What follows belongs to an exercise in optimizing a design on an open flow for small area and a short achievable clock period; a production flow would make more cautious choices.
In this exercise RTL edits were held to simulation tests only and were not proved equivalent to the original.
Some runs may be left out. An edit can pass the tests and still lose a function that they never use.
Treat power and IR drop as tool artefacts here; the default activity estimate runs too high for this design.

Run 1, IR drop over the die:
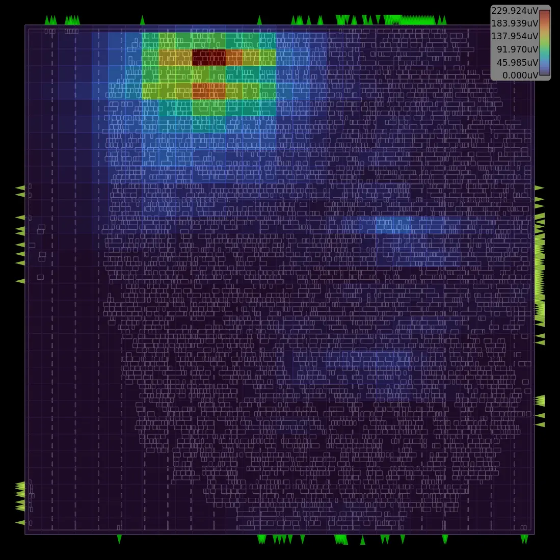
Run 1, drive-strength map:
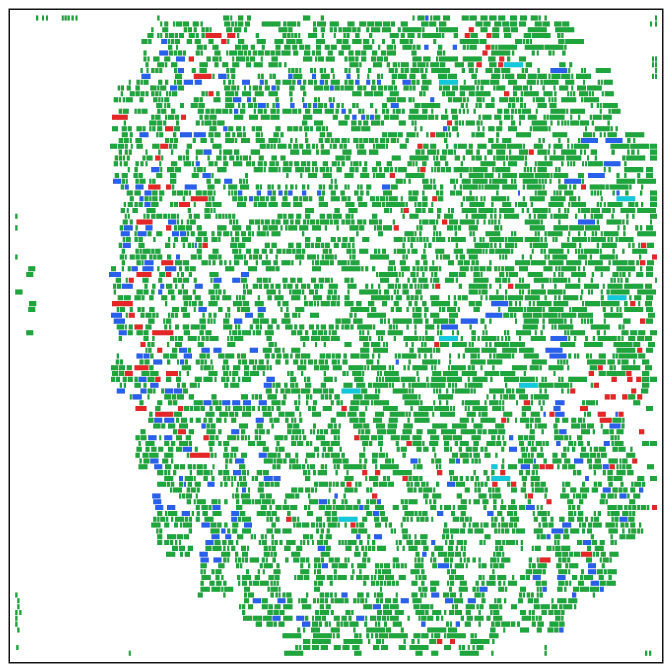
Run 1, routed clock nets over the placement:
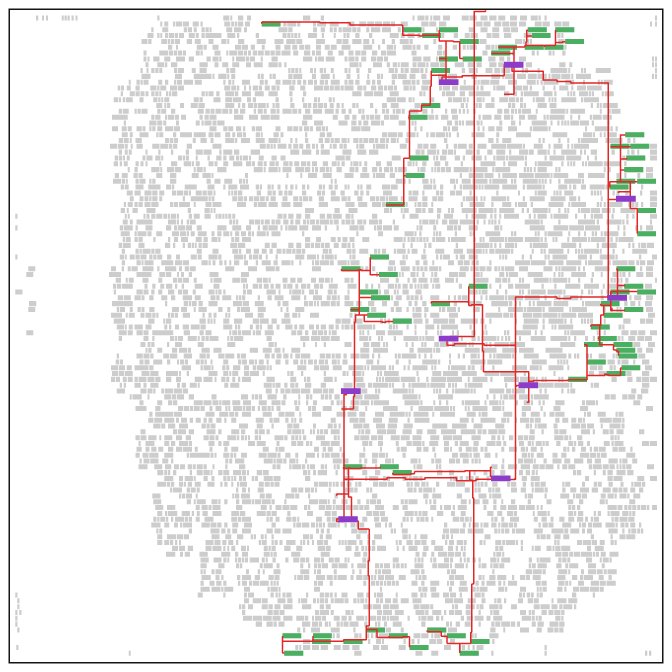
Run 1, the whole layout, all layers:
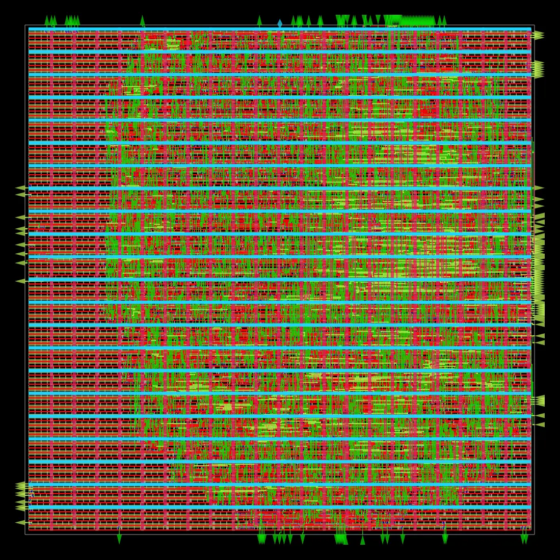
==> design/flow/design.v <==
module Decoder_Unit (
    input [1 : 0] DEC_ALU_FUNC,
    output reg DEC_Arith_Enable, DEC_Logic_Enable, DEC_CMP_Enable, DEC_Shift_Enable
);
always @(*) begin
    DEC_Arith_Enable = 1'b0;
    DEC_Logic_Enable = 1'b0;
    DEC_CMP_Enable   = 1'b0;
    DEC_Shift_Enable = 1'b0;
    case (DEC_ALU_FUNC)
        2'b00: DEC_Arith_Enable = 1'b1;
        2'b01: DEC_Logic_Enable = 1'b1;
        2'b10: DEC_CMP_Enable   = 1'b1;
        2'b11: DEC_Shift_Enable = 1'b1;
        default: begin
            DEC_Arith_Enable = 1'b0;
            DEC_Logic_Enable = 1'b0;
            DEC_CMP_Enable   = 1'b0;
            DEC_Shift_Enable = 1'b0; 
    end
    endcase
end
endmodule
module Arithmetic_Unit #(
    parameter A_WIDTH = 16,
    parameter B_WIDTH = 16
) (
    input clk,rst,
    input [A_WIDTH - 1 : 0] A,
    input [B_WIDTH - 1 : 0] B,
    input [1 : 0] Arith_ALU_FUNC,
    input Arith_Enable,
    output reg [A_WIDTH + B_WIDTH - 1 : 0] Arith_OUT,
    output reg Carry_OUT, Arith_Flag       
);
reg [A_WIDTH + B_WIDTH - 1 : 0] ADD_Signal;
always @(posedge clk or negedge rst) begin
    if(!rst) begin 
        Arith_OUT  <=  'b0;
        Carry_OUT  <= 1'b0; 
        Arith_Flag <= 1'b0; 
end
else begin
    Arith_Flag <= Arith_Enable;
    if(Arith_Enable) begin
        case (Arith_ALU_FUNC)
            2'b00: begin
                if (A_WIDTH >= B_WIDTH) begin
                    Arith_OUT <= A + B;
                    {Carry_OUT,ADD_Signal[A_WIDTH - 1 : 0]} <= A + B;
                end
                else begin
                    Arith_OUT <= A + B;
                    {Carry_OUT,ADD_Signal[B_WIDTH - 1 : 0]} <= A + B;
                end
            end
            2'b01: Arith_OUT <= A - B;
            2'b10: Arith_OUT <= A * B;
            2'b11: Arith_OUT <= (B == 0) ? 'b0 : A / B;
            default: begin
                Arith_OUT <=  'b0;
                Carry_OUT <= 1'b0; 
            end
        endcase 
    end
  end
end
endmodule
module Logic_Unit #(
    parameter A_WIDTH = 16,
    parameter B_WIDTH = 16
) (
    input clk,rst,
    input [A_WIDTH - 1 : 0] A,
    input [B_WIDTH - 1 : 0] B,
    input [1 : 0] Logic_ALU_FUNC,
    input Logic_Enable,
    output reg [A_WIDTH + B_WIDTH - 1 : 0] Logic_OUT,
    output reg Logic_Flag       
);
always @(posedge clk or negedge rst) begin
    if(!rst) begin
    Logic_OUT  <= 16'b0;
    Logic_Flag <= 1'b0;
end
else begin
    Logic_Flag <= Logic_Enable;
    if(Logic_Enable) begin
        case (Logic_ALU_FUNC)
            2'b00: Logic_OUT <=   A & B; 
            2'b01: Logic_OUT <=   A | B;
            2'b10: Logic_OUT <= ~(A & B);
            2'b11: Logic_OUT <= ~(A | B);
            default: begin
                Logic_OUT <= 16'b0;
            end
        endcase
    end
  end
end
endmodule
module CMP_Unit #(
    parameter A_WIDTH = 16,
    parameter B_WIDTH = 16
) (
    input clk,rst,
    input [A_WIDTH - 1 : 0] A,
    input [B_WIDTH - 1 : 0] B,    
    input [1 : 0] CMP_ALU_FUNC,
    input CMP_Enable,
    output reg [A_WIDTH + B_WIDTH - 1 : 0] CMP_OUT,
    output reg CMP_Flag       
);
always @(posedge clk or negedge rst) begin
    if(!rst) begin
       CMP_OUT  <= 16'b0;
       CMP_Flag <= 1'b0;
    end
    else begin
    CMP_Flag <= CMP_Enable;    
    if(CMP_Enable) begin
        case (CMP_ALU_FUNC)
            2'b00: CMP_OUT <= 16'b0; 
            2'b01: begin
                if( A == B)
                CMP_OUT <= 16'b1;
                else
                CMP_OUT <= 16'b0;
            end
            2'b10:begin
                if( A > B)
                CMP_OUT <= 16'b10;
                else
                CMP_OUT <= 16'b0;
            end
            2'b11:begin
                if( A < B)
                CMP_OUT <= 16'b11;
                else
                CMP_OUT <= 16'b0;
            end
            default: begin
                CMP_OUT <= 16'b0;
            end
        endcase
    end
  end
end
endmodule
module Shift_Unit #(
    parameter A_WIDTH = 16,
    parameter B_WIDTH = 16
) (
    input clk,rst,
    input [A_WIDTH - 1 : 0] A,
    input [B_WIDTH - 1 : 0] B,
    input [1 : 0] Shift_ALU_FUNC,
    input Shift_Enable,
    output reg [A_WIDTH + B_WIDTH - 1 : 0] Shift_OUT,
    output reg Shift_Flag       
);
always @(posedge clk or negedge rst) begin
  if(!rst) begin
    Shift_OUT  <= 16'b0;
    Shift_Flag <= 1'b0;
end
else begin
    Shift_Flag <= Shift_Enable;
    if(Shift_Enable) begin
        case (Shift_ALU_FUNC)
            2'b00: Shift_OUT <= A >> 1; 
            2'b01: Shift_OUT <= A << 1;
            2'b10: Shift_OUT <= B >> 1;
            2'b11: Shift_OUT <= B << 1;
            default: begin
                Shift_OUT <= 16'b0;
            end
        endcase
    end
  end
end
endmodule
module alu_top #(
    parameter A_WIDTH_TOP = 16,
    parameter B_WIDTH_TOP = 16
) (
    input   CLK,rst,
    input   [3 : 0] ALU_FUNC,
    input   [A_WIDTH_TOP - 1 : 0] A,
    input   [B_WIDTH_TOP - 1 : 0] B,
    output  [A_WIDTH_TOP + B_WIDTH_TOP - 1 : 0] Arith_OUT, Logic_OUT, CMP_OUT,Shift_OUT,
    output  Carry_OUT, Arith_Flag, Logic_Flag, CMP_Flag, Shift_Flag
);
wire Arith_EN, Logic_EN, CMP_EN, Shift_EN;
Decoder_Unit U0 (
    .DEC_ALU_FUNC(ALU_FUNC[3 : 2]),
    .DEC_Arith_Enable(Arith_EN),
    .DEC_Logic_Enable(Logic_EN),
    .DEC_CMP_Enable  (CMP_EN),
    .DEC_Shift_Enable(Shift_EN)
);
Arithmetic_Unit #(.A_WIDTH(A_WIDTH_TOP), .B_WIDTH(B_WIDTH_TOP)) U1 (
    .clk(CLK),
    .rst(rst),
    .A(A),
    .B(B),
    .Arith_ALU_FUNC(ALU_FUNC[1 : 0]),
    .Arith_Enable(Arith_EN),
    .Arith_OUT(Arith_OUT),
    .Carry_OUT(Carry_OUT),
    .Arith_Flag(Arith_Flag)
);
Logic_Unit #(.A_WIDTH(A_WIDTH_TOP), .B_WIDTH(B_WIDTH_TOP)) U2 (
    .clk(CLK),
    .rst(rst),
    .A(A),
    .B(B),
    .Logic_ALU_FUNC(ALU_FUNC[1 : 0]),
    .Logic_Enable(Logic_EN),
    .Logic_OUT(Logic_OUT),
    .Logic_Flag(Logic_Flag)
);
CMP_Unit #(.A_WIDTH(A_WIDTH_TOP), .B_WIDTH(B_WIDTH_TOP)) U3 (
    .clk(CLK),
    .rst(rst),
    .A(A),
    .B(B),
    .CMP_ALU_FUNC(ALU_FUNC[1 : 0]),
    .CMP_Enable(CMP_EN),
    .CMP_OUT(CMP_OUT),
    .CMP_Flag(CMP_Flag)
);
Shift_Unit #(.A_WIDTH(A_WIDTH_TOP), .B_WIDTH(B_WIDTH_TOP)) U4 (
    .clk(CLK),
    .rst(rst),
    .A(A),
    .B(B),
    .Shift_ALU_FUNC(ALU_FUNC[1 : 0]),
    .Shift_Enable(Shift_EN),
    .Shift_OUT(Shift_OUT),
    .Shift_Flag(Shift_Flag)
);
endmodule
==> design/flow/run.sh <==
#!/bin/bash
# synth_recipe.tcl (not shown) runs the flow's synth.tcl, then flattens the netlist and writes it again
# the make line also repeats each setting of config.mk as NAME=value (left out here)
make -C /OpenROAD-flow-scripts/flow DESIGN_CONFIG=/design/flow/config.mk WORK_HOME=/design/flow/orfs CLKGATE_MAP_FILE= SYNTH_SCRIPT=/design/flow/synth_recipe.tcl finish
==> design/flow/config.mk <==
export PLATFORM = sky130hd
export DESIGN_NAME = alu_top
export DESIGN_NICKNAME = alu_top
export VERILOG_FILES = /design/flow/design.v
export SDC_FILE = /design/flow/constraint.sdc
export NUM_CORES = 4
export LEC_CHECK = 0
export CAP_MARGIN = 20
export CORE_MARGIN = 2
export CORE_UTILIZATION = 40
export SLEW_MARGIN = 20
==> design/flow/constraint.sdc <==
create_clock -name core_clock -period 130.0 [get_ports {CLK}]
set_input_delay 26.0000 -clock core_clock [delete_from_list [all_inputs] [get_ports {CLK}]]
set_output_delay 26.0000 -clock core_clock [all_outputs]
set_load 0.01 [all_outputs]
==> impl_metrics.yaml, run 1 <==
status:
  status: "complete, no violations"
sta:
  fin_crit_sh: 0.935
  fin_skew_ns: 0
  slew_viol_final: 0
  tightest_slew_ns: 1.06
  slew_headroom: 0.295
  rsz0062_at_grt: "no"
  fmax_ghz: 0.00823
  holdWs_ns: 0.480
  hold_viol: 0
  setup_tns_ns: 0
  post-route-min-period_ns: 121.51
  setup_viol: 0
placement:
  dp_hpwl_um: 93400
  place_area_mm2: 0.0384
  finalWeightedCongestion: 0.938
  dpl.cell_count: 5977
  portBuffers: 125
detailed_routing:
  wl_met1_um: 54800
  vias: 35300
  dr_wl_met3_um: 7360
  viasPerCell: 5.89
  drt-total-wl_um: 121000
  top_layer_used: "met4"
  dr_wl_met2_um: 54700
  drtAntennaViolNets: 0
  drc: 0
  first_pass_iters: 6
  drt_iter0_drc: 2606
  routedWlPerCell_um: 20.1
yosys:
  synthMuxAreaShare: 0.0492
  synth_compound_area_frac: 0.252
  synth_edf_count: 0
  synth_top_family_by_area: "adder cells"
  yosys_warnings: 5
  synth_top_cell_by_area: "ha_1"
  syn_inst: 4761
  synth_xor_area_frac: 0.0630
  ys_seq_area_frac: 0.0506
  synth_fa_ha_area_frac: 0.299
  netlist_area_mm2: 0.0361
  yosysUniqueCellTypes: 138
  synth_ff_type: "dfrtp_1"
  async_reset_ff_frac: 1.00
  yosysTopAreaCellShare: 0.189
  synth_most_common_cell: "nand2_1"
  synth_common_cells: "nand2_1, ha_1, nor2_1"
  synth_seq_cells: 73
  yosys.area_share.simple: 0.217
  synthTopCellsByArea: "ha_1, fa_1, nand2_1"
  avgSynthCellArea_um2: 7.58
global_routing:
  grt_use_met1: 0.347
  grt_max_degree: 59
  grt_usage: 0.256
  grt_use_met3: 0.0292
  overflow: 0
  antenna_found_initial: 3
  grtUsageMet2: 0.424
  grt_pass1_wl_um: 190000
  grt_busiest_layer: "met2"
  grt_pass1_vias: 33900
critical_path:
  cp_common_cell: "o21a_1"
  end_kind: "flop"
  rr_endpoint: "U1.Arith_OUT[0]"
  crit_slowest_cell: "clkdlybuf4s50_1"
  reg2reg_depth: 6
  cp-endpoint: "U1.Arith_OUT[0]"
  cp-startpoint: "B[1]"
  crit_fanout: 41
  reg2reg_setup_slack_ns: 128.04
  critical_path_required_ns: 130.28
  timing.rr.start: "U1.Arith_OUT[0]"
  arrival_ns: 121.80
  path_class: "input port to flop"
  cp-start-kind: "input port"
  critical_path.max_stage_delay_ns: 0.87
clock_tree:
  clockRootBuffer: "clkbuf_16"
  cts_buffer_depth: 2
  path_clk_slew_ns: 0.08
  numCtsBuffers: 9
  cts_tree: "yes"
  htree_levels: 3
  clock_sinks: 73
  cts_hold_buffers: 0
die:
  dieArea_mm2: 0.0926
  initial_core_util: 0.402
  core_mm2: 0.0897
  die_w_um: 304
  die_h_um: 304
  num_rows: 110
final_layout:
  nets: 5592
  drive_above_1_share: 0.0747
  nFillCells: 9256
  diodes: 0
  final-instance-count-excl-fill: 5993
hold_path:
  hp-start: "U4.Shift_OUT[2]"
  holdCritPathClass: "flop to flop"
  hold_depth: 2
  whs_endpoint: "U4.Shift_OUT[2]"
run:
  cap_violations: 0
-- 'IR drop over the die' (at the start) --

-- 'drive-strength map' (at the start) --
- blue: drive 2 (cells 237; share 4.9%; most used mux2_2)
- green: drive 1 or less (cells 4,457; share 93%)
- cyan: drive 6 and up (cells 10; share 0.21%; most used clkbuf_16)
- red: drive 3 to 4 (cells 113; share 2.3%; most used buf_4)
Worst Slack Setup Final: 8.49 ns
bufs w/o clock: 206
synthesis-to-layout area growth: 7.32%

-- 'routed clock nets over the placement' (at the start) --
- red: clock wires (length 1,880 um)
- green: flip-flops (count 73)
- purple: cells driving clock nets (count 9)
- routed clock nets: 10
clock latency on the worst-skew pair: 0.42 ns

-- 'the whole layout, all layers' (at the start) --
final instance area: 0.0387 mm2
total I/O pin count: 171

-- run 1: critical path: cells and delay by family --
family	cells	cell delay, ns
AOI/OAI and AO/OA	258	58.11
and+or+nand+nor	85	19.48
adders and majority gates	31	9.61
buffers and inverters	18	4.60
muxes	12	3.64
-- run 1: layout make-up --
| type | instances | area, um2 | area share |
|---|---|---|---|
| clock inverters | 6 | 42.5 | 0.00110 |
| multi-input cells | 4184 | 32000 | 0.827 |
| inverters | 338 | 1270 | 0.0328 |
| flip-flops and latches | 73 | 1830 | 0.0472 |
| repair buffers | 206 | 1850 | 0.0478 |
| clock buffers | 10 | 229 | 0.00591 |
| well taps | 1176 | 1470 | 0.0380 |
-- run 1: sequential cells by signal, summed over array words and instances, names as in the netlist --
signal,count
U1.Carry_OUT,1
U2.Logic_OUT,17
U1.Arith_OUT,32
U3.CMP_OUT,2
U1.Arith_Flag,1
U3.CMP_Flag,1
U4.Shift_OUT,17
U4.Shift_Flag,1
U2.Logic_Flag,1
-- run 1: placed cells by master, fill, tap and decap left out, types with 28 or more instances in the layout --
cell | Yosys | layout
and2_1 | 36 | 36
nand4_1 | 42 | 42
or3_1 | 38 | 38
a21o_1 | 96 | 96
conb_1 | 1 | 61
o21ai_0 | 217 | 215
nor2b_1 | 33 | 33
a211oi_1 | 36 | 36
nor3_1 | 218 | 218
mux2_2 | 81 | 81
o211ai_1 | 46 | 46
inv_1 | 328 | 319
nand3_1 | 62 | 61
ha_1 | 546 | 546
dfrtp_1 | 73 | 73
o21ai_1 | 39 | 41
mux2i_1 | 43 | 43
clkdlybuf4s50_1 | 0 | 123
buf_4 | 78 | 81
a31oi_1 | 28 | 28
nand2b_1 | 37 | 37
nand2_1 | 547 | 546
o21bai_1 | 39 | 39
xor2_1 | 87 | 87
xnor2_1 | 169 | 169
o31ai_1 | 103 | 103
fa_1 | 196 | 196
nor2_1 | 445 | 443
o21a_1 | 197 | 197
a21oi_1 | 276 | 275
or2_2 | 57 | 57
-- run 1: metrics by stage --
stage / utilization / setup WS [ns]
detailed placement: 0.428 / 8.70
floorplan: - / 16.65
CTS: 0.431 / 8.85
finish: 0.432 / 8.49
global route: 0.432 / 0.263
global placement: 0.428 / 11.06
-- run 1: what timing repair did --
action | 4_1_cts | 5_1_grt
resized for setup | 0 | 2
endpoints found under the setup margin | 0 | 1
buffers inserted | 0 | 0
Run 1, I/O pins on the die edge:
Pins as bars across the die edge, other pins in gray.
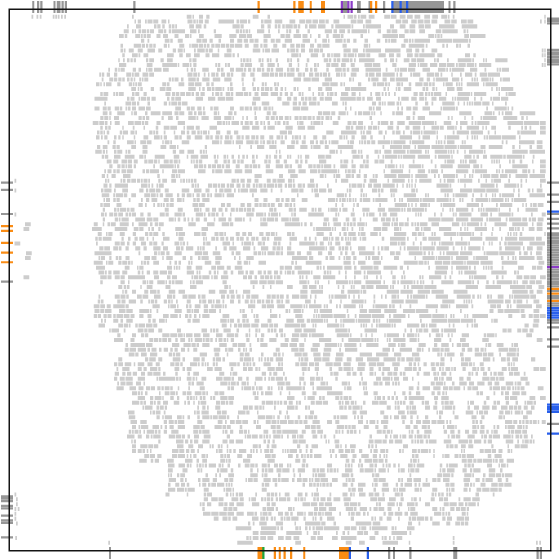

--- run 2 (changed files replaced; the others as in run 1) ---
==> design/flow/design.v <==
module Decoder_Unit (
    input [1 : 0] DEC_ALU_FUNC,
    output reg DEC_Arith_Enable, DEC_Logic_Enable, DEC_CMP_Enable, DEC_Shift_Enable
);
always @(*) begin
    DEC_Arith_Enable = 1'b0;
    DEC_Logic_Enable = 1'b0;
    DEC_CMP_Enable   = 1'b0;
    DEC_Shift_Enable = 1'b0;
    case (DEC_ALU_FUNC)
        2'b00: DEC_Arith_Enable = 1'b1;
        2'b01: DEC_Logic_Enable = 1'b1;
        2'b10: DEC_CMP_Enable   = 1'b1;
        2'b11: DEC_Shift_Enable = 1'b1;
        default: begin
            DEC_Arith_Enable = 1'b0;
            DEC_Logic_Enable = 1'b0;
            DEC_CMP_Enable   = 1'b0;
            DEC_Shift_Enable = 1'b0; 
    end
    endcase
end
endmodule
module Arithmetic_Unit (
    input clk,rst,
    input [15 : 0] A,
    input [15 : 0] B,
    input [1 : 0] Arith_ALU_FUNC,
    input Arith_Enable,
    input [16 : 0] Sum,           
    output reg [31 : 0] Arith_OUT,
    output reg Carry_OUT, Arith_Flag
);
wire [31 : 0] Prod = A * B;
wire [15 : 0] Quot;
Div_Unit DIV (.A(A), .B(B), .Q(Quot));
reg [31 : 0] Result;
always @(*) begin
    case (Arith_ALU_FUNC)
        2'b00: Result = {15'b0, Sum};
        2'b01: Result = {{16{~Sum[16]}}, Sum[15 : 0]};
        2'b10: Result = Prod;
        default: Result = {16'b0, Quot};
    endcase
end
always @(posedge clk or negedge rst) begin
    if (!rst) begin
        Arith_OUT  <= 32'b0;
        Carry_OUT  <= 1'b0;
        Arith_Flag <= 1'b0;
    end
    else begin
        Arith_Flag <= Arith_Enable;
        if (Arith_Enable) begin
            Arith_OUT <= Result;
            if (Arith_ALU_FUNC == 2'b00)
                Carry_OUT <= Sum[16];
        end
    end
end
endmodule
module Div_Unit (
    input  [15 : 0] A,
    input  [15 : 0] B,
    output [15 : 0] Q
);
wire bnz = |B;
wire [15 : 0] R [0 : 16];
assign R[16] = 16'd0;
genvar k;
generate
    for (k = 15; k >= 0; k = k - 1) begin : step
        localparam W = 16 - k;
        wire [W - 1 : 0] T;
        if (W == 1) begin : t1
            assign T = A[k];
        end
        else begin : tn
            assign T = {R[k + 1][W - 2 : 0], A[k]};
        end
        wire fits;
        if (W == 16) begin : f16
            assign fits = bnz;
        end
        else begin : fn
            assign fits = bnz & ~|B[15 : W];
        end
        wire [W : 0] D = {1'b0, T} - {1'b0, B[W - 1 : 0]};
        assign Q[k] = fits & ~D[W];
        assign R[k] = Q[k] ? D[W - 1 : 0] : T;
    end
endgenerate
endmodule
module Logic_Unit (
    input clk,rst,
    input [15 : 0] A,
    input [15 : 0] B,
    input [1 : 0] Logic_ALU_FUNC,
    input Logic_Enable,
    output [31 : 0] Logic_OUT,
    output reg Logic_Flag
);
reg [15 : 0] Low;
reg High;
assign Logic_OUT = {{16{High}}, Low};
always @(posedge clk or negedge rst) begin
    if (!rst) begin
        Low        <= 16'b0;
        High       <= 1'b0;
        Logic_Flag <= 1'b0;
    end
    else begin
        Logic_Flag <= Logic_Enable;
        if (Logic_Enable) begin
            High <= Logic_ALU_FUNC[1];
            case (Logic_ALU_FUNC)
                2'b00: Low <=   A & B;
                2'b01: Low <=   A | B;
                2'b10: Low <= ~(A & B);
                default: Low <= ~(A | B);
            endcase
        end
    end
end
endmodule
module CMP_Unit (
    input clk,rst,
    input [16 : 0] Sum,
    input [1 : 0] CMP_ALU_FUNC,
    input CMP_Enable,
    output [31 : 0] CMP_OUT,
    output reg CMP_Flag
);
reg [1 : 0] CMP_Val;
wire eq = ~|Sum[15 : 0];
wire lt = ~Sum[16];
wire gt = Sum[16] & ~eq;
assign CMP_OUT = {30'b0, CMP_Val};
always @(posedge clk or negedge rst) begin
    if (!rst) begin
        CMP_Val  <= 2'b0;
        CMP_Flag <= 1'b0;
    end
    else begin
        CMP_Flag <= CMP_Enable;
        if (CMP_Enable) begin
            case (CMP_ALU_FUNC)
                2'b00: CMP_Val <= 2'b00;
                2'b01: CMP_Val <= {1'b0, eq};
                2'b10: CMP_Val <= {gt, 1'b0};
                default: CMP_Val <= {lt, lt};
            endcase
        end
    end
end
endmodule
module Shift_Unit (
    input clk,rst,
    input [15 : 0] A,
    input [15 : 0] B,
    input [1 : 0] Shift_ALU_FUNC,
    input Shift_Enable,
    output [31 : 0] Shift_OUT,
    output reg Shift_Flag
);
reg [16 : 0] Val;
assign Shift_OUT = {15'b0, Val};
wire [15 : 0] X = Shift_ALU_FUNC[1] ? B : A;
always @(posedge clk or negedge rst) begin
    if (!rst) begin
        Val        <= 17'b0;
        Shift_Flag <= 1'b0;
    end
    else begin
        Shift_Flag <= Shift_Enable;
        if (Shift_Enable) begin
            if (Shift_ALU_FUNC[0])
                Val <= {X, 1'b0};
            else
                Val <= {2'b0, X[15 : 1]};
        end
    end
end
endmodule
module alu_top (
    input   CLK,rst,
    input   [3 : 0] ALU_FUNC,
    input   [15 : 0] A,
    input   [15 : 0] B,
    output  [31 : 0] Arith_OUT, Logic_OUT, CMP_OUT,Shift_OUT,
    output  Carry_OUT, Arith_Flag, Logic_Flag, CMP_Flag, Shift_Flag
);
wire Arith_EN, Logic_EN, CMP_EN, Shift_EN;
Decoder_Unit U0 (
    .DEC_ALU_FUNC(ALU_FUNC[3 : 2]),
    .DEC_Arith_Enable(Arith_EN),
    .DEC_Logic_Enable(Logic_EN),
    .DEC_CMP_Enable  (CMP_EN),
    .DEC_Shift_Enable(Shift_EN)
);
wire Sub = |ALU_FUNC;
wire [17 : 0] Sum_x = {1'b0, A, 1'b1} + {1'b0, B ^ {16{Sub}}, Sub};
wire [16 : 0] Sum = Sum_x[17 : 1];
Arithmetic_Unit U1 (
    .clk(CLK), .rst(rst), .A(A), .B(B),
    .Arith_ALU_FUNC(ALU_FUNC[1 : 0]), .Arith_Enable(Arith_EN), .Sum(Sum),
    .Arith_OUT(Arith_OUT), .Carry_OUT(Carry_OUT), .Arith_Flag(Arith_Flag)
);
Logic_Unit U2 (
    .clk(CLK), .rst(rst), .A(A), .B(B),
    .Logic_ALU_FUNC(ALU_FUNC[1 : 0]), .Logic_Enable(Logic_EN),
    .Logic_OUT(Logic_OUT), .Logic_Flag(Logic_Flag)
);
CMP_Unit U3 (
    .clk(CLK), .rst(rst), .Sum(Sum),
    .CMP_ALU_FUNC(ALU_FUNC[1 : 0]), .CMP_Enable(CMP_EN),
    .CMP_OUT(CMP_OUT), .CMP_Flag(CMP_Flag)
);
Shift_Unit U4 (
    .clk(CLK), .rst(rst), .A(A), .B(B),
    .Shift_ALU_FUNC(ALU_FUNC[1 : 0]), .Shift_Enable(Shift_EN),
    .Shift_OUT(Shift_OUT), .Shift_Flag(Shift_Flag)
);
endmodule
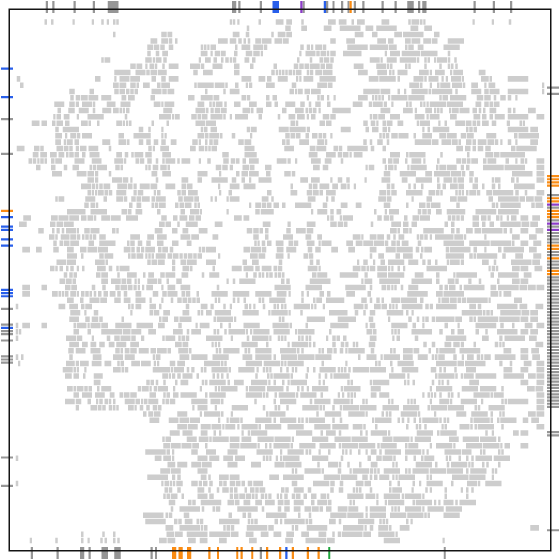
Run 2: I/O pins on the die edge
Pins as bars across the die edge, other pins in gray.
- blue: `B` (pins 16; direction input; edge 11 left, 4 top, 1 bottom)
- green: `Arith_Flag` (pins 1; direction output; edge bottom)
- orange: `Arith_OUT` (pins 32; direction output; edge 16 bottom, 14 right, 1 left, 1 top)
- purple: `ALU_FUNC` (pins 4; direction input; edge 3 right, 1 top)
Buffers on Ports: 125
Die Y: 232 um
Die W: 232 um

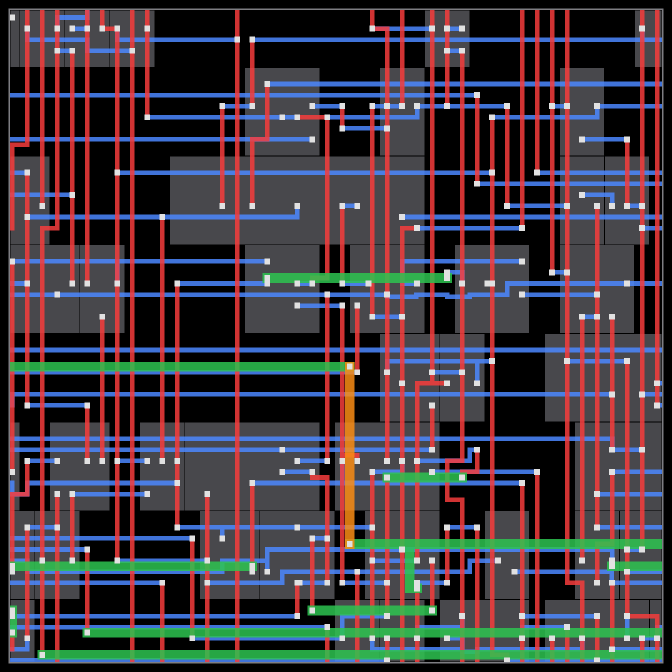
Run 2: a small window of the routed layout
Region (48, 164) to (68, 184) um. Cells in gray, sequential cells in the stronger gray; small squares are vias.
- blue: met1
- green: met3
- orange: met4
- red: met2
- sequential cells in the window: 0
- cells with their middle in the window: 36
- most frequent: nand2_1 (13), nor2_1 (4), mux2_2 (3)

==> run 2 against run 1 <==
Final cell count fell by 44%. Via count decreased by 45%. Largest cell class unchanged. Highest routed layer is now met5.
==> impl_metrics.yaml, run 2 <==
placement:
  dp_hpwl_um: 57500
  dpl.cell_count: 3329
  finalWeightedCongestion: 0.964
  preCtsSetupSlack_ns: 73.66
final_layout:
  multiInputGateArea_mm2: 0.0171
  final_cell_mix: "inv_1, nand2_1, ha_1"
  largest_register: "U1.Arith_OUT"
  regArea_mm2: 0.00183
  layout_commonest_cell: "inv_1"
  nFillCells: 5200
  syn2layout_area_growth_pct: 10.0
  largest_registers: "U1.Arith_OUT (32), U4.Val (17), U2.Low (16)"
  final-instance-count-excl-fill: 3345
  nets: 3178
  largest_reg_flops: 32
  drive_above_1_share: 0.0702
  diodes: 0
sta:
  fin_ws_ns: 73.63
  rsz0062_at_grt: "no"
  hold_viol: 0
  post-route-min-period_ns: 56.37
  setup_viol: 0
  fmax_ghz: 0.0177
  fin_skew_ns: 0
  setup_tns_ns: 0
  slew_viol_final: 0
  tightest_slew_ns: 1.06
  fin_crit_sh: 0.434
  slew_headroom: 0.289
yosys:
  synth_most_common_cell: "inv_1"
  async_reset_ff_frac: 1.00
  yosysUniqueCellTypes: 97
  syn_inst: 2591
  synth_top_cell_by_area: "fa_1"
  synth_seq_cells: 73
  synth_ff_type: "dfrtp_1"
  avgSynthCellArea_um2: 8.04
  synth_common_cells: "inv_1, nand2_1, ha_1"
  ys_seq_area_frac: 0.0876
  synthTopCellsByArea: "fa_1, ha_1, dfrtp_1"
  yosysTopAreaCellShare: 0.200
  yosys_warnings: 6
  netlist_area_mm2: 0.0208
  synth_edf_count: 0
global_routing:
  grt_max_degree: 74
  grt_pass1_wl_um: 115000
  antenna_found_initial: 4
  grt_usage: 0.282
  overflow: 0
  grt_pass1_vias: 19200
critical_path:
  critical_path.max_stage_delay_ns: 0.69
  arrival_ns: 56.59
  crit_family: "compound AO/OA/AOI/OAI gates"
  crit_slowest_cell: "o41ai_1"
  path_class: "input port to flop"
  cp_common_cell: "ha_1"
  crit_fanout: 26
  path_buf_inv: 11
  end_kind: "flop"
  critical_path_required_ns: 130.22
  cp-start-kind: "input port"
clock_tree:
  cts_hold_buffers: 0
  cts_tree: "yes"
  worst_skew_pair.late_latency_ns: 0.38
  path_clk_slew_ns: 0.07
  clock_sinks: 73
  htree_levels: 3
  cts_setup_buffers: 0
  clockRootBuffer: "clkbuf_16"
  cts_buffer_depth: 2
  numCtsBuffers: 9
  post_cts_resize_count: 0
status:
  status: "complete, no violations"
die:
  num_rows: 83
  dieArea_mm2: 0.0539
  core_mm2: 0.0514
  initial_core_util: 0.405
  pin_count: 171
run:
  cap_violations: 0
detailed_routing:
  drt-total-wl_um: 75800
  first_pass_iters: 6
  drt_iter0_drc: 1616
  viasPerCell: 5.76
  drtAntennaViolNets: 0
  routedWlPerCell_um: 22.7
  vias: 19300
  drc: 0
hold_path:
  holdCritPathClass: "flop to flop"
[run 2: area by class of cell]
cell class	count	share of cell area
clock buffers	9	0.00982
clock inverters	7	0.00344
inverters	321	0.0526
multi-input cells	2077	0.746
flip-flops and latches	73	0.0797
well taps	680	0.0371
repair buffers	178	0.0712
[run 2: path summary, 6_finish.rpt]
| path | from | endpoint | slack [ns] | cells past startpoint |
|---|---|---|---|---|
| setup / recovery | B[7] | U1.Arith_OUT[0] | 73.63 | 122 |
| hold / removal | U1.Arith_OUT[9] | U1.Arith_OUT[9] | 0.48 | 2 |
| setup reg to reg | U1.Arith_OUT[31] | U1.Arith_OUT[31] | 128.91 | 4 |
| hold reg to reg | U1.Arith_OUT[9] | U1.Arith_OUT[9] | 0.48 | 2 |
| max in group asynchronous | rst | U2.Low[4] | 103.81 | 1 |
| min in group asynchronous | rst | U1.Arith_OUT[17] | 25.67 | 1 |
[run 2: cell families (layout without fill, tap and decap cells)]
family,Yosys count,after routing,synth area share
adders and majority gates,480,480,0.363
xor gates and xnor gates,124,124,0.0521
other,1,45,0.000180
AOI/OAI and AO/OA,590,590,0.186
DFF,73,73,0.0876
muxes,64,64,0.0418
buffers and inverters,485,515,0.101
and+or+nand+nor,774,774,0.169
[run 2: through the flow]
step / hold WS (ns) / utilization / area [um2]
after global routing: 0.506 / 0.446 / 22900
final: 0.478 / 0.446 / 22900
after detailed placement: 0.470 / 0.440 / 22600
after floorplan: 0.516 / - / 21000
after CTS: 0.484 / 0.446 / 22900
after global placement: 0.465 / 0.440 / 22600
[run 2: metal layers]
layer  GRT usage  part of all wire
met1       0.368              0.41
met2       0.464              0.46
met3      0.0447             0.082
met4       0.112             0.042
met5           0           0.00057
[run 2: tightest hold or removal path: cells and delay by family (launching register included)]
kind	cells	cell delay [ns]
flip-flops	1	0.34
AO/OA/AOI/OAI	1	0.06
AND/OR/NAND/NOR	1	0.04
Run 2, drive-strength map:
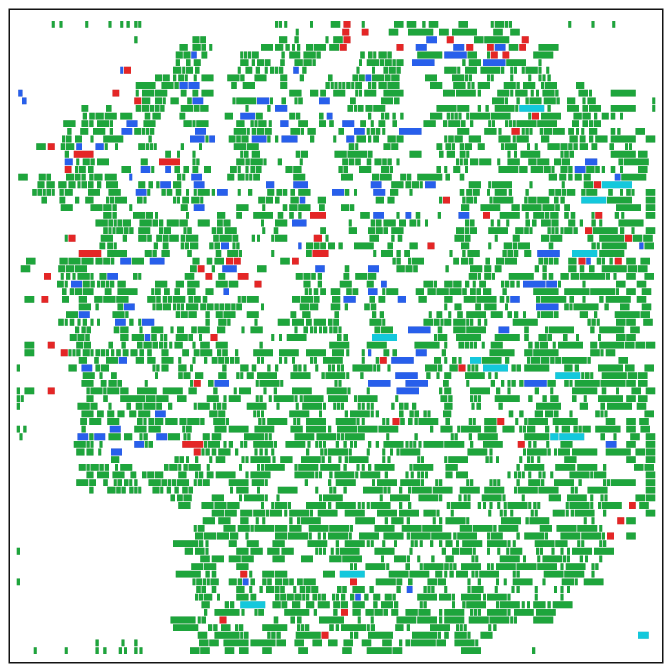

## Run 3: what changed since run 2
--- a/design/flow/config.mk
+++ b/design/flow/config.mk
@@ -7,2 +7,3 @@
 export LEC_CHECK = 0
+export ABC_AREA = 1
 export CAP_MARGIN = 20
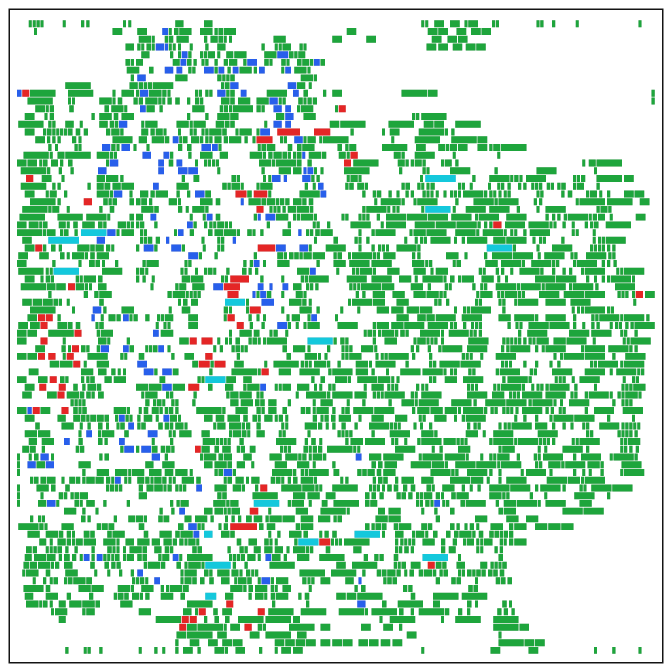
Run 3: drive-strength map
- red: drive 3 to 4 (cells 59; share 2.1%; most used buf_4)
- green: drive 1 or less (cells 2,646; share 93%; most used nand2_1)
- blue: drive 2 (cells 130; share 4.6%; most used o21ai_2)
- cyan: drive 6 and up (cells 16; share 0.56%; most used clkbuf_16)
bufs w/o clock: 163
synthesis-to-layout area growth: 9.68%
final instance area: 0.0223 mm2
Worst Slack Setup Final: 74.25 ns

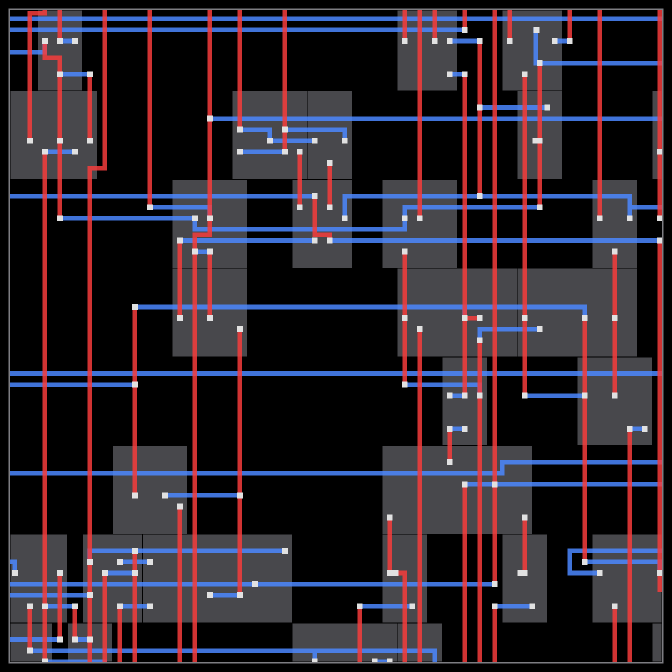
Run 3: a small window of the routed layout
Region (47, 162) to (67, 182) um. Cells in gray, sequential cells in the stronger gray; small squares are vias.
- red: met2
- blue: met1
- most frequent: nand2_1 (4), nand2_2 (4)
- cells with their middle in the window: 24
- sequential cells in the window: 0

==> run 3 against run 2 <==
Critical path type unchanged. Critical endpoint unchanged. Final cell count increased by 5.4%. Count of clock-buffer cells in the layout unchanged. Register-to-register slack better by 0.20 ns. Via count is 5.9% lower. Largest cell class unchanged.
==> impl_metrics.yaml, run 3 <==
status:
  status: "complete, no violations"
yosys:
  synth_edf_count: 0
  synth_ff_type: "dfrtp_1"
  synth_common_cells: "nand2_1, inv_1, ha_1"
  synth_top_family_by_area: "adder cells"
  synthMuxAreaShare: 0.00111
  synth_top_cell_by_area: "fa_1"
  synthTopCellsByArea: "fa_1, ha_1, nand2_1"
  yosysUniqueCellTypes: 65
  ys_seq_area_frac: 0.0900
  yosys_warnings: 6
  synth_seq_cells: 73
  synth_xor_area_frac: 0.0432
  synth_compound_area_frac: 0.134
  syn_inst: 2785
  yosys.area_share.simple: 0.213
  synth_fa_ha_area_frac: 0.373
  netlist_area_mm2: 0.0203
  avgSynthCellArea_um2: 7.29
  async_reset_ff_frac: 1.00
  yosysTopAreaCellShare: 0.205
  synth_most_common_cell: "nand2_1"
clock_tree:
  cts_hold_buffers: 0
  cts_buffer_depth: 2
  cts_setup_buffers: 0
  post_cts_resize_count: 0
  cts_tree: "yes"
  path_clk_slew_ns: 0.06
  htree_levels: 3
  clock_sinks: 73
  clockRootBuffer: "clkbuf_16"
  worst_skew_pair.late_latency_ns: 0.37
  numCtsBuffers: 9
die:
  num_rows: 82
  dieArea_mm2: 0.0525
  die_w_um: 229
  die_h_um: 229
  initial_core_util: 0.405
  core_mm2: 0.0501
  pin_count: 171
sta:
  post-route-min-period_ns: 55.75
  fmax_ghz: 0.0179
  tightest_slew_ns: 1.06
  slew_headroom: 0.290
  fin_skew_ns: 0
  fin_crit_sh: 0.429
  hold_viol: 0
  rsz0062_at_grt: "no"
  setup_tns_ns: 0
  slew_viol_final: 0
  setup_viol: 0
final_layout:
  final-instance-count-excl-fill: 3526
  layout_commonest_cell: "nand2_1"
  nets: 3364
  drive_above_1_share: 0.0719
  largest_reg_flops: 32
  largest_registers: "U1.Arith_OUT (32), U4.Val (17), U2.Low (16)"
  largest_register: "U1.Arith_OUT"
  final_util: 0.444
  final_cell_mix: "nand2_1, inv_1, ha_1"
  nFillCells: 5168
critical_path:
  cp_common_cell: "nand2_1"
  critical_path.max_stage_delay_ns: 1.01
  path_class: "input port to flop"
  end_kind: "flop"
  critical_path_required_ns: 130.30
  crit_slowest_cell: "clkdlybuf4s50_1"
  cp-start-kind: "input port"
  reg2reg_depth: 2
  arrival_ns: 56.05
  crit_fanout: 24
placement:
  finalWeightedCongestion: 0.946
  place_area_mm2: 0.0219
  dpl.cell_count: 3507
  dp_hpwl_um: 52900
  portBuffers: 125
detailed_routing:
  viasPerCell: 5.14
  routedWlPerCell_um: 19.0
  first_pass_iters: 6
  drt-total-wl_um: 67000
  drc: 0
  drtAntennaViolNets: 0
  drt_iter0_drc: 1121
  vias: 18100
global_routing:
  grt_max_degree: 70
  grt_usage: 0.260
  grt_pass1_vias: 18700
  antenna_found_initial: 6
  overflow: 0
  grt_pass1_wl_um: 105000
hold_path:
  hold_depth: 2
  holdCritPathClass: "flop to flop"
run:
  cap_violations: 0
## run 3: cells by family (layout without fill, tap and decap cells)
logic type / Yosys count / count (layout)
DFF: 73 / 73
adders and majority gates: 480 / 480
xor gates and xnor gates: 100 / 100
AOI/OAI and AO/OA: 445 / 445
other: 1 / 48
and+or+nand+nor: 983 / 983
buffers and inverters: 702 / 724
muxes: 1 / 1
## run 3: metrics by stage
step | hold slack [ns] | worst slack (ns)
2_1_floorplan | 0.516 | 80.94
3_3_place_gp | 0.484 | 75.05
3_5_place_dp | 0.476 | 74.11
4_1_cts | 0.501 | 74.38
5_1_grt | 0.527 | 70.60
6_report | 0.499 | 74.25
## run 3: worst paths after layout
kind / endpoint / slack [ns] / from
worst min register to register: U4.Val[3] / 0.50 / U4.Val[3]
min in group asynchronous: U1.Arith_OUT[3] / 25.41 / rst
worst max register to register: U2.High / 129.11 / U2.High
worst min-delay path: U4.Val[3] / 0.50 / U4.Val[3]
worst max-delay path: U1.Arith_OUT[0] / 74.25 / A[15]
max in group asynchronous: U2.Low[10] / 103.66 / rst
## run 3: routing by layer
metal,track usage,share of wire,vias up,routed length (um)
met5,0,0.00069,-,46
met4,0.133,0.055,6,3700
met3,0.0335,0.042,163,2790
met2,0.460,0.50,456,33500
met1,0.308,0.40,8747,26900
li1,-,-,8760,-
## run 3: final cells by class
type	count	area (um2)	share of cell area
clock buffer	9	225	0.0101
timing repair buffer	163	1530	0.0687
sequential	73	1830	0.0821
inverter	545	2050	0.0920
antenna	3	7.51	0.000337
tap	672	841	0.0378
clock inverter	7	103	0.00461
multi-input combinational	2054	15700	0.704
## run 3: critical path: cells and delay by family
| kind | cells | cell delay (ns) |
|---|---|---|
| and+or+nand+nor | 89 | 10.85 |
| AOI/OAI and AO/OA | 68 | 9.45 |
| adders and majority gates | 16 | 5.67 |
| buffers and inverters | 18 | 3.98 |
Run 3, routed clock nets over the placement:
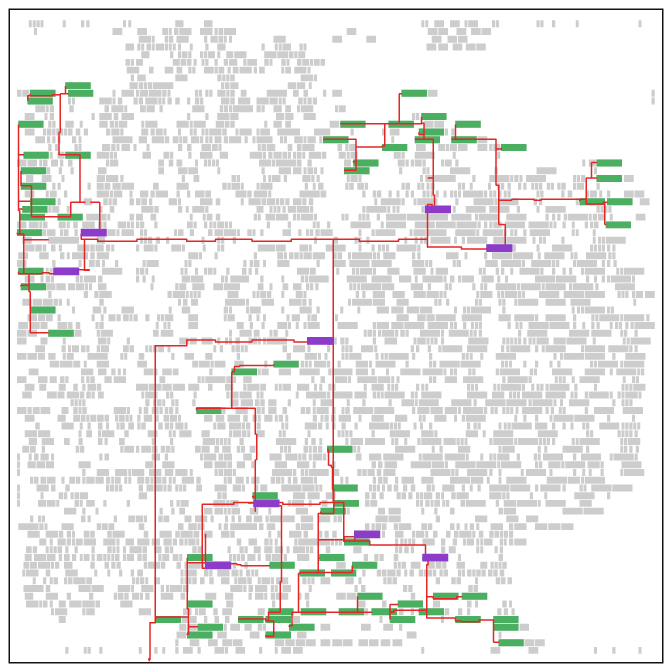

## Run 4: large edit since run 3, in outline
design/flow/design.v: 224 -> 1696 lines; modules unchanged: 5
  Arithmetic_Unit: edited, 38 -> 39 lines
  Mul_Unit: new, 743 lines
  FA_Cell: new, 3 lines
  Div_Unit: edited, 32 -> 86 lines
  Div_Step_1: new, 9 lines
  Div_Step_2: new, 12 lines
  Div_Step_3: new, 15 lines
  Div_Step_4: new, 20 lines
  Div_Step_5: new, 23 lines
  Div_Step_6: new, 28 lines
  Div_Step_7: new, 33 lines
  Div_Step_8: new, 40 lines
  Div_Step_9: new, 43 lines
  Div_Step_10: new, 48 lines
  Div_Step_11: new, 53 lines
  Div_Step_12: new, 60 lines
  Div_Step_13: new, 65 lines
  Div_Step_14: new, 72 lines
  Div_Step_15: new, 79 lines
  Div_Step_16_L: new, 71 lines
==> module Div_Unit as of run 4 <==
module Div_Unit (
    input  [15 : 0] A,
    input  [15 : 0] B,
    output [15 : 0] Q
);
wire bnz = |B;
wire [0 : 0] t15 = A[15];
wire [0 : 0] g15 = ~t15 & B[0 : 0];
wire [0 : 0] p15 = ~t15 | B[0 : 0];
wire [0 : 0] r15;
Div_Step_1 S15 (.G0(g15), .P0(p15), .T(t15), .fit(bnz & ~|B[15 : 1]), .q(Q[15]), .R(r15));
wire [1 : 0] t14 = {r15[0 : 0], A[14]};
wire [1 : 0] g14 = ~t14 & B[1 : 0];
wire [1 : 0] p14 = ~t14 | B[1 : 0];
wire [1 : 0] r14;
Div_Step_2 S14 (.G0(g14), .P0(p14), .T(t14), .fit(bnz & ~|B[15 : 2]), .q(Q[14]), .R(r14));
wire [2 : 0] t13 = {r14[1 : 0], A[13]};
wire [2 : 0] g13 = ~t13 & B[2 : 0];
wire [2 : 0] p13 = ~t13 | B[2 : 0];
wire [2 : 0] r13;
Div_Step_3 S13 (.G0(g13), .P0(p13), .T(t13), .fit(bnz & ~|B[15 : 3]), .q(Q[13]), .R(r13));
wire [3 : 0] t12 = {r13[2 : 0], A[12]};
wire [3 : 0] g12 = ~t12 & B[3 : 0];
wire [3 : 0] p12 = ~t12 | B[3 : 0];
wire [3 : 0] r12;
Div_Step_4 S12 (.G0(g12), .P0(p12), .T(t12), .fit(bnz & ~|B[15 : 4]), .q(Q[12]), .R(r12));
wire [4 : 0] t11 = {r12[3 : 0], A[11]};
wire [4 : 0] g11 = ~t11 & B[4 : 0];
wire [4 : 0] p11 = ~t11 | B[4 : 0];
wire [4 : 0] r11;
Div_Step_5 S11 (.G0(g11), .P0(p11), .T(t11), .fit(bnz & ~|B[15 : 5]), .q(Q[11]), .R(r11));
wire [5 : 0] t10 = {r11[4 : 0], A[10]};
wire [5 : 0] g10 = ~t10 & B[5 : 0];
wire [5 : 0] p10 = ~t10 | B[5 : 0];
wire [5 : 0] r10;
Div_Step_6 S10 (.G0(g10), .P0(p10), .T(t10), .fit(bnz & ~|B[15 : 6]), .q(Q[10]), .R(r10));
wire [6 : 0] t9 = {r10[5 : 0], A[9]};
wire [6 : 0] g9 = ~t9 & B[6 : 0];
wire [6 : 0] p9 = ~t9 | B[6 : 0];
wire [6 : 0] r9;
Div_Step_7 S9 (.G0(g9), .P0(p9), .T(t9), .fit(bnz & ~|B[15 : 7]), .q(Q[9]), .R(r9));
wire [7 : 0] t8 = {r9[6 : 0], A[8]};
wire [7 : 0] g8 = ~t8 & B[7 : 0];
wire [7 : 0] p8 = ~t8 | B[7 : 0];
wire [7 : 0] r8;
Div_Step_8 S8 (.G0(g8), .P0(p8), .T(t8), .fit(bnz & ~|B[15 : 8]), .q(Q[8]), .R(r8));
wire [8 : 0] t7 = {r8[7 : 0], A[7]};
wire [8 : 0] g7 = ~t7 & B[8 : 0];
wire [8 : 0] p7 = ~t7 | B[8 : 0];
wire [8 : 0] r7;
Div_Step_9 S7 (.G0(g7), .P0(p7), .T(t7), .fit(bnz & ~|B[15 : 9]), .q(Q[7]), .R(r7));
wire [9 : 0] t6 = {r7[8 : 0], A[6]};
wire [9 : 0] g6 = ~t6 & B[9 : 0];
wire [9 : 0] p6 = ~t6 | B[9 : 0];
wire [9 : 0] r6;
Div_Step_10 S6 (.G0(g6), .P0(p6), .T(t6), .fit(bnz & ~|B[15 : 10]), .q(Q[6]), .R(r6));
wire [10 : 0] t5 = {r6[9 : 0], A[5]};
wire [10 : 0] g5 = ~t5 & B[10 : 0];
wire [10 : 0] p5 = ~t5 | B[10 : 0];
wire [10 : 0] r5;
Div_Step_11 S5 (.G0(g5), .P0(p5), .T(t5), .fit(bnz & ~|B[15 : 11]), .q(Q[5]), .R(r5));
wire [11 : 0] t4 = {r5[10 : 0], A[4]};
wire [11 : 0] g4 = ~t4 & B[11 : 0];
wire [11 : 0] p4 = ~t4 | B[11 : 0];
wire [11 : 0] r4;
Div_Step_12 S4 (.G0(g4), .P0(p4), .T(t4), .fit(bnz & ~|B[15 : 12]), .q(Q[4]), .R(r4));
wire [12 : 0] t3 = {r4[11 : 0], A[3]};
wire [12 : 0] g3 = ~t3 & B[12 : 0];
wire [12 : 0] p3 = ~t3 | B[12 : 0];
wire [12 : 0] r3;
Div_Step_13 S3 (.G0(g3), .P0(p3), .T(t3), .fit(bnz & ~|B[15 : 13]), .q(Q[3]), .R(r3));
wire [13 : 0] t2 = {r3[12 : 0], A[2]};
wire [13 : 0] g2 = ~t2 & B[13 : 0];
wire [13 : 0] p2 = ~t2 | B[13 : 0];
wire [13 : 0] r2;
Div_Step_14 S2 (.G0(g2), .P0(p2), .T(t2), .fit(bnz & ~|B[15 : 14]), .q(Q[2]), .R(r2));
wire [14 : 0] t1 = {r2[13 : 0], A[1]};
wire [14 : 0] g1 = ~t1 & B[14 : 0];
wire [14 : 0] p1 = ~t1 | B[14 : 0];
wire [14 : 0] r1;
Div_Step_15 S1 (.G0(g1), .P0(p1), .T(t1), .fit(bnz & ~|B[15 : 15]), .q(Q[1]), .R(r1));
wire [15 : 0] t0 = {r1[14 : 0], A[0]};
wire [15 : 0] g0 = ~t0 & B[15 : 0];
wire [15 : 0] p0 = ~t0 | B[15 : 0];
Div_Step_16_L S0 (.G0(g0), .P0(p0), .T(t0), .fit(bnz), .q(Q[0]));
endmodule
==> module Div_Step_9 as of run 4 <==
module Div_Step_9 (
    input  [8 : 0] G0, P0, T,
    input  fit,
    output q,
    output [8 : 0] R
);
wire g1_1 = G0[1] | (P0[1] & G0[0]);
wire p1_1 = P0[1] & P0[0];
wire g3_1 = G0[3] | (P0[3] & G0[2]);
wire p3_1 = P0[3] & P0[2];
wire g5_1 = G0[5] | (P0[5] & G0[4]);
wire p5_1 = P0[5] & P0[4];
wire g7_1 = G0[7] | (P0[7] & G0[6]);
wire p7_1 = P0[7] & P0[6];
wire g2_2 = G0[2] | (P0[2] & g1_1);
wire p2_2 = P0[2] & p1_1;
wire g3_2 = g3_1 | (p3_1 & g1_1);
wire p3_2 = p3_1 & p1_1;
wire g6_2 = G0[6] | (P0[6] & g5_1);
wire p6_2 = P0[6] & p5_1;
wire g7_2 = g7_1 | (p7_1 & g5_1);
wire p7_2 = p7_1 & p5_1;
wire g4_3 = G0[4] | (P0[4] & g3_2);
wire p4_3 = P0[4] & p3_2;
wire g5_3 = g5_1 | (p5_1 & g3_2);
wire p5_3 = p5_1 & p3_2;
wire g6_3 = g6_2 | (p6_2 & g3_2);
wire p6_3 = p6_2 & p3_2;
wire g7_3 = g7_2 | (p7_2 & g3_2);
wire p7_3 = p7_2 & p3_2;
wire g8_4 = G0[8] | (P0[8] & g7_3);
wire p8_4 = P0[8] & p7_3;
assign q = fit & ~g8_4;
assign R[0] = q ? ((G0[0] | ~P0[0])) : T[0];
assign R[1] = q ? ((G0[1] | ~P0[1]) ^ G0[0]) : T[1];
assign R[2] = q ? ((G0[2] | ~P0[2]) ^ g1_1) : T[2];
assign R[3] = q ? ((G0[3] | ~P0[3]) ^ g2_2) : T[3];
assign R[4] = q ? ((G0[4] | ~P0[4]) ^ g3_2) : T[4];
assign R[5] = q ? ((G0[5] | ~P0[5]) ^ g4_3) : T[5];
assign R[6] = q ? ((G0[6] | ~P0[6]) ^ g5_3) : T[6];
assign R[7] = q ? ((G0[7] | ~P0[7]) ^ g6_3) : T[7];
assign R[8] = q ? ((G0[8] | ~P0[8]) ^ g7_3) : T[8];
endmodule
==> module Div_Step_16_L as of run 4 <==
module Div_Step_16_L (
    input  [15 : 0] G0, P0, T,
    input  fit,
    output q
);
wire g1_1 = G0[1] | (P0[1] & G0[0]);
wire p1_1 = P0[1] & P0[0];
wire g3_1 = G0[3] | (P0[3] & G0[2]);
wire p3_1 = P0[3] & P0[2];
wire g5_1 = G0[5] | (P0[5] & G0[4]);
wire p5_1 = P0[5] & P0[4];
wire g7_1 = G0[7] | (P0[7] & G0[6]);
wire p7_1 = P0[7] & P0[6];
wire g9_1 = G0[9] | (P0[9] & G0[8]);
wire p9_1 = P0[9] & P0[8];
wire g11_1 = G0[11] | (P0[11] & G0[10]);
wire p11_1 = P0[11] & P0[10];
wire g13_1 = G0[13] | (P0[13] & G0[12]);
wire p13_1 = P0[13] & P0[12];
wire g15_1 = G0[15] | (P0[15] & G0[14]);
wire p15_1 = P0[15] & P0[14];
wire g2_2 = G0[2] | (P0[2] & g1_1);
wire p2_2 = P0[2] & p1_1;
wire g3_2 = g3_1 | (p3_1 & g1_1);
wire p3_2 = p3_1 & p1_1;
wire g6_2 = G0[6] | (P0[6] & g5_1);
wire p6_2 = P0[6] & p5_1;
wire g7_2 = g7_1 | (p7_1 & g5_1);
wire p7_2 = p7_1 & p5_1;
wire g10_2 = G0[10] | (P0[10] & g9_1);
wire p10_2 = P0[10] & p9_1;
wire g11_2 = g11_1 | (p11_1 & g9_1);
wire p11_2 = p11_1 & p9_1;
wire g14_2 = G0[14] | (P0[14] & g13_1);
wire p14_2 = P0[14] & p13_1;
wire g15_2 = g15_1 | (p15_1 & g13_1);
wire p15_2 = p15_1 & p13_1;
wire g4_3 = G0[4] | (P0[4] & g3_2);
wire p4_3 = P0[4] & p3_2;
wire g5_3 = g5_1 | (p5_1 & g3_2);
wire p5_3 = p5_1 & p3_2;
wire g6_3 = g6_2 | (p6_2 & g3_2);
wire p6_3 = p6_2 & p3_2;
wire g7_3 = g7_2 | (p7_2 & g3_2);
wire p7_3 = p7_2 & p3_2;
wire g12_3 = G0[12] | (P0[12] & g11_2);
wire p12_3 = P0[12] & p11_2;
wire g13_3 = g13_1 | (p13_1 & g11_2);
wire p13_3 = p13_1 & p11_2;
wire g14_3 = g14_2 | (p14_2 & g11_2);
wire p14_3 = p14_2 & p11_2;
wire g15_3 = g15_2 | (p15_2 & g11_2);
wire p15_3 = p15_2 & p11_2;
wire g8_4 = G0[8] | (P0[8] & g7_3);
wire p8_4 = P0[8] & p7_3;
wire g9_4 = g9_1 | (p9_1 & g7_3);
wire p9_4 = p9_1 & p7_3;
wire g10_4 = g10_2 | (p10_2 & g7_3);
wire p10_4 = p10_2 & p7_3;
wire g11_4 = g11_2 | (p11_2 & g7_3);
wire p11_4 = p11_2 & p7_3;
wire g12_4 = g12_3 | (p12_3 & g7_3);
wire p12_4 = p12_3 & p7_3;
wire g13_4 = g13_3 | (p13_3 & g7_3);
wire p13_4 = p13_3 & p7_3;
wire g14_4 = g14_3 | (p14_3 & g7_3);
wire p14_4 = p14_3 & p7_3;
wire g15_4 = g15_3 | (p15_3 & g7_3);
wire p15_4 = p15_3 & p7_3;
assign q = fit & ~g15_4;
endmodule
==> module Div_Step_11 as of run 4 <==
module Div_Step_11 (
    input  [10 : 0] G0, P0, T,
    input  fit,
    output q,
    output [10 : 0] R
);
wire g1_1 = G0[1] | (P0[1] & G0[0]);
wire p1_1 = P0[1] & P0[0];
wire g3_1 = G0[3] | (P0[3] & G0[2]);
wire p3_1 = P0[3] & P0[2];
wire g5_1 = G0[5] | (P0[5] & G0[4]);
wire p5_1 = P0[5] & P0[4];
wire g7_1 = G0[7] | (P0[7] & G0[6]);
wire p7_1 = P0[7] & P0[6];
wire g9_1 = G0[9] | (P0[9] & G0[8]);
wire p9_1 = P0[9] & P0[8];
wire g2_2 = G0[2] | (P0[2] & g1_1);
wire p2_2 = P0[2] & p1_1;
wire g3_2 = g3_1 | (p3_1 & g1_1);
wire p3_2 = p3_1 & p1_1;
wire g6_2 = G0[6] | (P0[6] & g5_1);
wire p6_2 = P0[6] & p5_1;
wire g7_2 = g7_1 | (p7_1 & g5_1);
wire p7_2 = p7_1 & p5_1;
wire g10_2 = G0[10] | (P0[10] & g9_1);
wire p10_2 = P0[10] & p9_1;
wire g4_3 = G0[4] | (P0[4] & g3_2);
wire p4_3 = P0[4] & p3_2;
wire g5_3 = g5_1 | (p5_1 & g3_2);
wire p5_3 = p5_1 & p3_2;
wire g6_3 = g6_2 | (p6_2 & g3_2);
wire p6_3 = p6_2 & p3_2;
wire g7_3 = g7_2 | (p7_2 & g3_2);
wire p7_3 = p7_2 & p3_2;
wire g8_4 = G0[8] | (P0[8] & g7_3);
wire p8_4 = P0[8] & p7_3;
wire g9_4 = g9_1 | (p9_1 & g7_3);
wire p9_4 = p9_1 & p7_3;
wire g10_4 = g10_2 | (p10_2 & g7_3);
wire p10_4 = p10_2 & p7_3;
assign q = fit & ~g10_4;
assign R[0] = q ? ((G0[0] | ~P0[0])) : T[0];
assign R[1] = q ? ((G0[1] | ~P0[1]) ^ G0[0]) : T[1];
assign R[2] = q ? ((G0[2] | ~P0[2]) ^ g1_1) : T[2];
assign R[3] = q ? ((G0[3] | ~P0[3]) ^ g2_2) : T[3];
assign R[4] = q ? ((G0[4] | ~P0[4]) ^ g3_2) : T[4];
assign R[5] = q ? ((G0[5] | ~P0[5]) ^ g4_3) : T[5];
assign R[6] = q ? ((G0[6] | ~P0[6]) ^ g5_3) : T[6];
assign R[7] = q ? ((G0[7] | ~P0[7]) ^ g6_3) : T[7];
assign R[8] = q ? ((G0[8] | ~P0[8]) ^ g7_3) : T[8];
assign R[9] = q ? ((G0[9] | ~P0[9]) ^ g8_4) : T[9];
assign R[10] = q ? ((G0[10] | ~P0[10]) ^ g9_4) : T[10];
endmodule
==> module Div_Step_3 as of run 4 <==
module Div_Step_3 (
    input  [2 : 0] G0, P0, T,
    input  fit,
    output q,
    output [2 : 0] R
);
wire g1_1 = G0[1] | (P0[1] & G0[0]);
wire p1_1 = P0[1] & P0[0];
wire g2_2 = G0[2] | (P0[2] & g1_1);
wire p2_2 = P0[2] & p1_1;
assign q = fit & ~g2_2;
assign R[0] = q ? ((G0[0] | ~P0[0])) : T[0];
assign R[1] = q ? ((G0[1] | ~P0[1]) ^ G0[0]) : T[1];
assign R[2] = q ? ((G0[2] | ~P0[2]) ^ g1_1) : T[2];
endmodule
==> module Div_Step_12 as of run 4 <==
module Div_Step_12 (
    input  [11 : 0] G0, P0, T,
    input  fit,
    output q,
    output [11 : 0] R
);
wire g1_1 = G0[1] | (P0[1] & G0[0]);
wire p1_1 = P0[1] & P0[0];
wire g3_1 = G0[3] | (P0[3] & G0[2]);
wire p3_1 = P0[3] & P0[2];
wire g5_1 = G0[5] | (P0[5] & G0[4]);
wire p5_1 = P0[5] & P0[4];
wire g7_1 = G0[7] | (P0[7] & G0[6]);
wire p7_1 = P0[7] & P0[6];
wire g9_1 = G0[9] | (P0[9] & G0[8]);
wire p9_1 = P0[9] & P0[8];
wire g11_1 = G0[11] | (P0[11] & G0[10]);
wire p11_1 = P0[11] & P0[10];
wire g2_2 = G0[2] | (P0[2] & g1_1);
wire p2_2 = P0[2] & p1_1;
wire g3_2 = g3_1 | (p3_1 & g1_1);
wire p3_2 = p3_1 & p1_1;
wire g6_2 = G0[6] | (P0[6] & g5_1);
wire p6_2 = P0[6] & p5_1;
wire g7_2 = g7_1 | (p7_1 & g5_1);
wire p7_2 = p7_1 & p5_1;
wire g10_2 = G0[10] | (P0[10] & g9_1);
wire p10_2 = P0[10] & p9_1;
wire g11_2 = g11_1 | (p11_1 & g9_1);
wire p11_2 = p11_1 & p9_1;
wire g4_3 = G0[4] | (P0[4] & g3_2);
wire p4_3 = P0[4] & p3_2;
wire g5_3 = g5_1 | (p5_1 & g3_2);
wire p5_3 = p5_1 & p3_2;
wire g6_3 = g6_2 | (p6_2 & g3_2);
wire p6_3 = p6_2 & p3_2;
wire g7_3 = g7_2 | (p7_2 & g3_2);
wire p7_3 = p7_2 & p3_2;
wire g8_4 = G0[8] | (P0[8] & g7_3);
wire p8_4 = P0[8] & p7_3;
wire g9_4 = g9_1 | (p9_1 & g7_3);
wire p9_4 = p9_1 & p7_3;
wire g10_4 = g10_2 | (p10_2 & g7_3);
wire p10_4 = p10_2 & p7_3;
wire g11_4 = g11_2 | (p11_2 & g7_3);
wire p11_4 = p11_2 & p7_3;
assign q = fit & ~g11_4;
assign R[0] = q ? ((G0[0] | ~P0[0])) : T[0];
assign R[1] = q ? ((G0[1] | ~P0[1]) ^ G0[0]) : T[1];
assign R[2] = q ? ((G0[2] | ~P0[2]) ^ g1_1) : T[2];
assign R[3] = q ? ((G0[3] | ~P0[3]) ^ g2_2) : T[3];
assign R[4] = q ? ((G0[4] | ~P0[4]) ^ g3_2) : T[4];
assign R[5] = q ? ((G0[5] | ~P0[5]) ^ g4_3) : T[5];
assign R[6] = q ? ((G0[6] | ~P0[6]) ^ g5_3) : T[6];
assign R[7] = q ? ((G0[7] | ~P0[7]) ^ g6_3) : T[7];
assign R[8] = q ? ((G0[8] | ~P0[8]) ^ g7_3) : T[8];
assign R[9] = q ? ((G0[9] | ~P0[9]) ^ g8_4) : T[9];
assign R[10] = q ? ((G0[10] | ~P0[10]) ^ g9_4) : T[10];
assign R[11] = q ? ((G0[11] | ~P0[11]) ^ g10_4) : T[11];
endmodule
==> module Div_Step_4 as of run 4 <==
module Div_Step_4 (
    input  [3 : 0] G0, P0, T,
    input  fit,
    output q,
    output [3 : 0] R
);
wire g1_1 = G0[1] | (P0[1] & G0[0]);
wire p1_1 = P0[1] & P0[0];
wire g3_1 = G0[3] | (P0[3] & G0[2]);
wire p3_1 = P0[3] & P0[2];
wire g2_2 = G0[2] | (P0[2] & g1_1);
wire p2_2 = P0[2] & p1_1;
wire g3_2 = g3_1 | (p3_1 & g1_1);
wire p3_2 = p3_1 & p1_1;
assign q = fit & ~g3_2;
assign R[0] = q ? ((G0[0] | ~P0[0])) : T[0];
assign R[1] = q ? ((G0[1] | ~P0[1]) ^ G0[0]) : T[1];
assign R[2] = q ? ((G0[2] | ~P0[2]) ^ g1_1) : T[2];
assign R[3] = q ? ((G0[3] | ~P0[3]) ^ g2_2) : T[3];
endmodule
--- a/design/flow/config.mk
+++ b/design/flow/config.mk
@@ -11,2 +11,4 @@
 export CORE_UTILIZATION = 40
 export SLEW_MARGIN = 20
+export SYNTH_HIERARCHICAL = 1
+export SYNTH_MINIMUM_KEEP_SIZE = 0
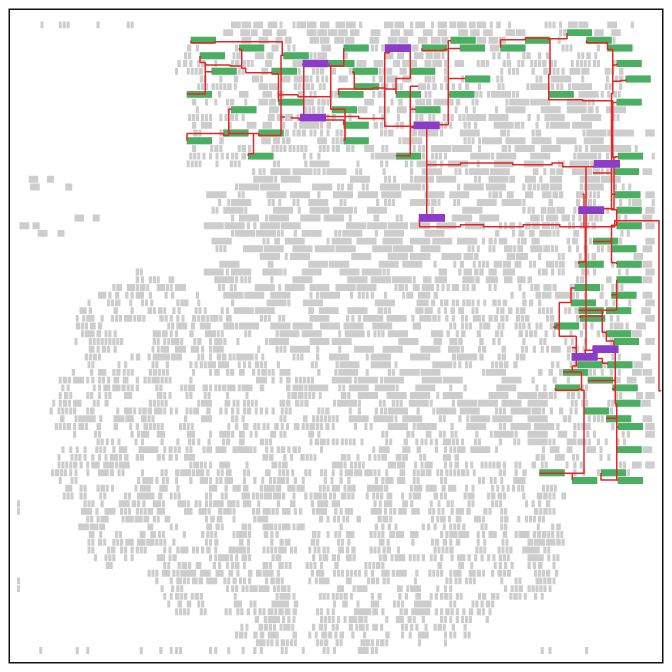
Run 4: routed clock nets over the placement
- green: flip-flops (count 73)
- purple: cells driving clock nets (count 9)
- red: clock wires (length 1,380 um)
- routed clock nets: 10
clock skew: 0 ns
clock latency on the worst-skew pair: 0.36 ns

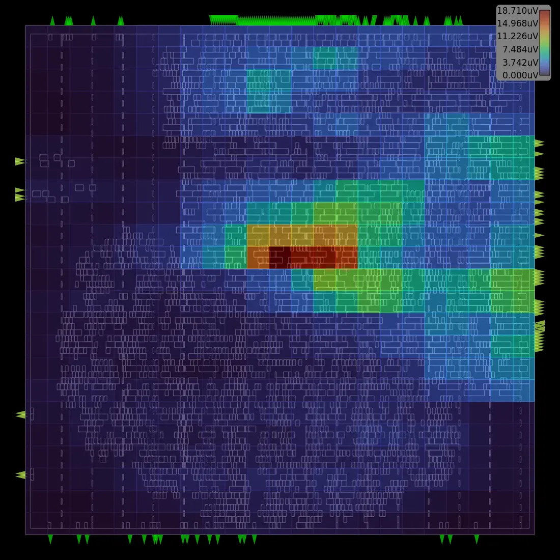
Run 4: IR drop over the die

==> run 4 against run 3 <==
Die area rose by 0.37%. Clock skew unchanged. Core utilization is 1.6 points lower. First-iteration DRC count grew 15%. Count of clock-buffer cells in the layout unchanged. Critical path type unchanged. Final cell count grew 7.3%. Sequential share of layout area up 0.29 points. Via count is 2.2% higher. Sequential cell count unchanged. Still clean on timing, DRC and antenna. Hold slack got worse by 0.022 ns. Register-to-register slack gained 0.06 ns.
==> impl_metrics.yaml, run 4 <==
placement:
  portBuffers: 125
  preCtsSetupSlack_ns: 86.11
  dpl.cell_count: 3767
  finalWeightedCongestion: 0.928
  place_area_mm2: 0.0212
  dp_hpwl_um: 45400
detailed_routing:
  drt-total-wl_um: 60000
  drtAntennaViolNets: 0
  wl_met1_um: 27200
  first_pass_iters: 6
  top_layer_used: "met4"
  viasPerCell: 4.90
  drc: 0
  dr_wl_met3_um: 3460
  routedWlPerCell_um: 15.9
  vias: 18500
  drt_iter0_drc: 1284
  dr_wl_met2_um: 28400
die:
  dieArea_mm2: 0.0527
  num_rows: 82
  pin_count: 171
  die_w_um: 230
  core_mm2: 0.0502
  initial_core_util: 0.406
  die_h_um: 230
critical_path:
  cp_common_cell: "nand2_1"
  crit_fanout: 23
  path_class: "input port to flop"
  end_kind: "flop"
  crit_family: "simple AND/OR/NAND/NOR gates"
  crit_slowest_cell: "inv_1"
  critical_path.max_stage_delay_ns: 0.70
  arrival_ns: 43.90
  cp-start-kind: "input port"
  path_buf_inv: 10
  critical_path_required_ns: 130.30
final_layout:
  nets: 3400
  final-instance-count-excl-fill: 3783
  largest_reg_flops: 32
  largest_registers: "U1.Arith_OUT (32), U4.Val (17), U2.Low (16)"
  drive_above_1_share: 0.115
  diodes: 0
  final_cell_mix: "nand2_1, inv_1, nor2_1"
  layout_commonest_cell: "nand2_1"
  largest_register: "U1.Arith_OUT"
  final_util: 0.429
  syn2layout_area_growth_pct: 5.60
  fin_area_mm2: 0.0215
clock_tree:
  htree_levels: 3
  clockRootBuffer: "clkbuf_16"
  cts_buffer_depth: 2
  numCtsBuffers: 9
  cts_hold_buffers: 0
  cts_setup_buffers: 0
  path_clk_slew_ns: 0.07
  clock_sinks: 73
  cts_tree: "yes"
  post_cts_resize_count: 0
global_routing:
  grt_pass1_wl_um: 95600
  grt_max_degree: 60
  antenna_found_initial: 0
  overflow: 0
  grt_usage: 0.227
  grt_pass1_vias: 17500
sta:
  fmax_ghz: 0.0229
  rsz0062_at_grt: "no"
  post-route-min-period_ns: 43.60
  tightest_slew_ns: 0.906
  slew_viol_final: 0
  setup_tns_ns: 0
  holdWs_ns: 0.478
  fin_ws_ns: 86.40
  fin_crit_sh: 0.335
  slew_headroom: 0.395
  setup_viol: 0
  hold_viol: 0
yosys:
  syn_inst: 3064
  yosys_warnings: 11
  avgSynthCellArea_um2: 6.65
  netlist_area_mm2: 0.0204
status:
  status: "complete, no violations"
run:
  cap_violations: 0
hold_path:
  holdCritPathClass: "flop to flop"
[run 4: tightest hold or removal path, stage by stage (launching register included)]
cell,delay (ns)
dfrtp_1,0.34
nand2_1,0.05
nand2_1,0.05
[run 4: metal layers]
layer  global-route usage  vias to the layer above
met3               0.0253                       63
met5                    0                        -
met1                0.314                     8698
li1                     -                     9220
met2                0.384                      541
met4               0.0453                        0
[run 4: worst paths after layout]
path,start,to,slack [ns],cells after the start
max,B[5],U1.Arith_OUT[0],86.40,118
max reg2reg,U2.High,U2.High,129.17,2
min in group asynchronous,rst,U1.Arith_OUT[19],25.48,1
min reg2reg,U1.Arith_OUT[3],U1.Arith_OUT[3],0.48,2
max in group asynchronous,rst,U2.Low[12],103.46,2
min,U1.Arith_OUT[3],U1.Arith_OUT[3],0.48,2
[run 4: area by class of cell]
class	count	area (um2)
clock buffer	9	225
clock inverter	7	60.1
fill	5322	28700
inverter	347	1320
multi-input combinational	2512	15700
sequential	73	1830
tap	672	841
timing repair buffer	163	1530
Run 4, the whole layout, all layers:
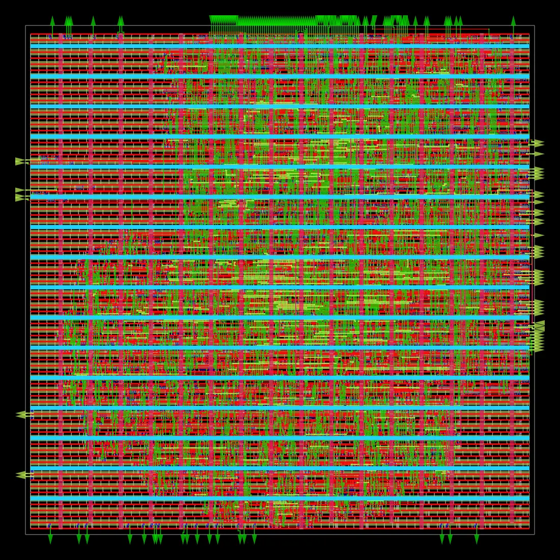

## Run 5: what changed since run 4
--- a/design/flow/config.mk
+++ b/design/flow/config.mk
@@ -7,3 +7,3 @@
 export LEC_CHECK = 0
-export ABC_AREA = 1
+export ABC_AREA = 0
 export CAP_MARGIN = 20
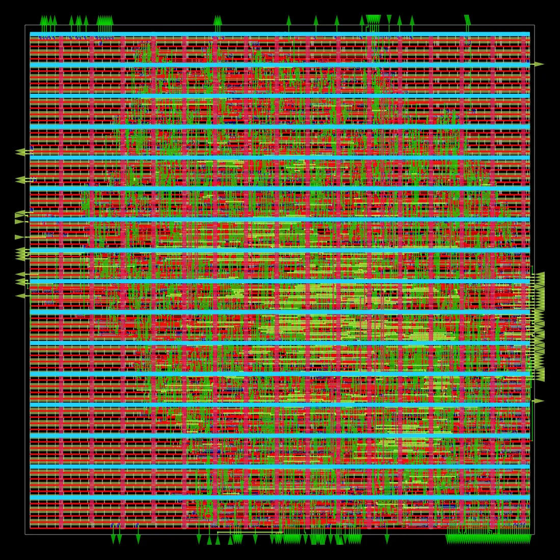
Run 5: the whole layout, all layers
DRT Wirelength: 57,800 um
row count: 80
final instance area: 0.0207 mm2

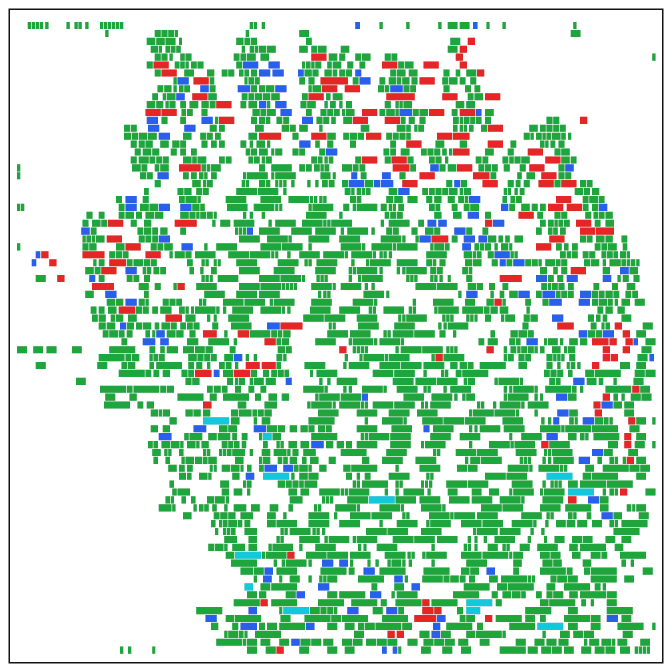
Run 5: drive-strength map
- red: drive 3 to 4 (cells 127; share 5.8%; most used mux2_4)
- cyan: drive 6 and up (cells 12; share 0.54%; most used clkbuf_16)
- blue: drive 2 (cells 135; share 6.1%; most used mux2_2)
- green: drive 1 or less (cells 1,932; share 88%; most used nand2_1)
synthesis-to-layout area growth: 6.67%
Worst Slack Setup Final: 82.32 ns
bufs w/o clock: 164

==> run 5 against run 4 <==
Die area fell by 4.6%. Clock skew did not move. Final area fell by 3.7%. Register-to-register slack got worse by 0.15 ns. Sequential share of layout area rose by 0.33 points. Sequential cell count did not move.
==> impl_metrics.yaml, run 5 <==
placement:
  finalWeightedCongestion: 0.878
  dpl.cell_count: 2805
  dp_hpwl_um: 41100
  preCtsSetupSlack_ns: 81.97
  portBuffers: 125
die:
  dieArea_mm2: 0.0503
  die_w_um: 224
  initial_core_util: 0.406
  core_mm2: 0.0478
  die_h_um: 224
  pin_count: 171
sta:
  tightest_slew_ns: 1.01
  rsz0062_at_grt: "no"
  fin_skew_ns: 0
  fmax_ghz: 0.0210
  post-route-min-period_ns: 47.68
  slew_headroom: 0.327
  setup_viol: 0
  fin_crit_sh: 0.367
  slew_viol_final: 0
  setup_tns_ns: 0
  hold_viol: 0
critical_path:
  critical_path_required_ns: 130.28
  crit_slowest_cell: "a31oi_4"
  crit_fanout: 41
  arrival_ns: 47.95
  cp-start-kind: "input port"
  path_buf_inv: 2
  path_class: "input port to flop"
  end_kind: "flop"
  critical_path.max_stage_delay_ns: 0.58
  crit_family: "compound AO/OA/AOI/OAI gates"
detailed_routing:
  routedWlPerCell_um: 20.5
  vias: 15500
  first_pass_iters: 8
  drc: 0
  drt_iter0_drc: 1163
  viasPerCell: 5.51
  drtAntennaViolNets: 0
status:
  status: "complete, no violations"
clock_tree:
  clock_sinks: 73
  htree_levels: 3
  clockRootBuffer: "clkbuf_16"
  cts_setup_buffers: 0
  post_cts_resize_count: 0
  path_clk_slew_ns: 0.07
  cts_buffer_depth: 2
  numCtsBuffers: 9
  cts_hold_buffers: 0
  worst_skew_pair.late_latency_ns: 0.36
  cts_tree: "yes"
yosys:
  yosys_warnings: 11
  syn_inst: 2158
  netlist_area_mm2: 0.0194
  avgSynthCellArea_um2: 9.00
final_layout:
  nets: 2495
  final_cell_mix: "nand2_1, fa_1, nand2b_1"
  regArea_mm2: 0.00183
  drive_above_1_share: 0.124
  largest_registers: "U1.Arith_OUT (32), U4.Val (17), U2.Low (16)"
  multiInputGateArea_mm2: 0.0160
  diodes: 0
  largest_reg_flops: 32
  final-instance-count-excl-fill: 2821
  layout_commonest_cell: "nand2_1"
  nFillCells: 4658
  largest_register: "U1.Arith_OUT"
global_routing:
  grt_pass1_wl_um: 90100
  grt_pass1_vias: 15700
  overflow: 0
  grt_usage: 0.230
  antenna_found_initial: 0
  grt_max_degree: 74
hold_path:
  holdCritPathClass: "flop to flop"
run:
  cap_violations: 0
[run 5: path summary, 6_finish.rpt]
kind | end | slack (ns) | from | depth (start not counted)
worst max-delay path | U1.Arith_OUT[0] | 82.32 | B[7] | 91
worst min-delay path | U4.Val[12] | 0.50 | U4.Val[12] | 2
worst max register to register | U1.Arith_OUT[24] | 129.02 | U1.Arith_OUT[24] | 2
worst min register to register | U4.Val[12] | 0.50 | U4.Val[12] | 2
max in group asynchronous | U2.Low[2] | 103.54 | rst | 1
min in group asynchronous | U3.CMP_Val[0] | 25.81 | rst | 1
[run 5: metrics by stage]
step                      area [um2]  hold WS [ns]  utilization
final                          20700         0.505        0.433
after global routing           20700         0.528        0.433
after CTS                      20700         0.506        0.433
after detailed placement       20400         0.491        0.427
after global placement         20400         0.481        0.427
after floorplan                19600         0.528            -
[run 5: area by class of cell]
type / count / share of cell area
Tap cell: 615 / 0.0372
Clock buffer: 10 / 0.0115
Multi-Input combinational cell: 1863 / 0.772
Sequential cell: 73 / 0.0882
Timing Repair Buffer: 164 / 0.0725
Clock inverter: 6 / 0.00242
Inverter: 90 / 0.0163
[run 5: worst min-delay path: stages (launching register included)]
cell      delay [ns]
dfrtp_1         0.34
nand2b_1        0.06
o221ai_1        0.06
[run 5: metal layers]
layer	up-vias	track usage	routed length, um
li1	7145	-	-
met2	568	0.368	26500
met1	7744	0.315	25000
met3	73	0.0473	4690
met5	-	0	0
met4	0	0.0701	1570
Run 5, IR drop over the die:
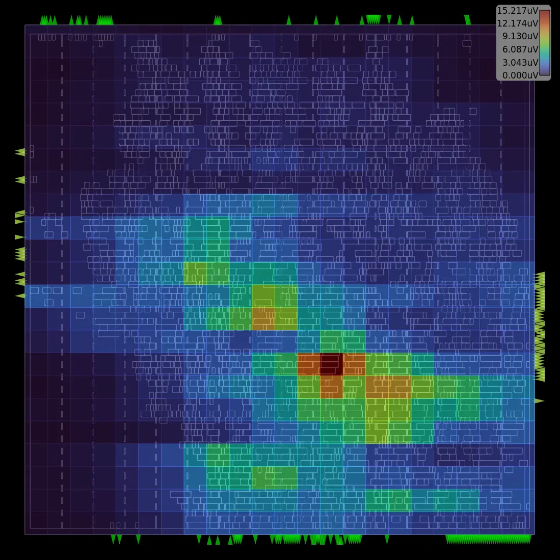

## Run 6: what changed since run 5
--- a/design/flow/config.mk
+++ b/design/flow/config.mk
@@ -7,6 +7,7 @@
 export LEC_CHECK = 0
-export ABC_AREA = 0
+export ABC_AREA = 1
 export CAP_MARGIN = 20
 export CORE_MARGIN = 2
-export CORE_UTILIZATION = 40
+export CORE_UTILIZATION = 70
+export PLACE_DENSITY = 0.8
 export SLEW_MARGIN = 20
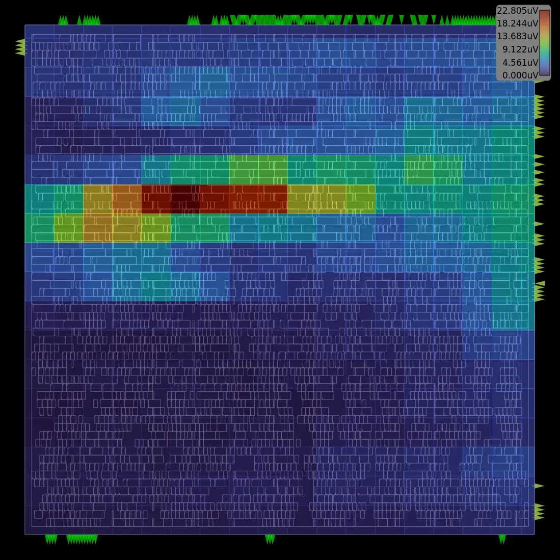
Run 6: IR drop over the die

==> run 6 against run 5 <==
Worst setup slack gained 4.2 ns. Critical path depth grew 37. Register-to-register slack better by 0.08 ns. Global-route usage increased by 17 points.
==> impl_metrics.yaml, run 6 <==
clock_tree:
  cts_hold_buffers: 0
  cts_setup_buffers: 0
  htree_levels: 3
  cts_buffer_depth: 2
  post_cts_resize_count: 0
  numCtsBuffers: 9
  clockRootBuffer: "clkbuf_16"
  path_clk_slew_ns: 0.07
  worst_skew_pair.late_latency_ns: 0.34
  cts_tree: "yes"
  clock_sinks: 73
sta:
  post-route-min-period_ns: 43.49
  fin_ws_ns: 86.51
  fin_crit_sh: 0.335
  fin_skew_ns: 0
  holdWs_ns: 0.480
  slew_viol_final: 0
  setup_tns_ns: 0
  hold_viol: 0
  rsz0062_at_grt: "no"
  slew_headroom: 0.379
  setup_viol: 0
  tightest_slew_ns: 0.931
  fmax_ghz: 0.0230
detailed_routing:
  dr_wl_met3_um: 7540
  first_pass_iters: 10
  drc: 0
  vias: 19800
  wl_met1_um: 22800
  top_layer_used: "met5"
  drt-total-wl_um: 60100
  viasPerCell: 5.67
  dr_wl_met2_um: 27500
  drtAntennaViolNets: 0
  routedWlPerCell_um: 17.2
  drt_iter0_drc: 1960
critical_path:
  cp-startpoint: "B[4]"
  timing.rr.start: "U2.High"
  end_kind: "flop"
  path_buf_inv: 12
  critical_path_required_ns: 130.29
  cp_common_cell: "nand2_1"
  crit_family: "simple AND/OR/NAND/NOR gates"
  arrival_ns: 43.78
  rr_endpoint: "U2.High"
  crit_slowest_cell: "inv_2"
  crit_fanout: 25
  reg2reg_setup_slack_ns: 129.10
  path_class: "input port to flop"
  cp-endpoint: "U1.Arith_OUT[0]"
  reg2reg_depth: 2
  worst-path-stages: 128
  cp-start-kind: "input port"
  critical_path.max_stage_delay_ns: 0.50
hold_path:
  holdCritPathClass: "flop to flop"
final_layout:
  largest_registers: "U1.Arith_OUT (32), U4.Val (17), U2.Low (16)"
  layout_commonest_cell: "nand2_1"
  nFillCells: 2415
  largest_reg_flops: 32
  syn2layout_area_growth_pct: 3.89
  nets: 3400
  drive_above_1_share: 0.115
  diodes: 0
  final_cell_mix: "nand2_1, inv_1, nor2_1"
  largest_register: "U1.Arith_OUT"
die:
  pin_count: 171
  dieArea_mm2: 0.0305
  num_rows: 62
  core_mm2: 0.0287
  initial_core_util: 0.710
  die_w_um: 175
run:
  cap_violations: 0
placement:
  portBuffers: 125
  place_area_mm2: 0.0209
  preCtsSetupSlack_ns: 86.52
  finalWeightedCongestion: 0.957
  dp_hpwl_um: 44300
yosys:
  netlist_area_mm2: 0.0204
  yosys_warnings: 11
  avgSynthCellArea_um2: 6.65
  syn_inst: 3064
global_routing:
  grt_pass1_wl_um: 97200
  overflow: 0
  antenna_found_initial: 1
  grt_pass1_vias: 19400
  grt_max_degree: 74
  grt_usage: 0.399
status:
  status: "complete, no violations"
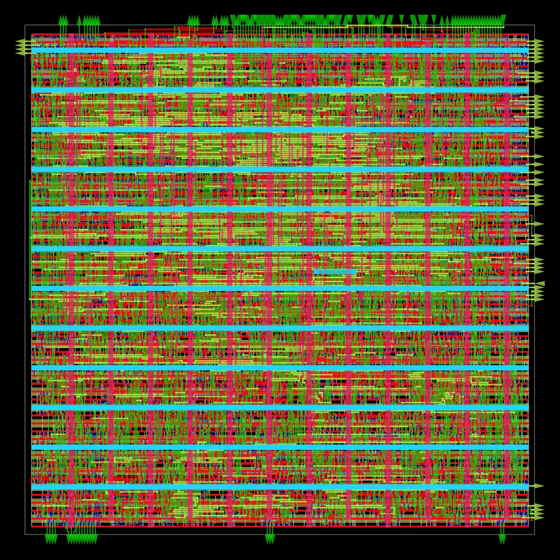
Run 6: the whole layout, all layers
Core Util, Final: 0.737
Die Y: 175 um
final instance area: 0.0212 mm2

## run 6: worst min-delay path by stage
| stage | endpoint | depth (start not counted) | from |
|---|---|---|---|
| after CTS | U1.Arith_OUT[25] | 2 | U1.Arith_OUT[25] |
| after detailed placement | U1.Arith_OUT[25] | 2 | U1.Arith_OUT[25] |
| final | U1.Arith_OUT[8] | 2 | U1.Arith_OUT[8] |
| after floorplan | U1.Arith_OUT[25] | 2 | U1.Arith_OUT[25] |
| after global placement | U1.Arith_OUT[8] | 2 | U1.Arith_OUT[8] |
| after global routing | U1.Arith_OUT[12] | 2 | U1.Arith_OUT[12] |
## run 6: layer usage
metal | track usage | vias to the layer above
met3 | 0.116 | 212
met2 | 0.645 | 1138
met1 | 0.513 | 9259
met4 | 0.145 | 2
met5 | 0 | -
li1 | - | 9203
## run 6: per-stage QoR
stage | std cells
final | 3495
after global routing | 3495
after CTS | 3495
after detailed placement | 3479
after global placement | 3479
after floorplan | 3122
## run 6: worst min-delay path, cell delays in order (launching register included)
cell	delay, ns
dfrtp_1	0.34
nand2_1	0.05
nand2_1	0.05
## run 6: final cells by class
cell class	instances	area, um2	area share
sequential	73	1830	0.0863
timing repair buffer	163	1530	0.0721
multi-input combinational	2512	15700	0.742
inverter	347	1320	0.0624
clock buffer	9	225	0.0106
clock inverter	7	75.1	0.00355
tap	384	480	0.0227
Run 6, routed clock nets over the placement:
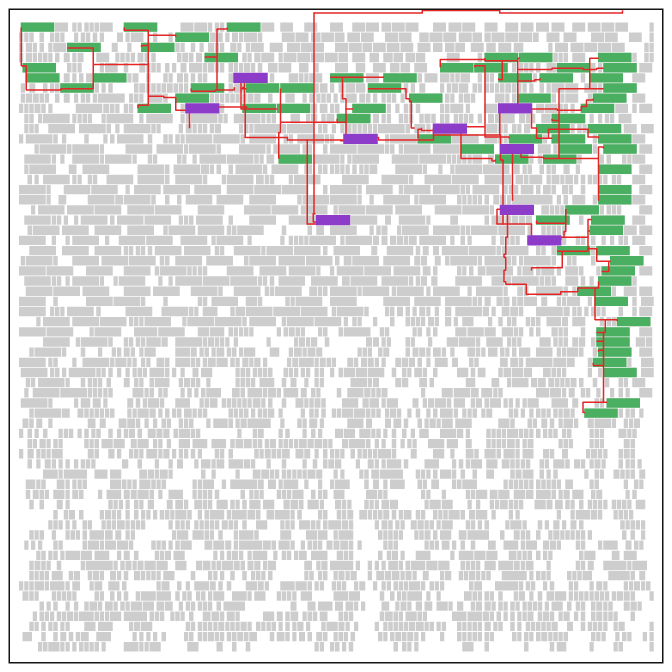

## Run 7: what changed since run 6
--- a/design/flow/design.v
+++ b/design/flow/design.v
@@ -1673,4 +1673,12 @@
 wire Sub = |ALU_FUNC;
-wire [17 : 0] Sum_x = {1'b0, A, 1'b1} + {1'b0, B ^ {16{Sub}}, Sub};
-wire [16 : 0] Sum = Sum_x[17 : 1];
+wire [16 : 0] Sum;
+wire [16 : 0] Carry;
+assign Carry[0] = Sub;
+genvar i;
+generate
+    for (i = 0; i < 16; i = i + 1) begin : add
+        FA_Cell FA (.a(A[i]), .b(B[i] ^ Sub), .c(Carry[i]), .s(Sum[i]), .co(Carry[i + 1]));
+    end
+endgenerate
+assign Sum[16] = Carry[16];
 Arithmetic_Unit U1 (
--- a/design/flow/config.mk
+++ b/design/flow/config.mk
@@ -10,4 +10,3 @@
 export CORE_MARGIN = 2
-export CORE_UTILIZATION = 70
-export PLACE_DENSITY = 0.8
+export CORE_UTILIZATION = 40
 export SLEW_MARGIN = 20
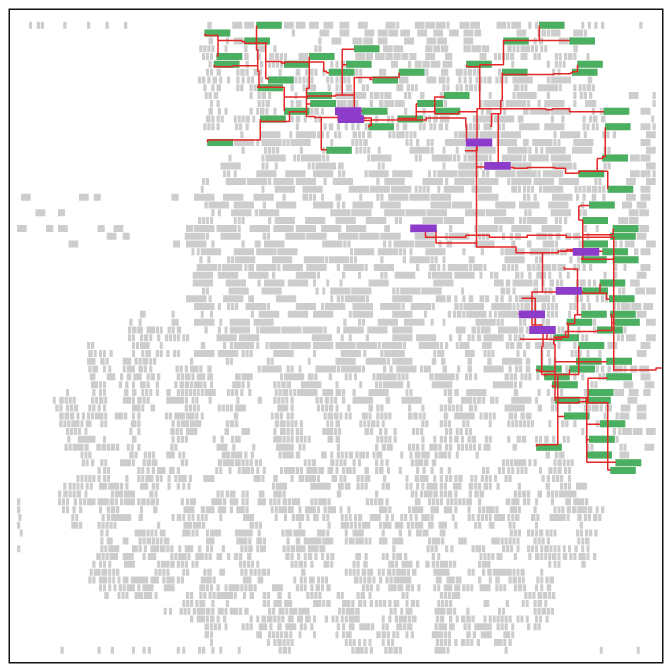
Run 7: routed clock nets over the placement
- green: flip-flops (count 73)
- red: clock wires (length 1,380 um)
- purple: cells driving clock nets (count 9)
- routed clock nets: 10
clock latency on the worst-skew pair: 0.35 ns

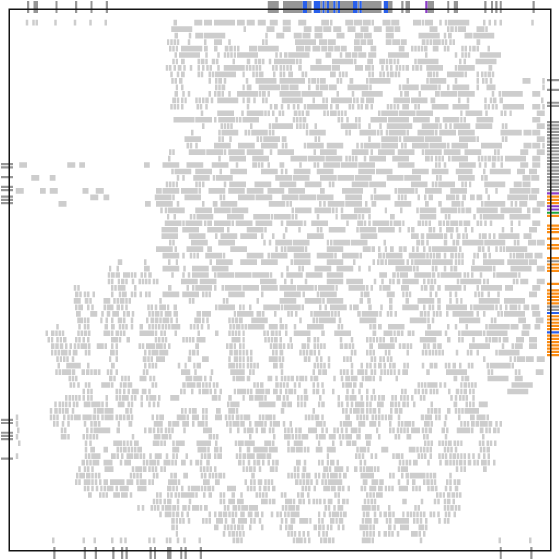
Run 7: I/O pins on the die edge
Pins as bars across the die edge, other pins in gray.
- purple: `ALU_FUNC` (pins 4; direction input; edge 3 right, 1 top)
- orange: `Arith_OUT` (pins 32; direction output; edge right)
- green: `Arith_Flag` (pins 1; direction output; edge right)
- blue: `B` (pins 16; direction input; edge 14 top, 2 right)
- all pins by edge: 75 top, 67 right, 15 bottom, 14 left
Die W: 227 um
Die Y: 227 um

==> run 7 against run 6 <==
Via count fell by 6.3%. Wire length grew 2.9%. Register-to-register slack improved by 0.08 ns. Still clean. First-iteration DRC count down 24%.
==> impl_metrics.yaml, run 7 <==
hold_path:
  hp-start: "U1.Arith_OUT[29]"
  hold_depth: 2
  whs_endpoint: "U1.Arith_OUT[29]"
clock_tree:
  cts_setup_buffers: 0
  path_clk_slew_ns: 0.07
  numCtsBuffers: 9
  clockRootBuffer: "clkbuf_16"
  cts_hold_buffers: 0
  cts_tree: "yes"
die:
  initial_core_util: 0.406
  core_mm2: 0.0491
  pin_count: 171
sta:
  fmax_ghz: 0.0230
  post-route-min-period_ns: 43.43
  hold_viol: 0
  fin_crit_sh: 0.334
  fin_skew_ns: 0
  slew_viol_final: 0
  setup_viol: 0
  holdWs_ns: 0.475
global_routing:
  grt_usage: 0.241
  grt_max_degree: 66
  overflow: 0
  grt_pass1_vias: 18200
critical_path:
  timing.rr.start: "U2.High"
  path_buf_inv: 11
  end_kind: "flop"
  reg2reg_depth: 2
  cp_common_cell: "nand2_1"
  cp-start-kind: "input port"
  crit_slowest_cell: "o21ai_0"
  arrival_ns: 43.72
yosys:
  avgSynthCellArea_um2: 6.72
  netlist_area_mm2: 0.0199
  yosys_warnings: 11
  syn_inst: 2960
final_layout:
  final_cell_mix: "nand2_1, inv_1, fa_1"
  syn2layout_area_growth_pct: 5.87
  largest_registers: "U1.Arith_OUT (32), U4.Val (17), U2.Low (16)"
  diodes: 0
  final_util: 0.429
  layout_commonest_cell: "nand2_1"
run:
  cap_violations: 0
detailed_routing:
  viasPerCell: 5.06
  drtAntennaViolNets: 0
  dr_wl_met3_um: 5230
  drt-total-wl_um: 61800
  dr_wl_met2_um: 28300
  routedWlPerCell_um: 16.8
  drt_iter0_drc: 1497
  wl_met1_um: 26500
placement:
  dp_hpwl_um: 45100
  finalWeightedCongestion: 0.922
  portBuffers: 125
status:
  status: "complete, no violations"
-- run 7: how the worst max path moves through the flow --
stage / from / to / slack (ns) / cells past startpoint
2_1_floorplan: B[7] / U1.Arith_OUT[0] / 90.77 / 128
3_3_place_gp: B[4] / U1.Arith_OUT[0] / 87.04 / 123
3_5_place_dp: B[4] / U1.Arith_OUT[0] / 86.36 / 124
4_1_cts: B[4] / U1.Arith_OUT[0] / 86.71 / 123
5_1_grt: B[6] / U1.Arith_OUT[0] / 84.42 / 125
6_report: B[6] / U1.Arith_OUT[0] / 86.57 / 121
-- run 7: metrics by stage --
stage / area, um2 / worst slack, ns / cells
2_1_floorplan: 20100 / 90.77 / 3018
5_1_grt: 21100 / 84.42 / 3669
3_5_place_dp: 20700 / 86.36 / 3653
4_1_cts: 21100 / 86.71 / 3669
6_report: 21100 / 86.57 / 3669
3_3_place_gp: 20700 / 87.04 / 3653
-- run 7: metal layers --
metal / track usage / up-vias
li1: - / 8842
met1: 0.320 / 8907
met2: 0.392 / 691
met3: 0.0519 / 119
met4: 0.0729 / 0
met5: 0 / -
-- run 7: cell type report --
class	instances	area, um2
clock buffer	10	229
clock inverter	6	115
fill	5078	28000
inverter	341	1300
multi-input combinational	2412	15200
sequential	73	1830
tap	664	831
timing repair buffer	163	1530
-- run 7: tightest hold or removal path, cell delays in order (launching register included) --
cell and delay, ns:
dfrtp_1 0.34, nand2_1 0.05, nand2_1 0.05
Run 7, the whole layout, all layers:
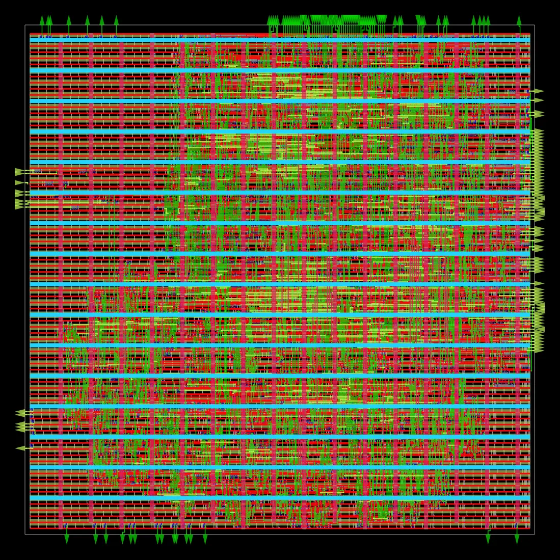

## Run 8: what changed since run 7
==> design/flow/flow/run.sh (new file) <==
#!/bin/bash
# The standard layout, with the port buffers made of the smallest buffer
# cell (sky130_fd_sc_hd__buf_1), and timing repair asked to leave 88 ns of setup
# slack at the design's clock period, so that it sizes up the critical paths.
set -euo pipefail
export BUFFER_PORTS_ARGS="-buffer_cell sky130_fd_sc_hd__buf_1"
export SETUP_SLACK_MARGIN=88
bash standard.sh > standard.log 2>&1
==> design/flow/standard.sh (new file) <==
#!/bin/bash
# synth_recipe.tcl (not shown) runs the flow's synth.tcl, then flattens the netlist and writes it again
# the make line also repeats each setting of config.mk as NAME=value (left out here)
make -C /OpenROAD-flow-scripts/flow DESIGN_CONFIG=/design/flow/config.mk WORK_HOME=/design/flow/orfs CLKGATE_MAP_FILE= SYNTH_SCRIPT=/design/flow/synth_recipe.tcl "${@:-finish}"
removed: design/flow/run.sh
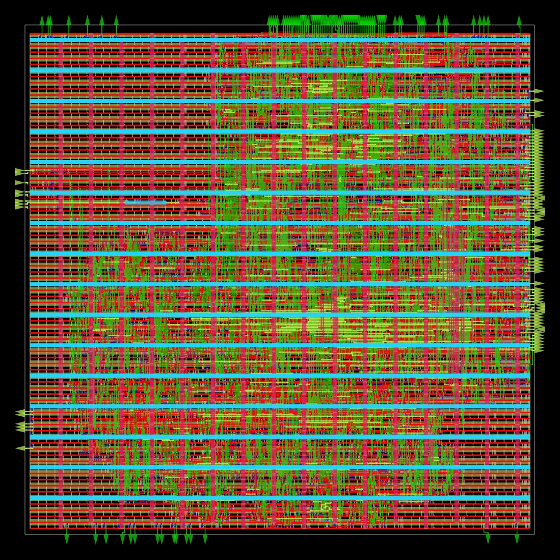
Run 8: the whole layout, all layers
row count: 81
Finished Layout Cells: 3,742
final instance area: 0.0217 mm2
Core Util, Final: 0.443

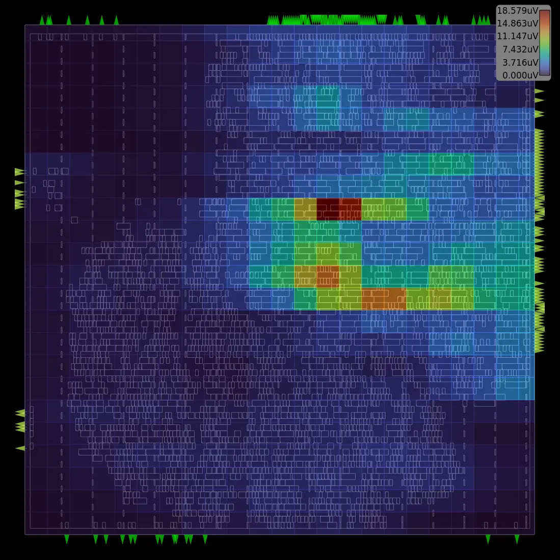
Run 8: IR drop over the die

==> run 8 against run 7 <==
Die area is the same. Wire length fell by 0.34%. Count of clock-buffer cells in the layout unchanged. Sequential share of layout area shrank 0.27 points. Non-clock buffer count up 61. Global-route usage is 0.84 points lower.
==> impl_metrics.yaml, run 8 <==
detailed_routing:
  viasPerCell: 4.98
  vias: 18600
  dr_wl_met2_um: 28900
  wl_met1_um: 26700
  routedWlPerCell_um: 16.5
  drt_iter0_drc: 1488
  dr_wl_met3_um: 4670
  top_layer_used: "met5"
  first_pass_iters: 5
  drt-total-wl_um: 61600
  drc: 0
  drtAntennaViolNets: 0
hold_path:
  whs_endpoint: "U1.Arith_OUT[2]"
  hold_depth: 2
  hp-start: "U1.Arith_OUT[2]"
  holdCritPathClass: "flop to flop"
clock_tree:
  cts_buffer_depth: 2
  htree_levels: 3
  cts_hold_buffers: 0
  numCtsBuffers: 9
  cts_tree: "yes"
  clock_sinks: 73
  clockRootBuffer: "clkbuf_16"
  worst_skew_pair.late_latency_ns: 0.35
  path_clk_slew_ns: 0.07
critical_path:
  crit_slowest_cell: "a21oi_1"
  timing.rr.start: "U2.High"
  cp-start-kind: "input port"
  reg2reg_depth: 2
  critical_path.max_stage_delay_ns: 0.45
  critical_path_required_ns: 130.29
  crit_fanout: 23
  reg2reg_setup_slack_ns: 129.21
  path_class: "input port to flop"
  cp_common_cell: "nand2_1"
  end_kind: "flop"
  arrival_ns: 41.19
  rr_endpoint: "U2.High"
die:
  initial_core_util: 0.406
  die_w_um: 227
  die_h_um: 227
  core_mm2: 0.0491
  pin_count: 171
  dieArea_mm2: 0.0515
sta:
  post-route-min-period_ns: 40.90
  setup_viol: 0
  fin_crit_sh: 0.315
  tightest_slew_ns: 0.811
  slew_headroom: 0.457
  slew_viol_final: 0
  fmax_ghz: 0.0244
  hold_viol: 0
  setup_tns_ns: 0
  rsz0062_at_grt: "no"
  fin_skew_ns: 0
final_layout:
  final_cell_mix: "nand2_1, inv_1, fa_1"
  largest_reg_flops: 32
  nets: 3367
  syn2layout_area_growth_pct: 9.21
  largest_registers: "U1.Arith_OUT (32), U4.Val (17), U2.Low (16)"
  layout_commonest_cell: "nand2_1"
  largest_register: "U1.Arith_OUT"
  drive_above_1_share: 0.169
  nFillCells: 5164
status:
  status: "complete, no violations"
global_routing:
  antenna_found_initial: 2
  grt_usage: 0.232
  grt_pass1_vias: 17000
  grt_pass1_wl_um: 93400
  overflow: 0
  grt_max_degree: 61
yosys:
  avgSynthCellArea_um2: 6.72
  syn_inst: 2960
  netlist_area_mm2: 0.0199
  yosys_warnings: 11
placement:
  finalWeightedCongestion: 0.891
  place_area_mm2: 0.0200
  dpl.cell_count: 3658
  portBuffers: 125
  dp_hpwl_um: 43200
run:
  cap_violations: 0
-- run 8: through the flow --
step	setup WS, ns	hold slack (ns)	util
final	89.10	0.476	0.443
after global routing	87.82	0.498	0.443
after CTS	88.03	0.482	0.414
after detailed placement	87.11	0.467	0.407
after global placement	87.41	0.461	0.407
after floorplan	90.77	0.513	-
-- run 8: per-layer routing --
layer | vias to the layer above | track usage
met4 | 2 | 0.0521
met2 | 677 | 0.381
met3 | 95 | 0.0364
li1 | 9026 | -
met5 | - | 0
met1 | 8843 | 0.323
-- run 8: critical path: cells and delay by family --
family / cells / cell delay, ns
compound gates: 14 / 2.95
buf+inv: 15 / 1.83
simple gates: 109 / 10.34
-- run 8: cell type report --
| type | instances | area (um2) | area share |
|---|---|---|---|
| inverter | 341 | 1380 | 0.0634 |
| timing repair buffer | 224 | 1360 | 0.0628 |
| sequential | 73 | 1830 | 0.0841 |
| antenna | 1 | 2.50 | 0.000115 |
| clock buffer | 10 | 239 | 0.0110 |
| multi-input combinational | 2424 | 16000 | 0.738 |
| tap | 664 | 831 | 0.0382 |
| clock inverter | 5 | 56.3 | 0.00259 |
-- run 8: timing repair --
| action | in CTS | in global routing |
|---|---|---|
| setup endpoints to repair | 1 | 3 |
| setup buffers | 1 | 53 |
| pin swaps | 0 | 50 |
| cloned | 0 | 14 |
| resized for setup | 13 | 215 |
-- run 8: worst max path at each step --
| stage | startpoint | to | slack (ns) | cells after the start |
|---|---|---|---|---|
| final | B[4] | U1.Arith_OUT[0] | 89.10 | 138 |
| after global routing | B[12] | U1.Arith_OUT[0] | 87.82 | 142 |
| after CTS | B[4] | U1.Arith_OUT[0] | 88.03 | 126 |
| after detailed placement | B[11] | U1.Arith_OUT[0] | 87.11 | 125 |
| after global placement | B[11] | U1.Arith_OUT[0] | 87.41 | 127 |
| after floorplan | B[7] | U1.Arith_OUT[0] | 90.77 | 128 |
Run 8, routed clock nets over the placement:
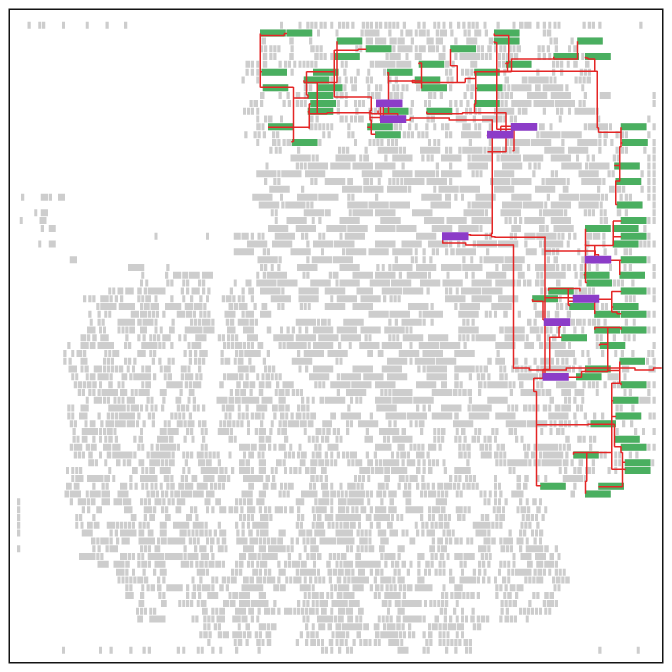

## Run 9: what changed since run 8
==> design/flow/flow/run.sh (replaced) <==
#!/bin/bash
# The standard layout, with the port buffers made of the smallest buffer
# cell (sky130_fd_sc_hd__buf_1), and timing repair asked to leave 92 ns of setup
# slack at the design's clock period, so that it sizes up the critical paths.
set -euo pipefail
export BUFFER_PORTS_ARGS="-buffer_cell sky130_fd_sc_hd__buf_1"
export SETUP_SLACK_MARGIN=92
bash standard.sh > standard.log 2>&1
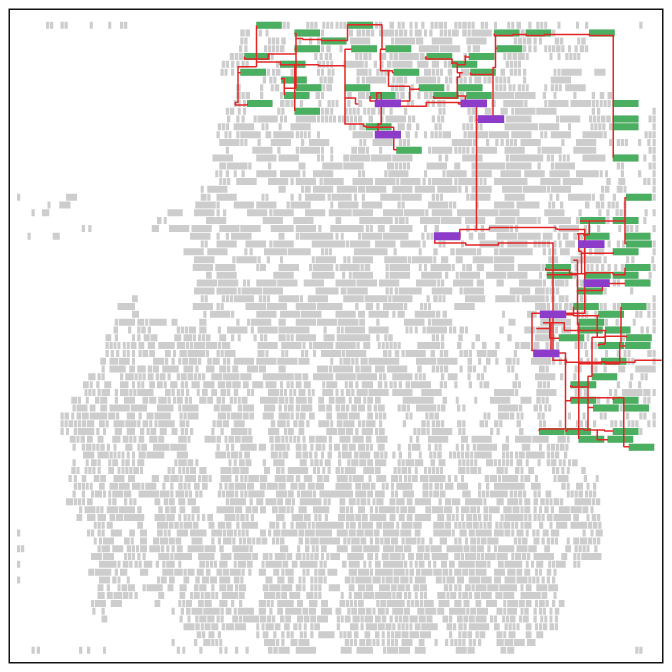
Run 9: routed clock nets over the placement
- purple: cells driving clock nets (count 9)
- green: flip-flops (count 73)
- red: clock wires (length 1,310 um)
- routed clock nets: 10
clock latency on the worst-skew pair: 0.34 ns

==> run 9 against run 8 <==
Synthesized cell count did not move. Count of clock-buffer cells in the layout up 1. Sequential cell count did not move. Worst setup slack better by 0.46 ns. Non-clock buffer count rose by 165. Final area increased by 16%. Sequential share of layout area is 1.2 points lower. Maximum frequency rose by 1.1%. Synthesized area unchanged. Critical path depth is 1 higher. Clock skew unchanged. Highest routed layer unchanged.
==> impl_metrics.yaml, run 9 <==
final_layout:
  largest_reg_flops: 32
  largest_register: "U1.Arith_OUT"
  multiInputGateArea_mm2: 0.0174
  syn2layout_area_growth_pct: 27.0
  largest_registers: "U1.Arith_OUT (32), U4.Val (17), U2.Low (16)"
  final_cell_mix: "nand2_1, inv_1, nand2_2"
  drive_above_1_share: 0.307
  nFillCells: 4678
  nets: 3538
  regArea_mm2: 0.00183
  layout_commonest_cell: "nand2_1"
  diodes: 0
die:
  num_rows: 81
  dieArea_mm2: 0.0515
  die_h_um: 227
  initial_core_util: 0.406
  pin_count: 171
  die_w_um: 227
critical_path:
  path_buf_inv: 19
  cp_common_cell: "nand2_4"
  critical_path.max_stage_delay_ns: 0.29
  path_class: "input port to flop"
  crit_slowest_cell: "nor3_4"
  end_kind: "flop"
  crit_family: "simple AND/OR/NAND/NOR gates"
  rr_endpoint: "U2.High"
  arrival_ns: 40.72
  reg2reg_depth: 2
  critical_path_required_ns: 130.29
  reg2reg_setup_slack_ns: 129.20
  crit_fanout: 16
  cp-start-kind: "input port"
  timing.rr.start: "U2.High"
sta:
  fin_skew_ns: 0
  fmax_ghz: 0.0247
  rsz0062_at_grt: "yes"
  setup_tns_ns: 0
  holdWs_ns: 0.479
  fin_ws_ns: 89.56
  slew_headroom: 0.378
  tightest_slew_ns: 0.929
  hold_viol: 0
  fin_crit_sh: 0.311
  slew_viol_final: 0
  post-route-min-period_ns: 40.44
  setup_viol: 0
clock_tree:
  clockRootBuffer: "clkbuf_16"
  path_clk_slew_ns: 0.06
  cts_hold_buffers: 0
  cts_buffer_depth: 2
  clock_sinks: 73
  cts_tree: "yes"
  numCtsBuffers: 9
  htree_levels: 3
yosys:
  netlist_area_mm2: 0.0199
  yosys_warnings: 11
  avgSynthCellArea_um2: 6.72
  syn_inst: 2960
global_routing:
  grt_usage: 0.265
  grt_pass1_wl_um: 107000
  grt_max_degree: 62
  overflow: 0
  grt_pass1_vias: 19700
  antenna_found_initial: 3
hold_path:
  hp-start: "U1.Arith_OUT[23]"
  whs_endpoint: "U1.Arith_OUT[23]"
  hold_depth: 2
  holdCritPathClass: "flop to flop"
detailed_routing:
  drtAntennaViolNets: 0
  routedWlPerCell_um: 18.4
  drt-total-wl_um: 71900
  first_pass_iters: 6
  drt_iter0_drc: 1602
  viasPerCell: 5.21
  vias: 20400
  drc: 0
placement:
  portBuffers: 125
  preCtsSetupSlack_ns: 87.10
  place_area_mm2: 0.0203
  finalWeightedCongestion: 0.922
  dp_hpwl_um: 44800
status:
  status: "complete, no violations"
run:
  cap_violations: 0
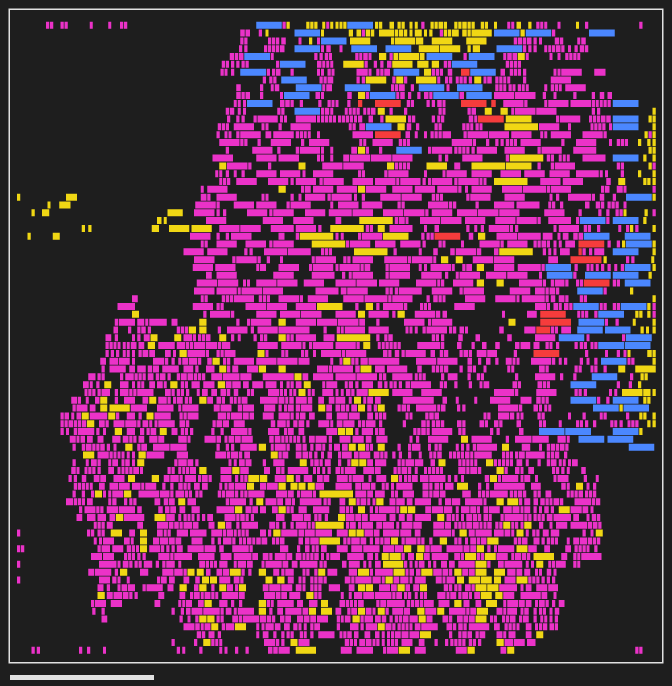
Run 9: placement by cell class
Bar = 50 um.
- blue: flip-flops (cells 73)
- yellow: other buffers and delay cells (cells 389)
- red: clock drivers and dummy loads (cells 16)
- magenta: all other logic (cells 2,771)
final instance area: 0.0253 mm2
Core Util, Final: 0.515
Seq area share: 0.0723
core area: 0.0491 mm2

==> run 9: layer usage <==
layer / GRT usage / vias to the layer above / routed length, um
li1: - / 9360 / -
met5: 0 / - / 34
met4: 0.0968 / 6 / 3770
met1: 0.338 / 9810 / 28300
met3: 0.0474 / 247 / 6000
met2: 0.450 / 966 / 33800
==> run 9: worst max path at each step <==
stage	startpoint	slack, ns	depth (start not counted)	end
final	B[1]	89.56	139	U1.Arith_OUT[0]
after global routing	B[9]	88.66	140	U1.Arith_OUT[0]
after CTS	B[10]	89.98	135	U1.Arith_OUT[0]
after detailed placement	B[1]	87.10	127	U1.Arith_OUT[0]
after global placement	B[1]	87.66	116	U1.Arith_OUT[0]
after floorplan	B[3]	91.31	147	U1.Arith_OUT[0]
==> run 9: final cells by class <==
type | instances | area share
inverter | 341 | 0.0610
multi-input combinational | 2424 | 0.687
sequential | 73 | 0.0723
timing repair buffer | 389 | 0.132
timing repair inverter | 6 | 0.00208
clock buffer | 11 | 0.00960
tap | 664 | 0.0329
clock inverter | 5 | 0.00312
==> run 9: tightest hold or removal path: stages (launching register included) <==
cell     delay, ns
dfrtp_1       0.34
nand2_1       0.05
nand2_1       0.05
==> run 9: repair_timing <==
item / in CTS / in global routing
cloned: 29 / 6
gates resized for setup: 330 / 312
setup buffers: 107 / 103
setup endpoints to repair: 8 / 7
pin swaps: 77 / 218
==> run 9: through the flow <==
step	util	cells
after floorplan	-	3018
after global placement	0.415	3652
after detailed placement	0.415	3652
after CTS	0.474	3804
after global routing	0.515	3913
final	0.515	3913

==> notes/layouts.md <==
Pictures saved along the way, in no particular order.

I/O pins on the die edge.
Pins as bars across the die edge, other pins in gray.
image #1
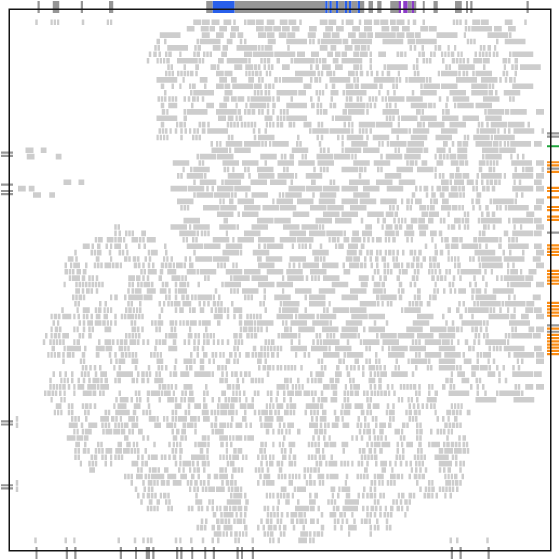
image #2
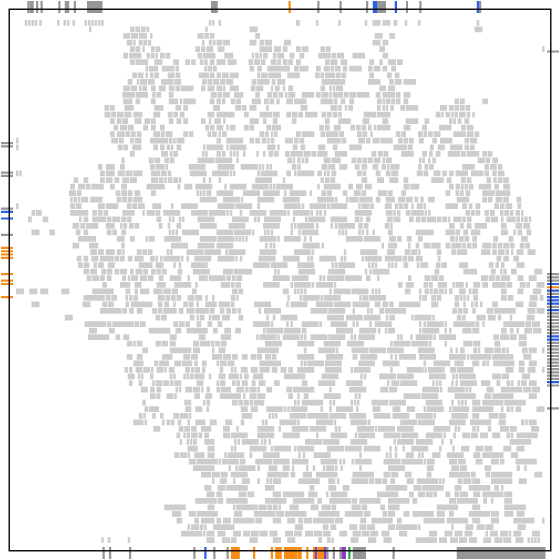
image #3
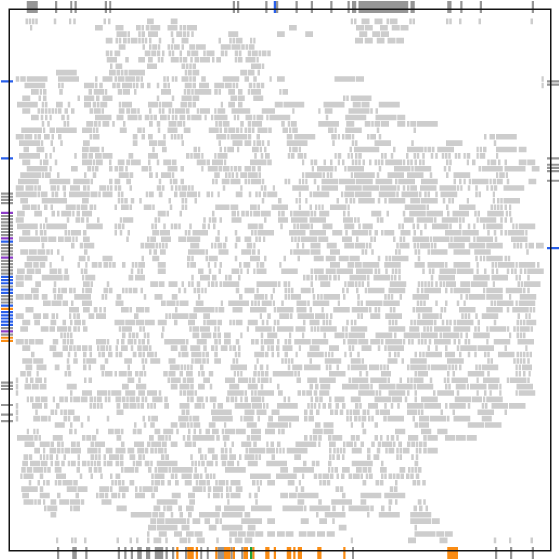
image #4
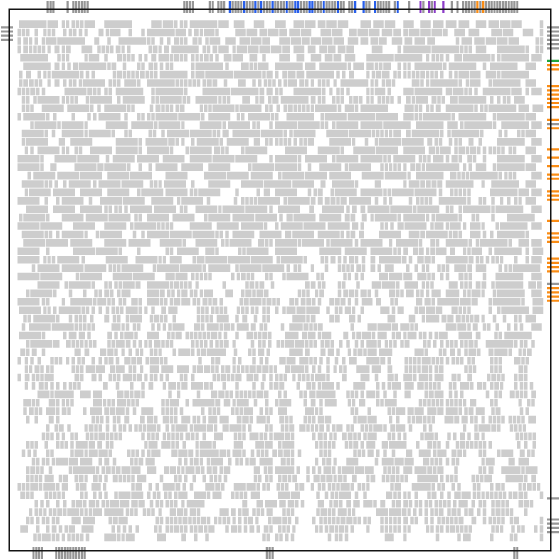
- image #4 = run 6
- image #2 = run 5
- image #3 = run 3
- image #1 = run 4


==> gallery <==
The whole layout, all layers.
Plate I
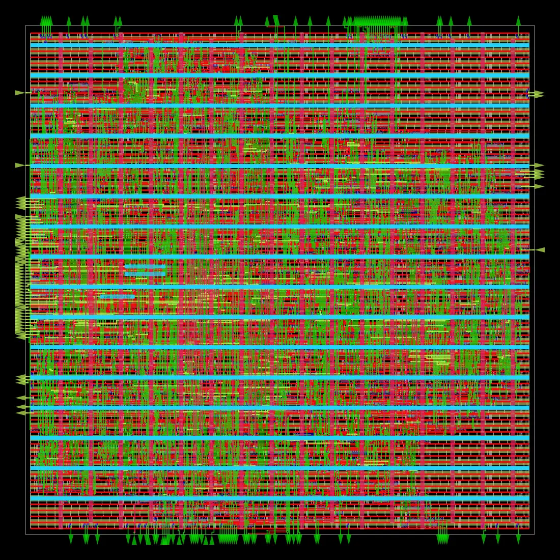
Plate II
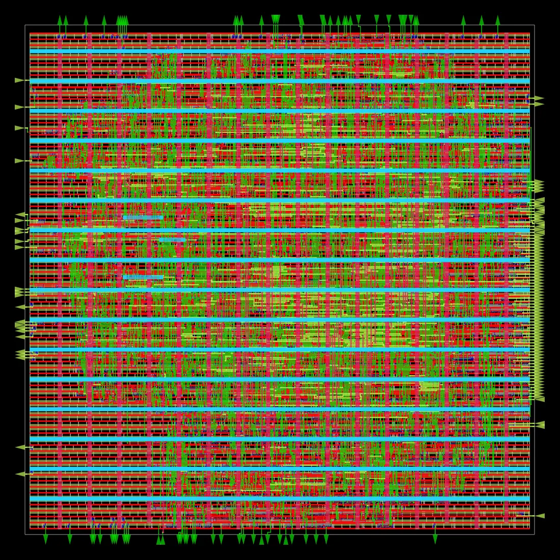
Plate III
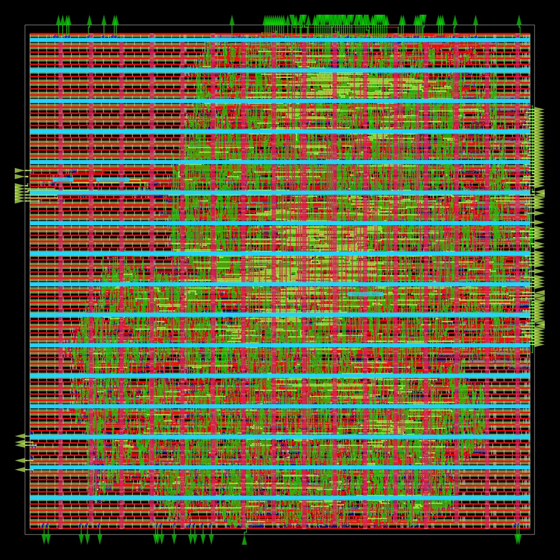
Of these, highest utilization: Plate III
For run 9, see Plate III.
For run 3, see Plate I.
For run 2, see Plate II.

## static timing again, ports no longer ideal
The results above use ideal ports. As a check the final layouts listed here were re-extracted and re-timed, cells and wires unchanged. Step 1 assumes that a clkbuf_16 drives the clock port and a buf_2 every other input. Step 2, shift: input delay + t, output delay - t, t = (earliest + latest rising clock arrival at the registers) / 2. This alone moves slack from input paths to output paths. a / b / c = no drivers / after step 1 / after step 2; a / b = the first two.
| run | shift t [ns] | setup slack, ns | worst hold slack (ns) | clock arrival spread, ns | worst data-port slew with drivers (ns) |
|---|---|---|---|---|---|
| run 1 | 0.459 | 8.485 / 8.499 / 8.040 | 0.480 / 0.480 / 0.480 | 0.023 / 0.023 | 0.06 |
| run 2 | 0.431 | 73.635 / 73.672 / 73.241 | 0.478 / 0.478 / 0.478 | 0.014 / 0.014 | 0.11 |
| run 3 | 0.435 | 74.252 / 74.201 / 73.765 | 0.499 / 0.499 / 0.499 | 0.013 / 0.013 | 0.10 |
| run 4 | 0.404 | 86.404 / 86.428 / 86.024 | 0.478 / 0.478 / 0.478 | 0.015 / 0.015 | 0.06 |
| run 5 | 0.396 | 82.322 / 82.338 / 81.942 | 0.505 / 0.505 / 0.505 | 0.011 / 0.011 | 0.04 |
| run 6 | 0.386 | 86.509 / 86.535 / 86.149 | 0.480 / 0.480 / 0.480 | 0.012 / 0.013 | 0.05 |
| run 7 | 0.391 | 86.571 / 86.597 / 86.206 | 0.475 / 0.475 / 0.475 | 0.018 / 0.018 | 0.06 |
| run 8 | 0.390 | 89.098 / 89.124 / 88.734 | 0.476 / 0.476 / 0.476 | 0.019 / 0.018 | 0.08 |
| run 9 | 0.390 | 89.561 / 89.581 / 89.191 | 0.479 / 0.479 / 0.479 | 0.014 / 0.015 | 0.06 |
After both steps setup and hold are still met in every run listed. The setup slack of run 3, which loses most, moves by -0.051 ns with the drivers and by -0.487 ns with both steps.
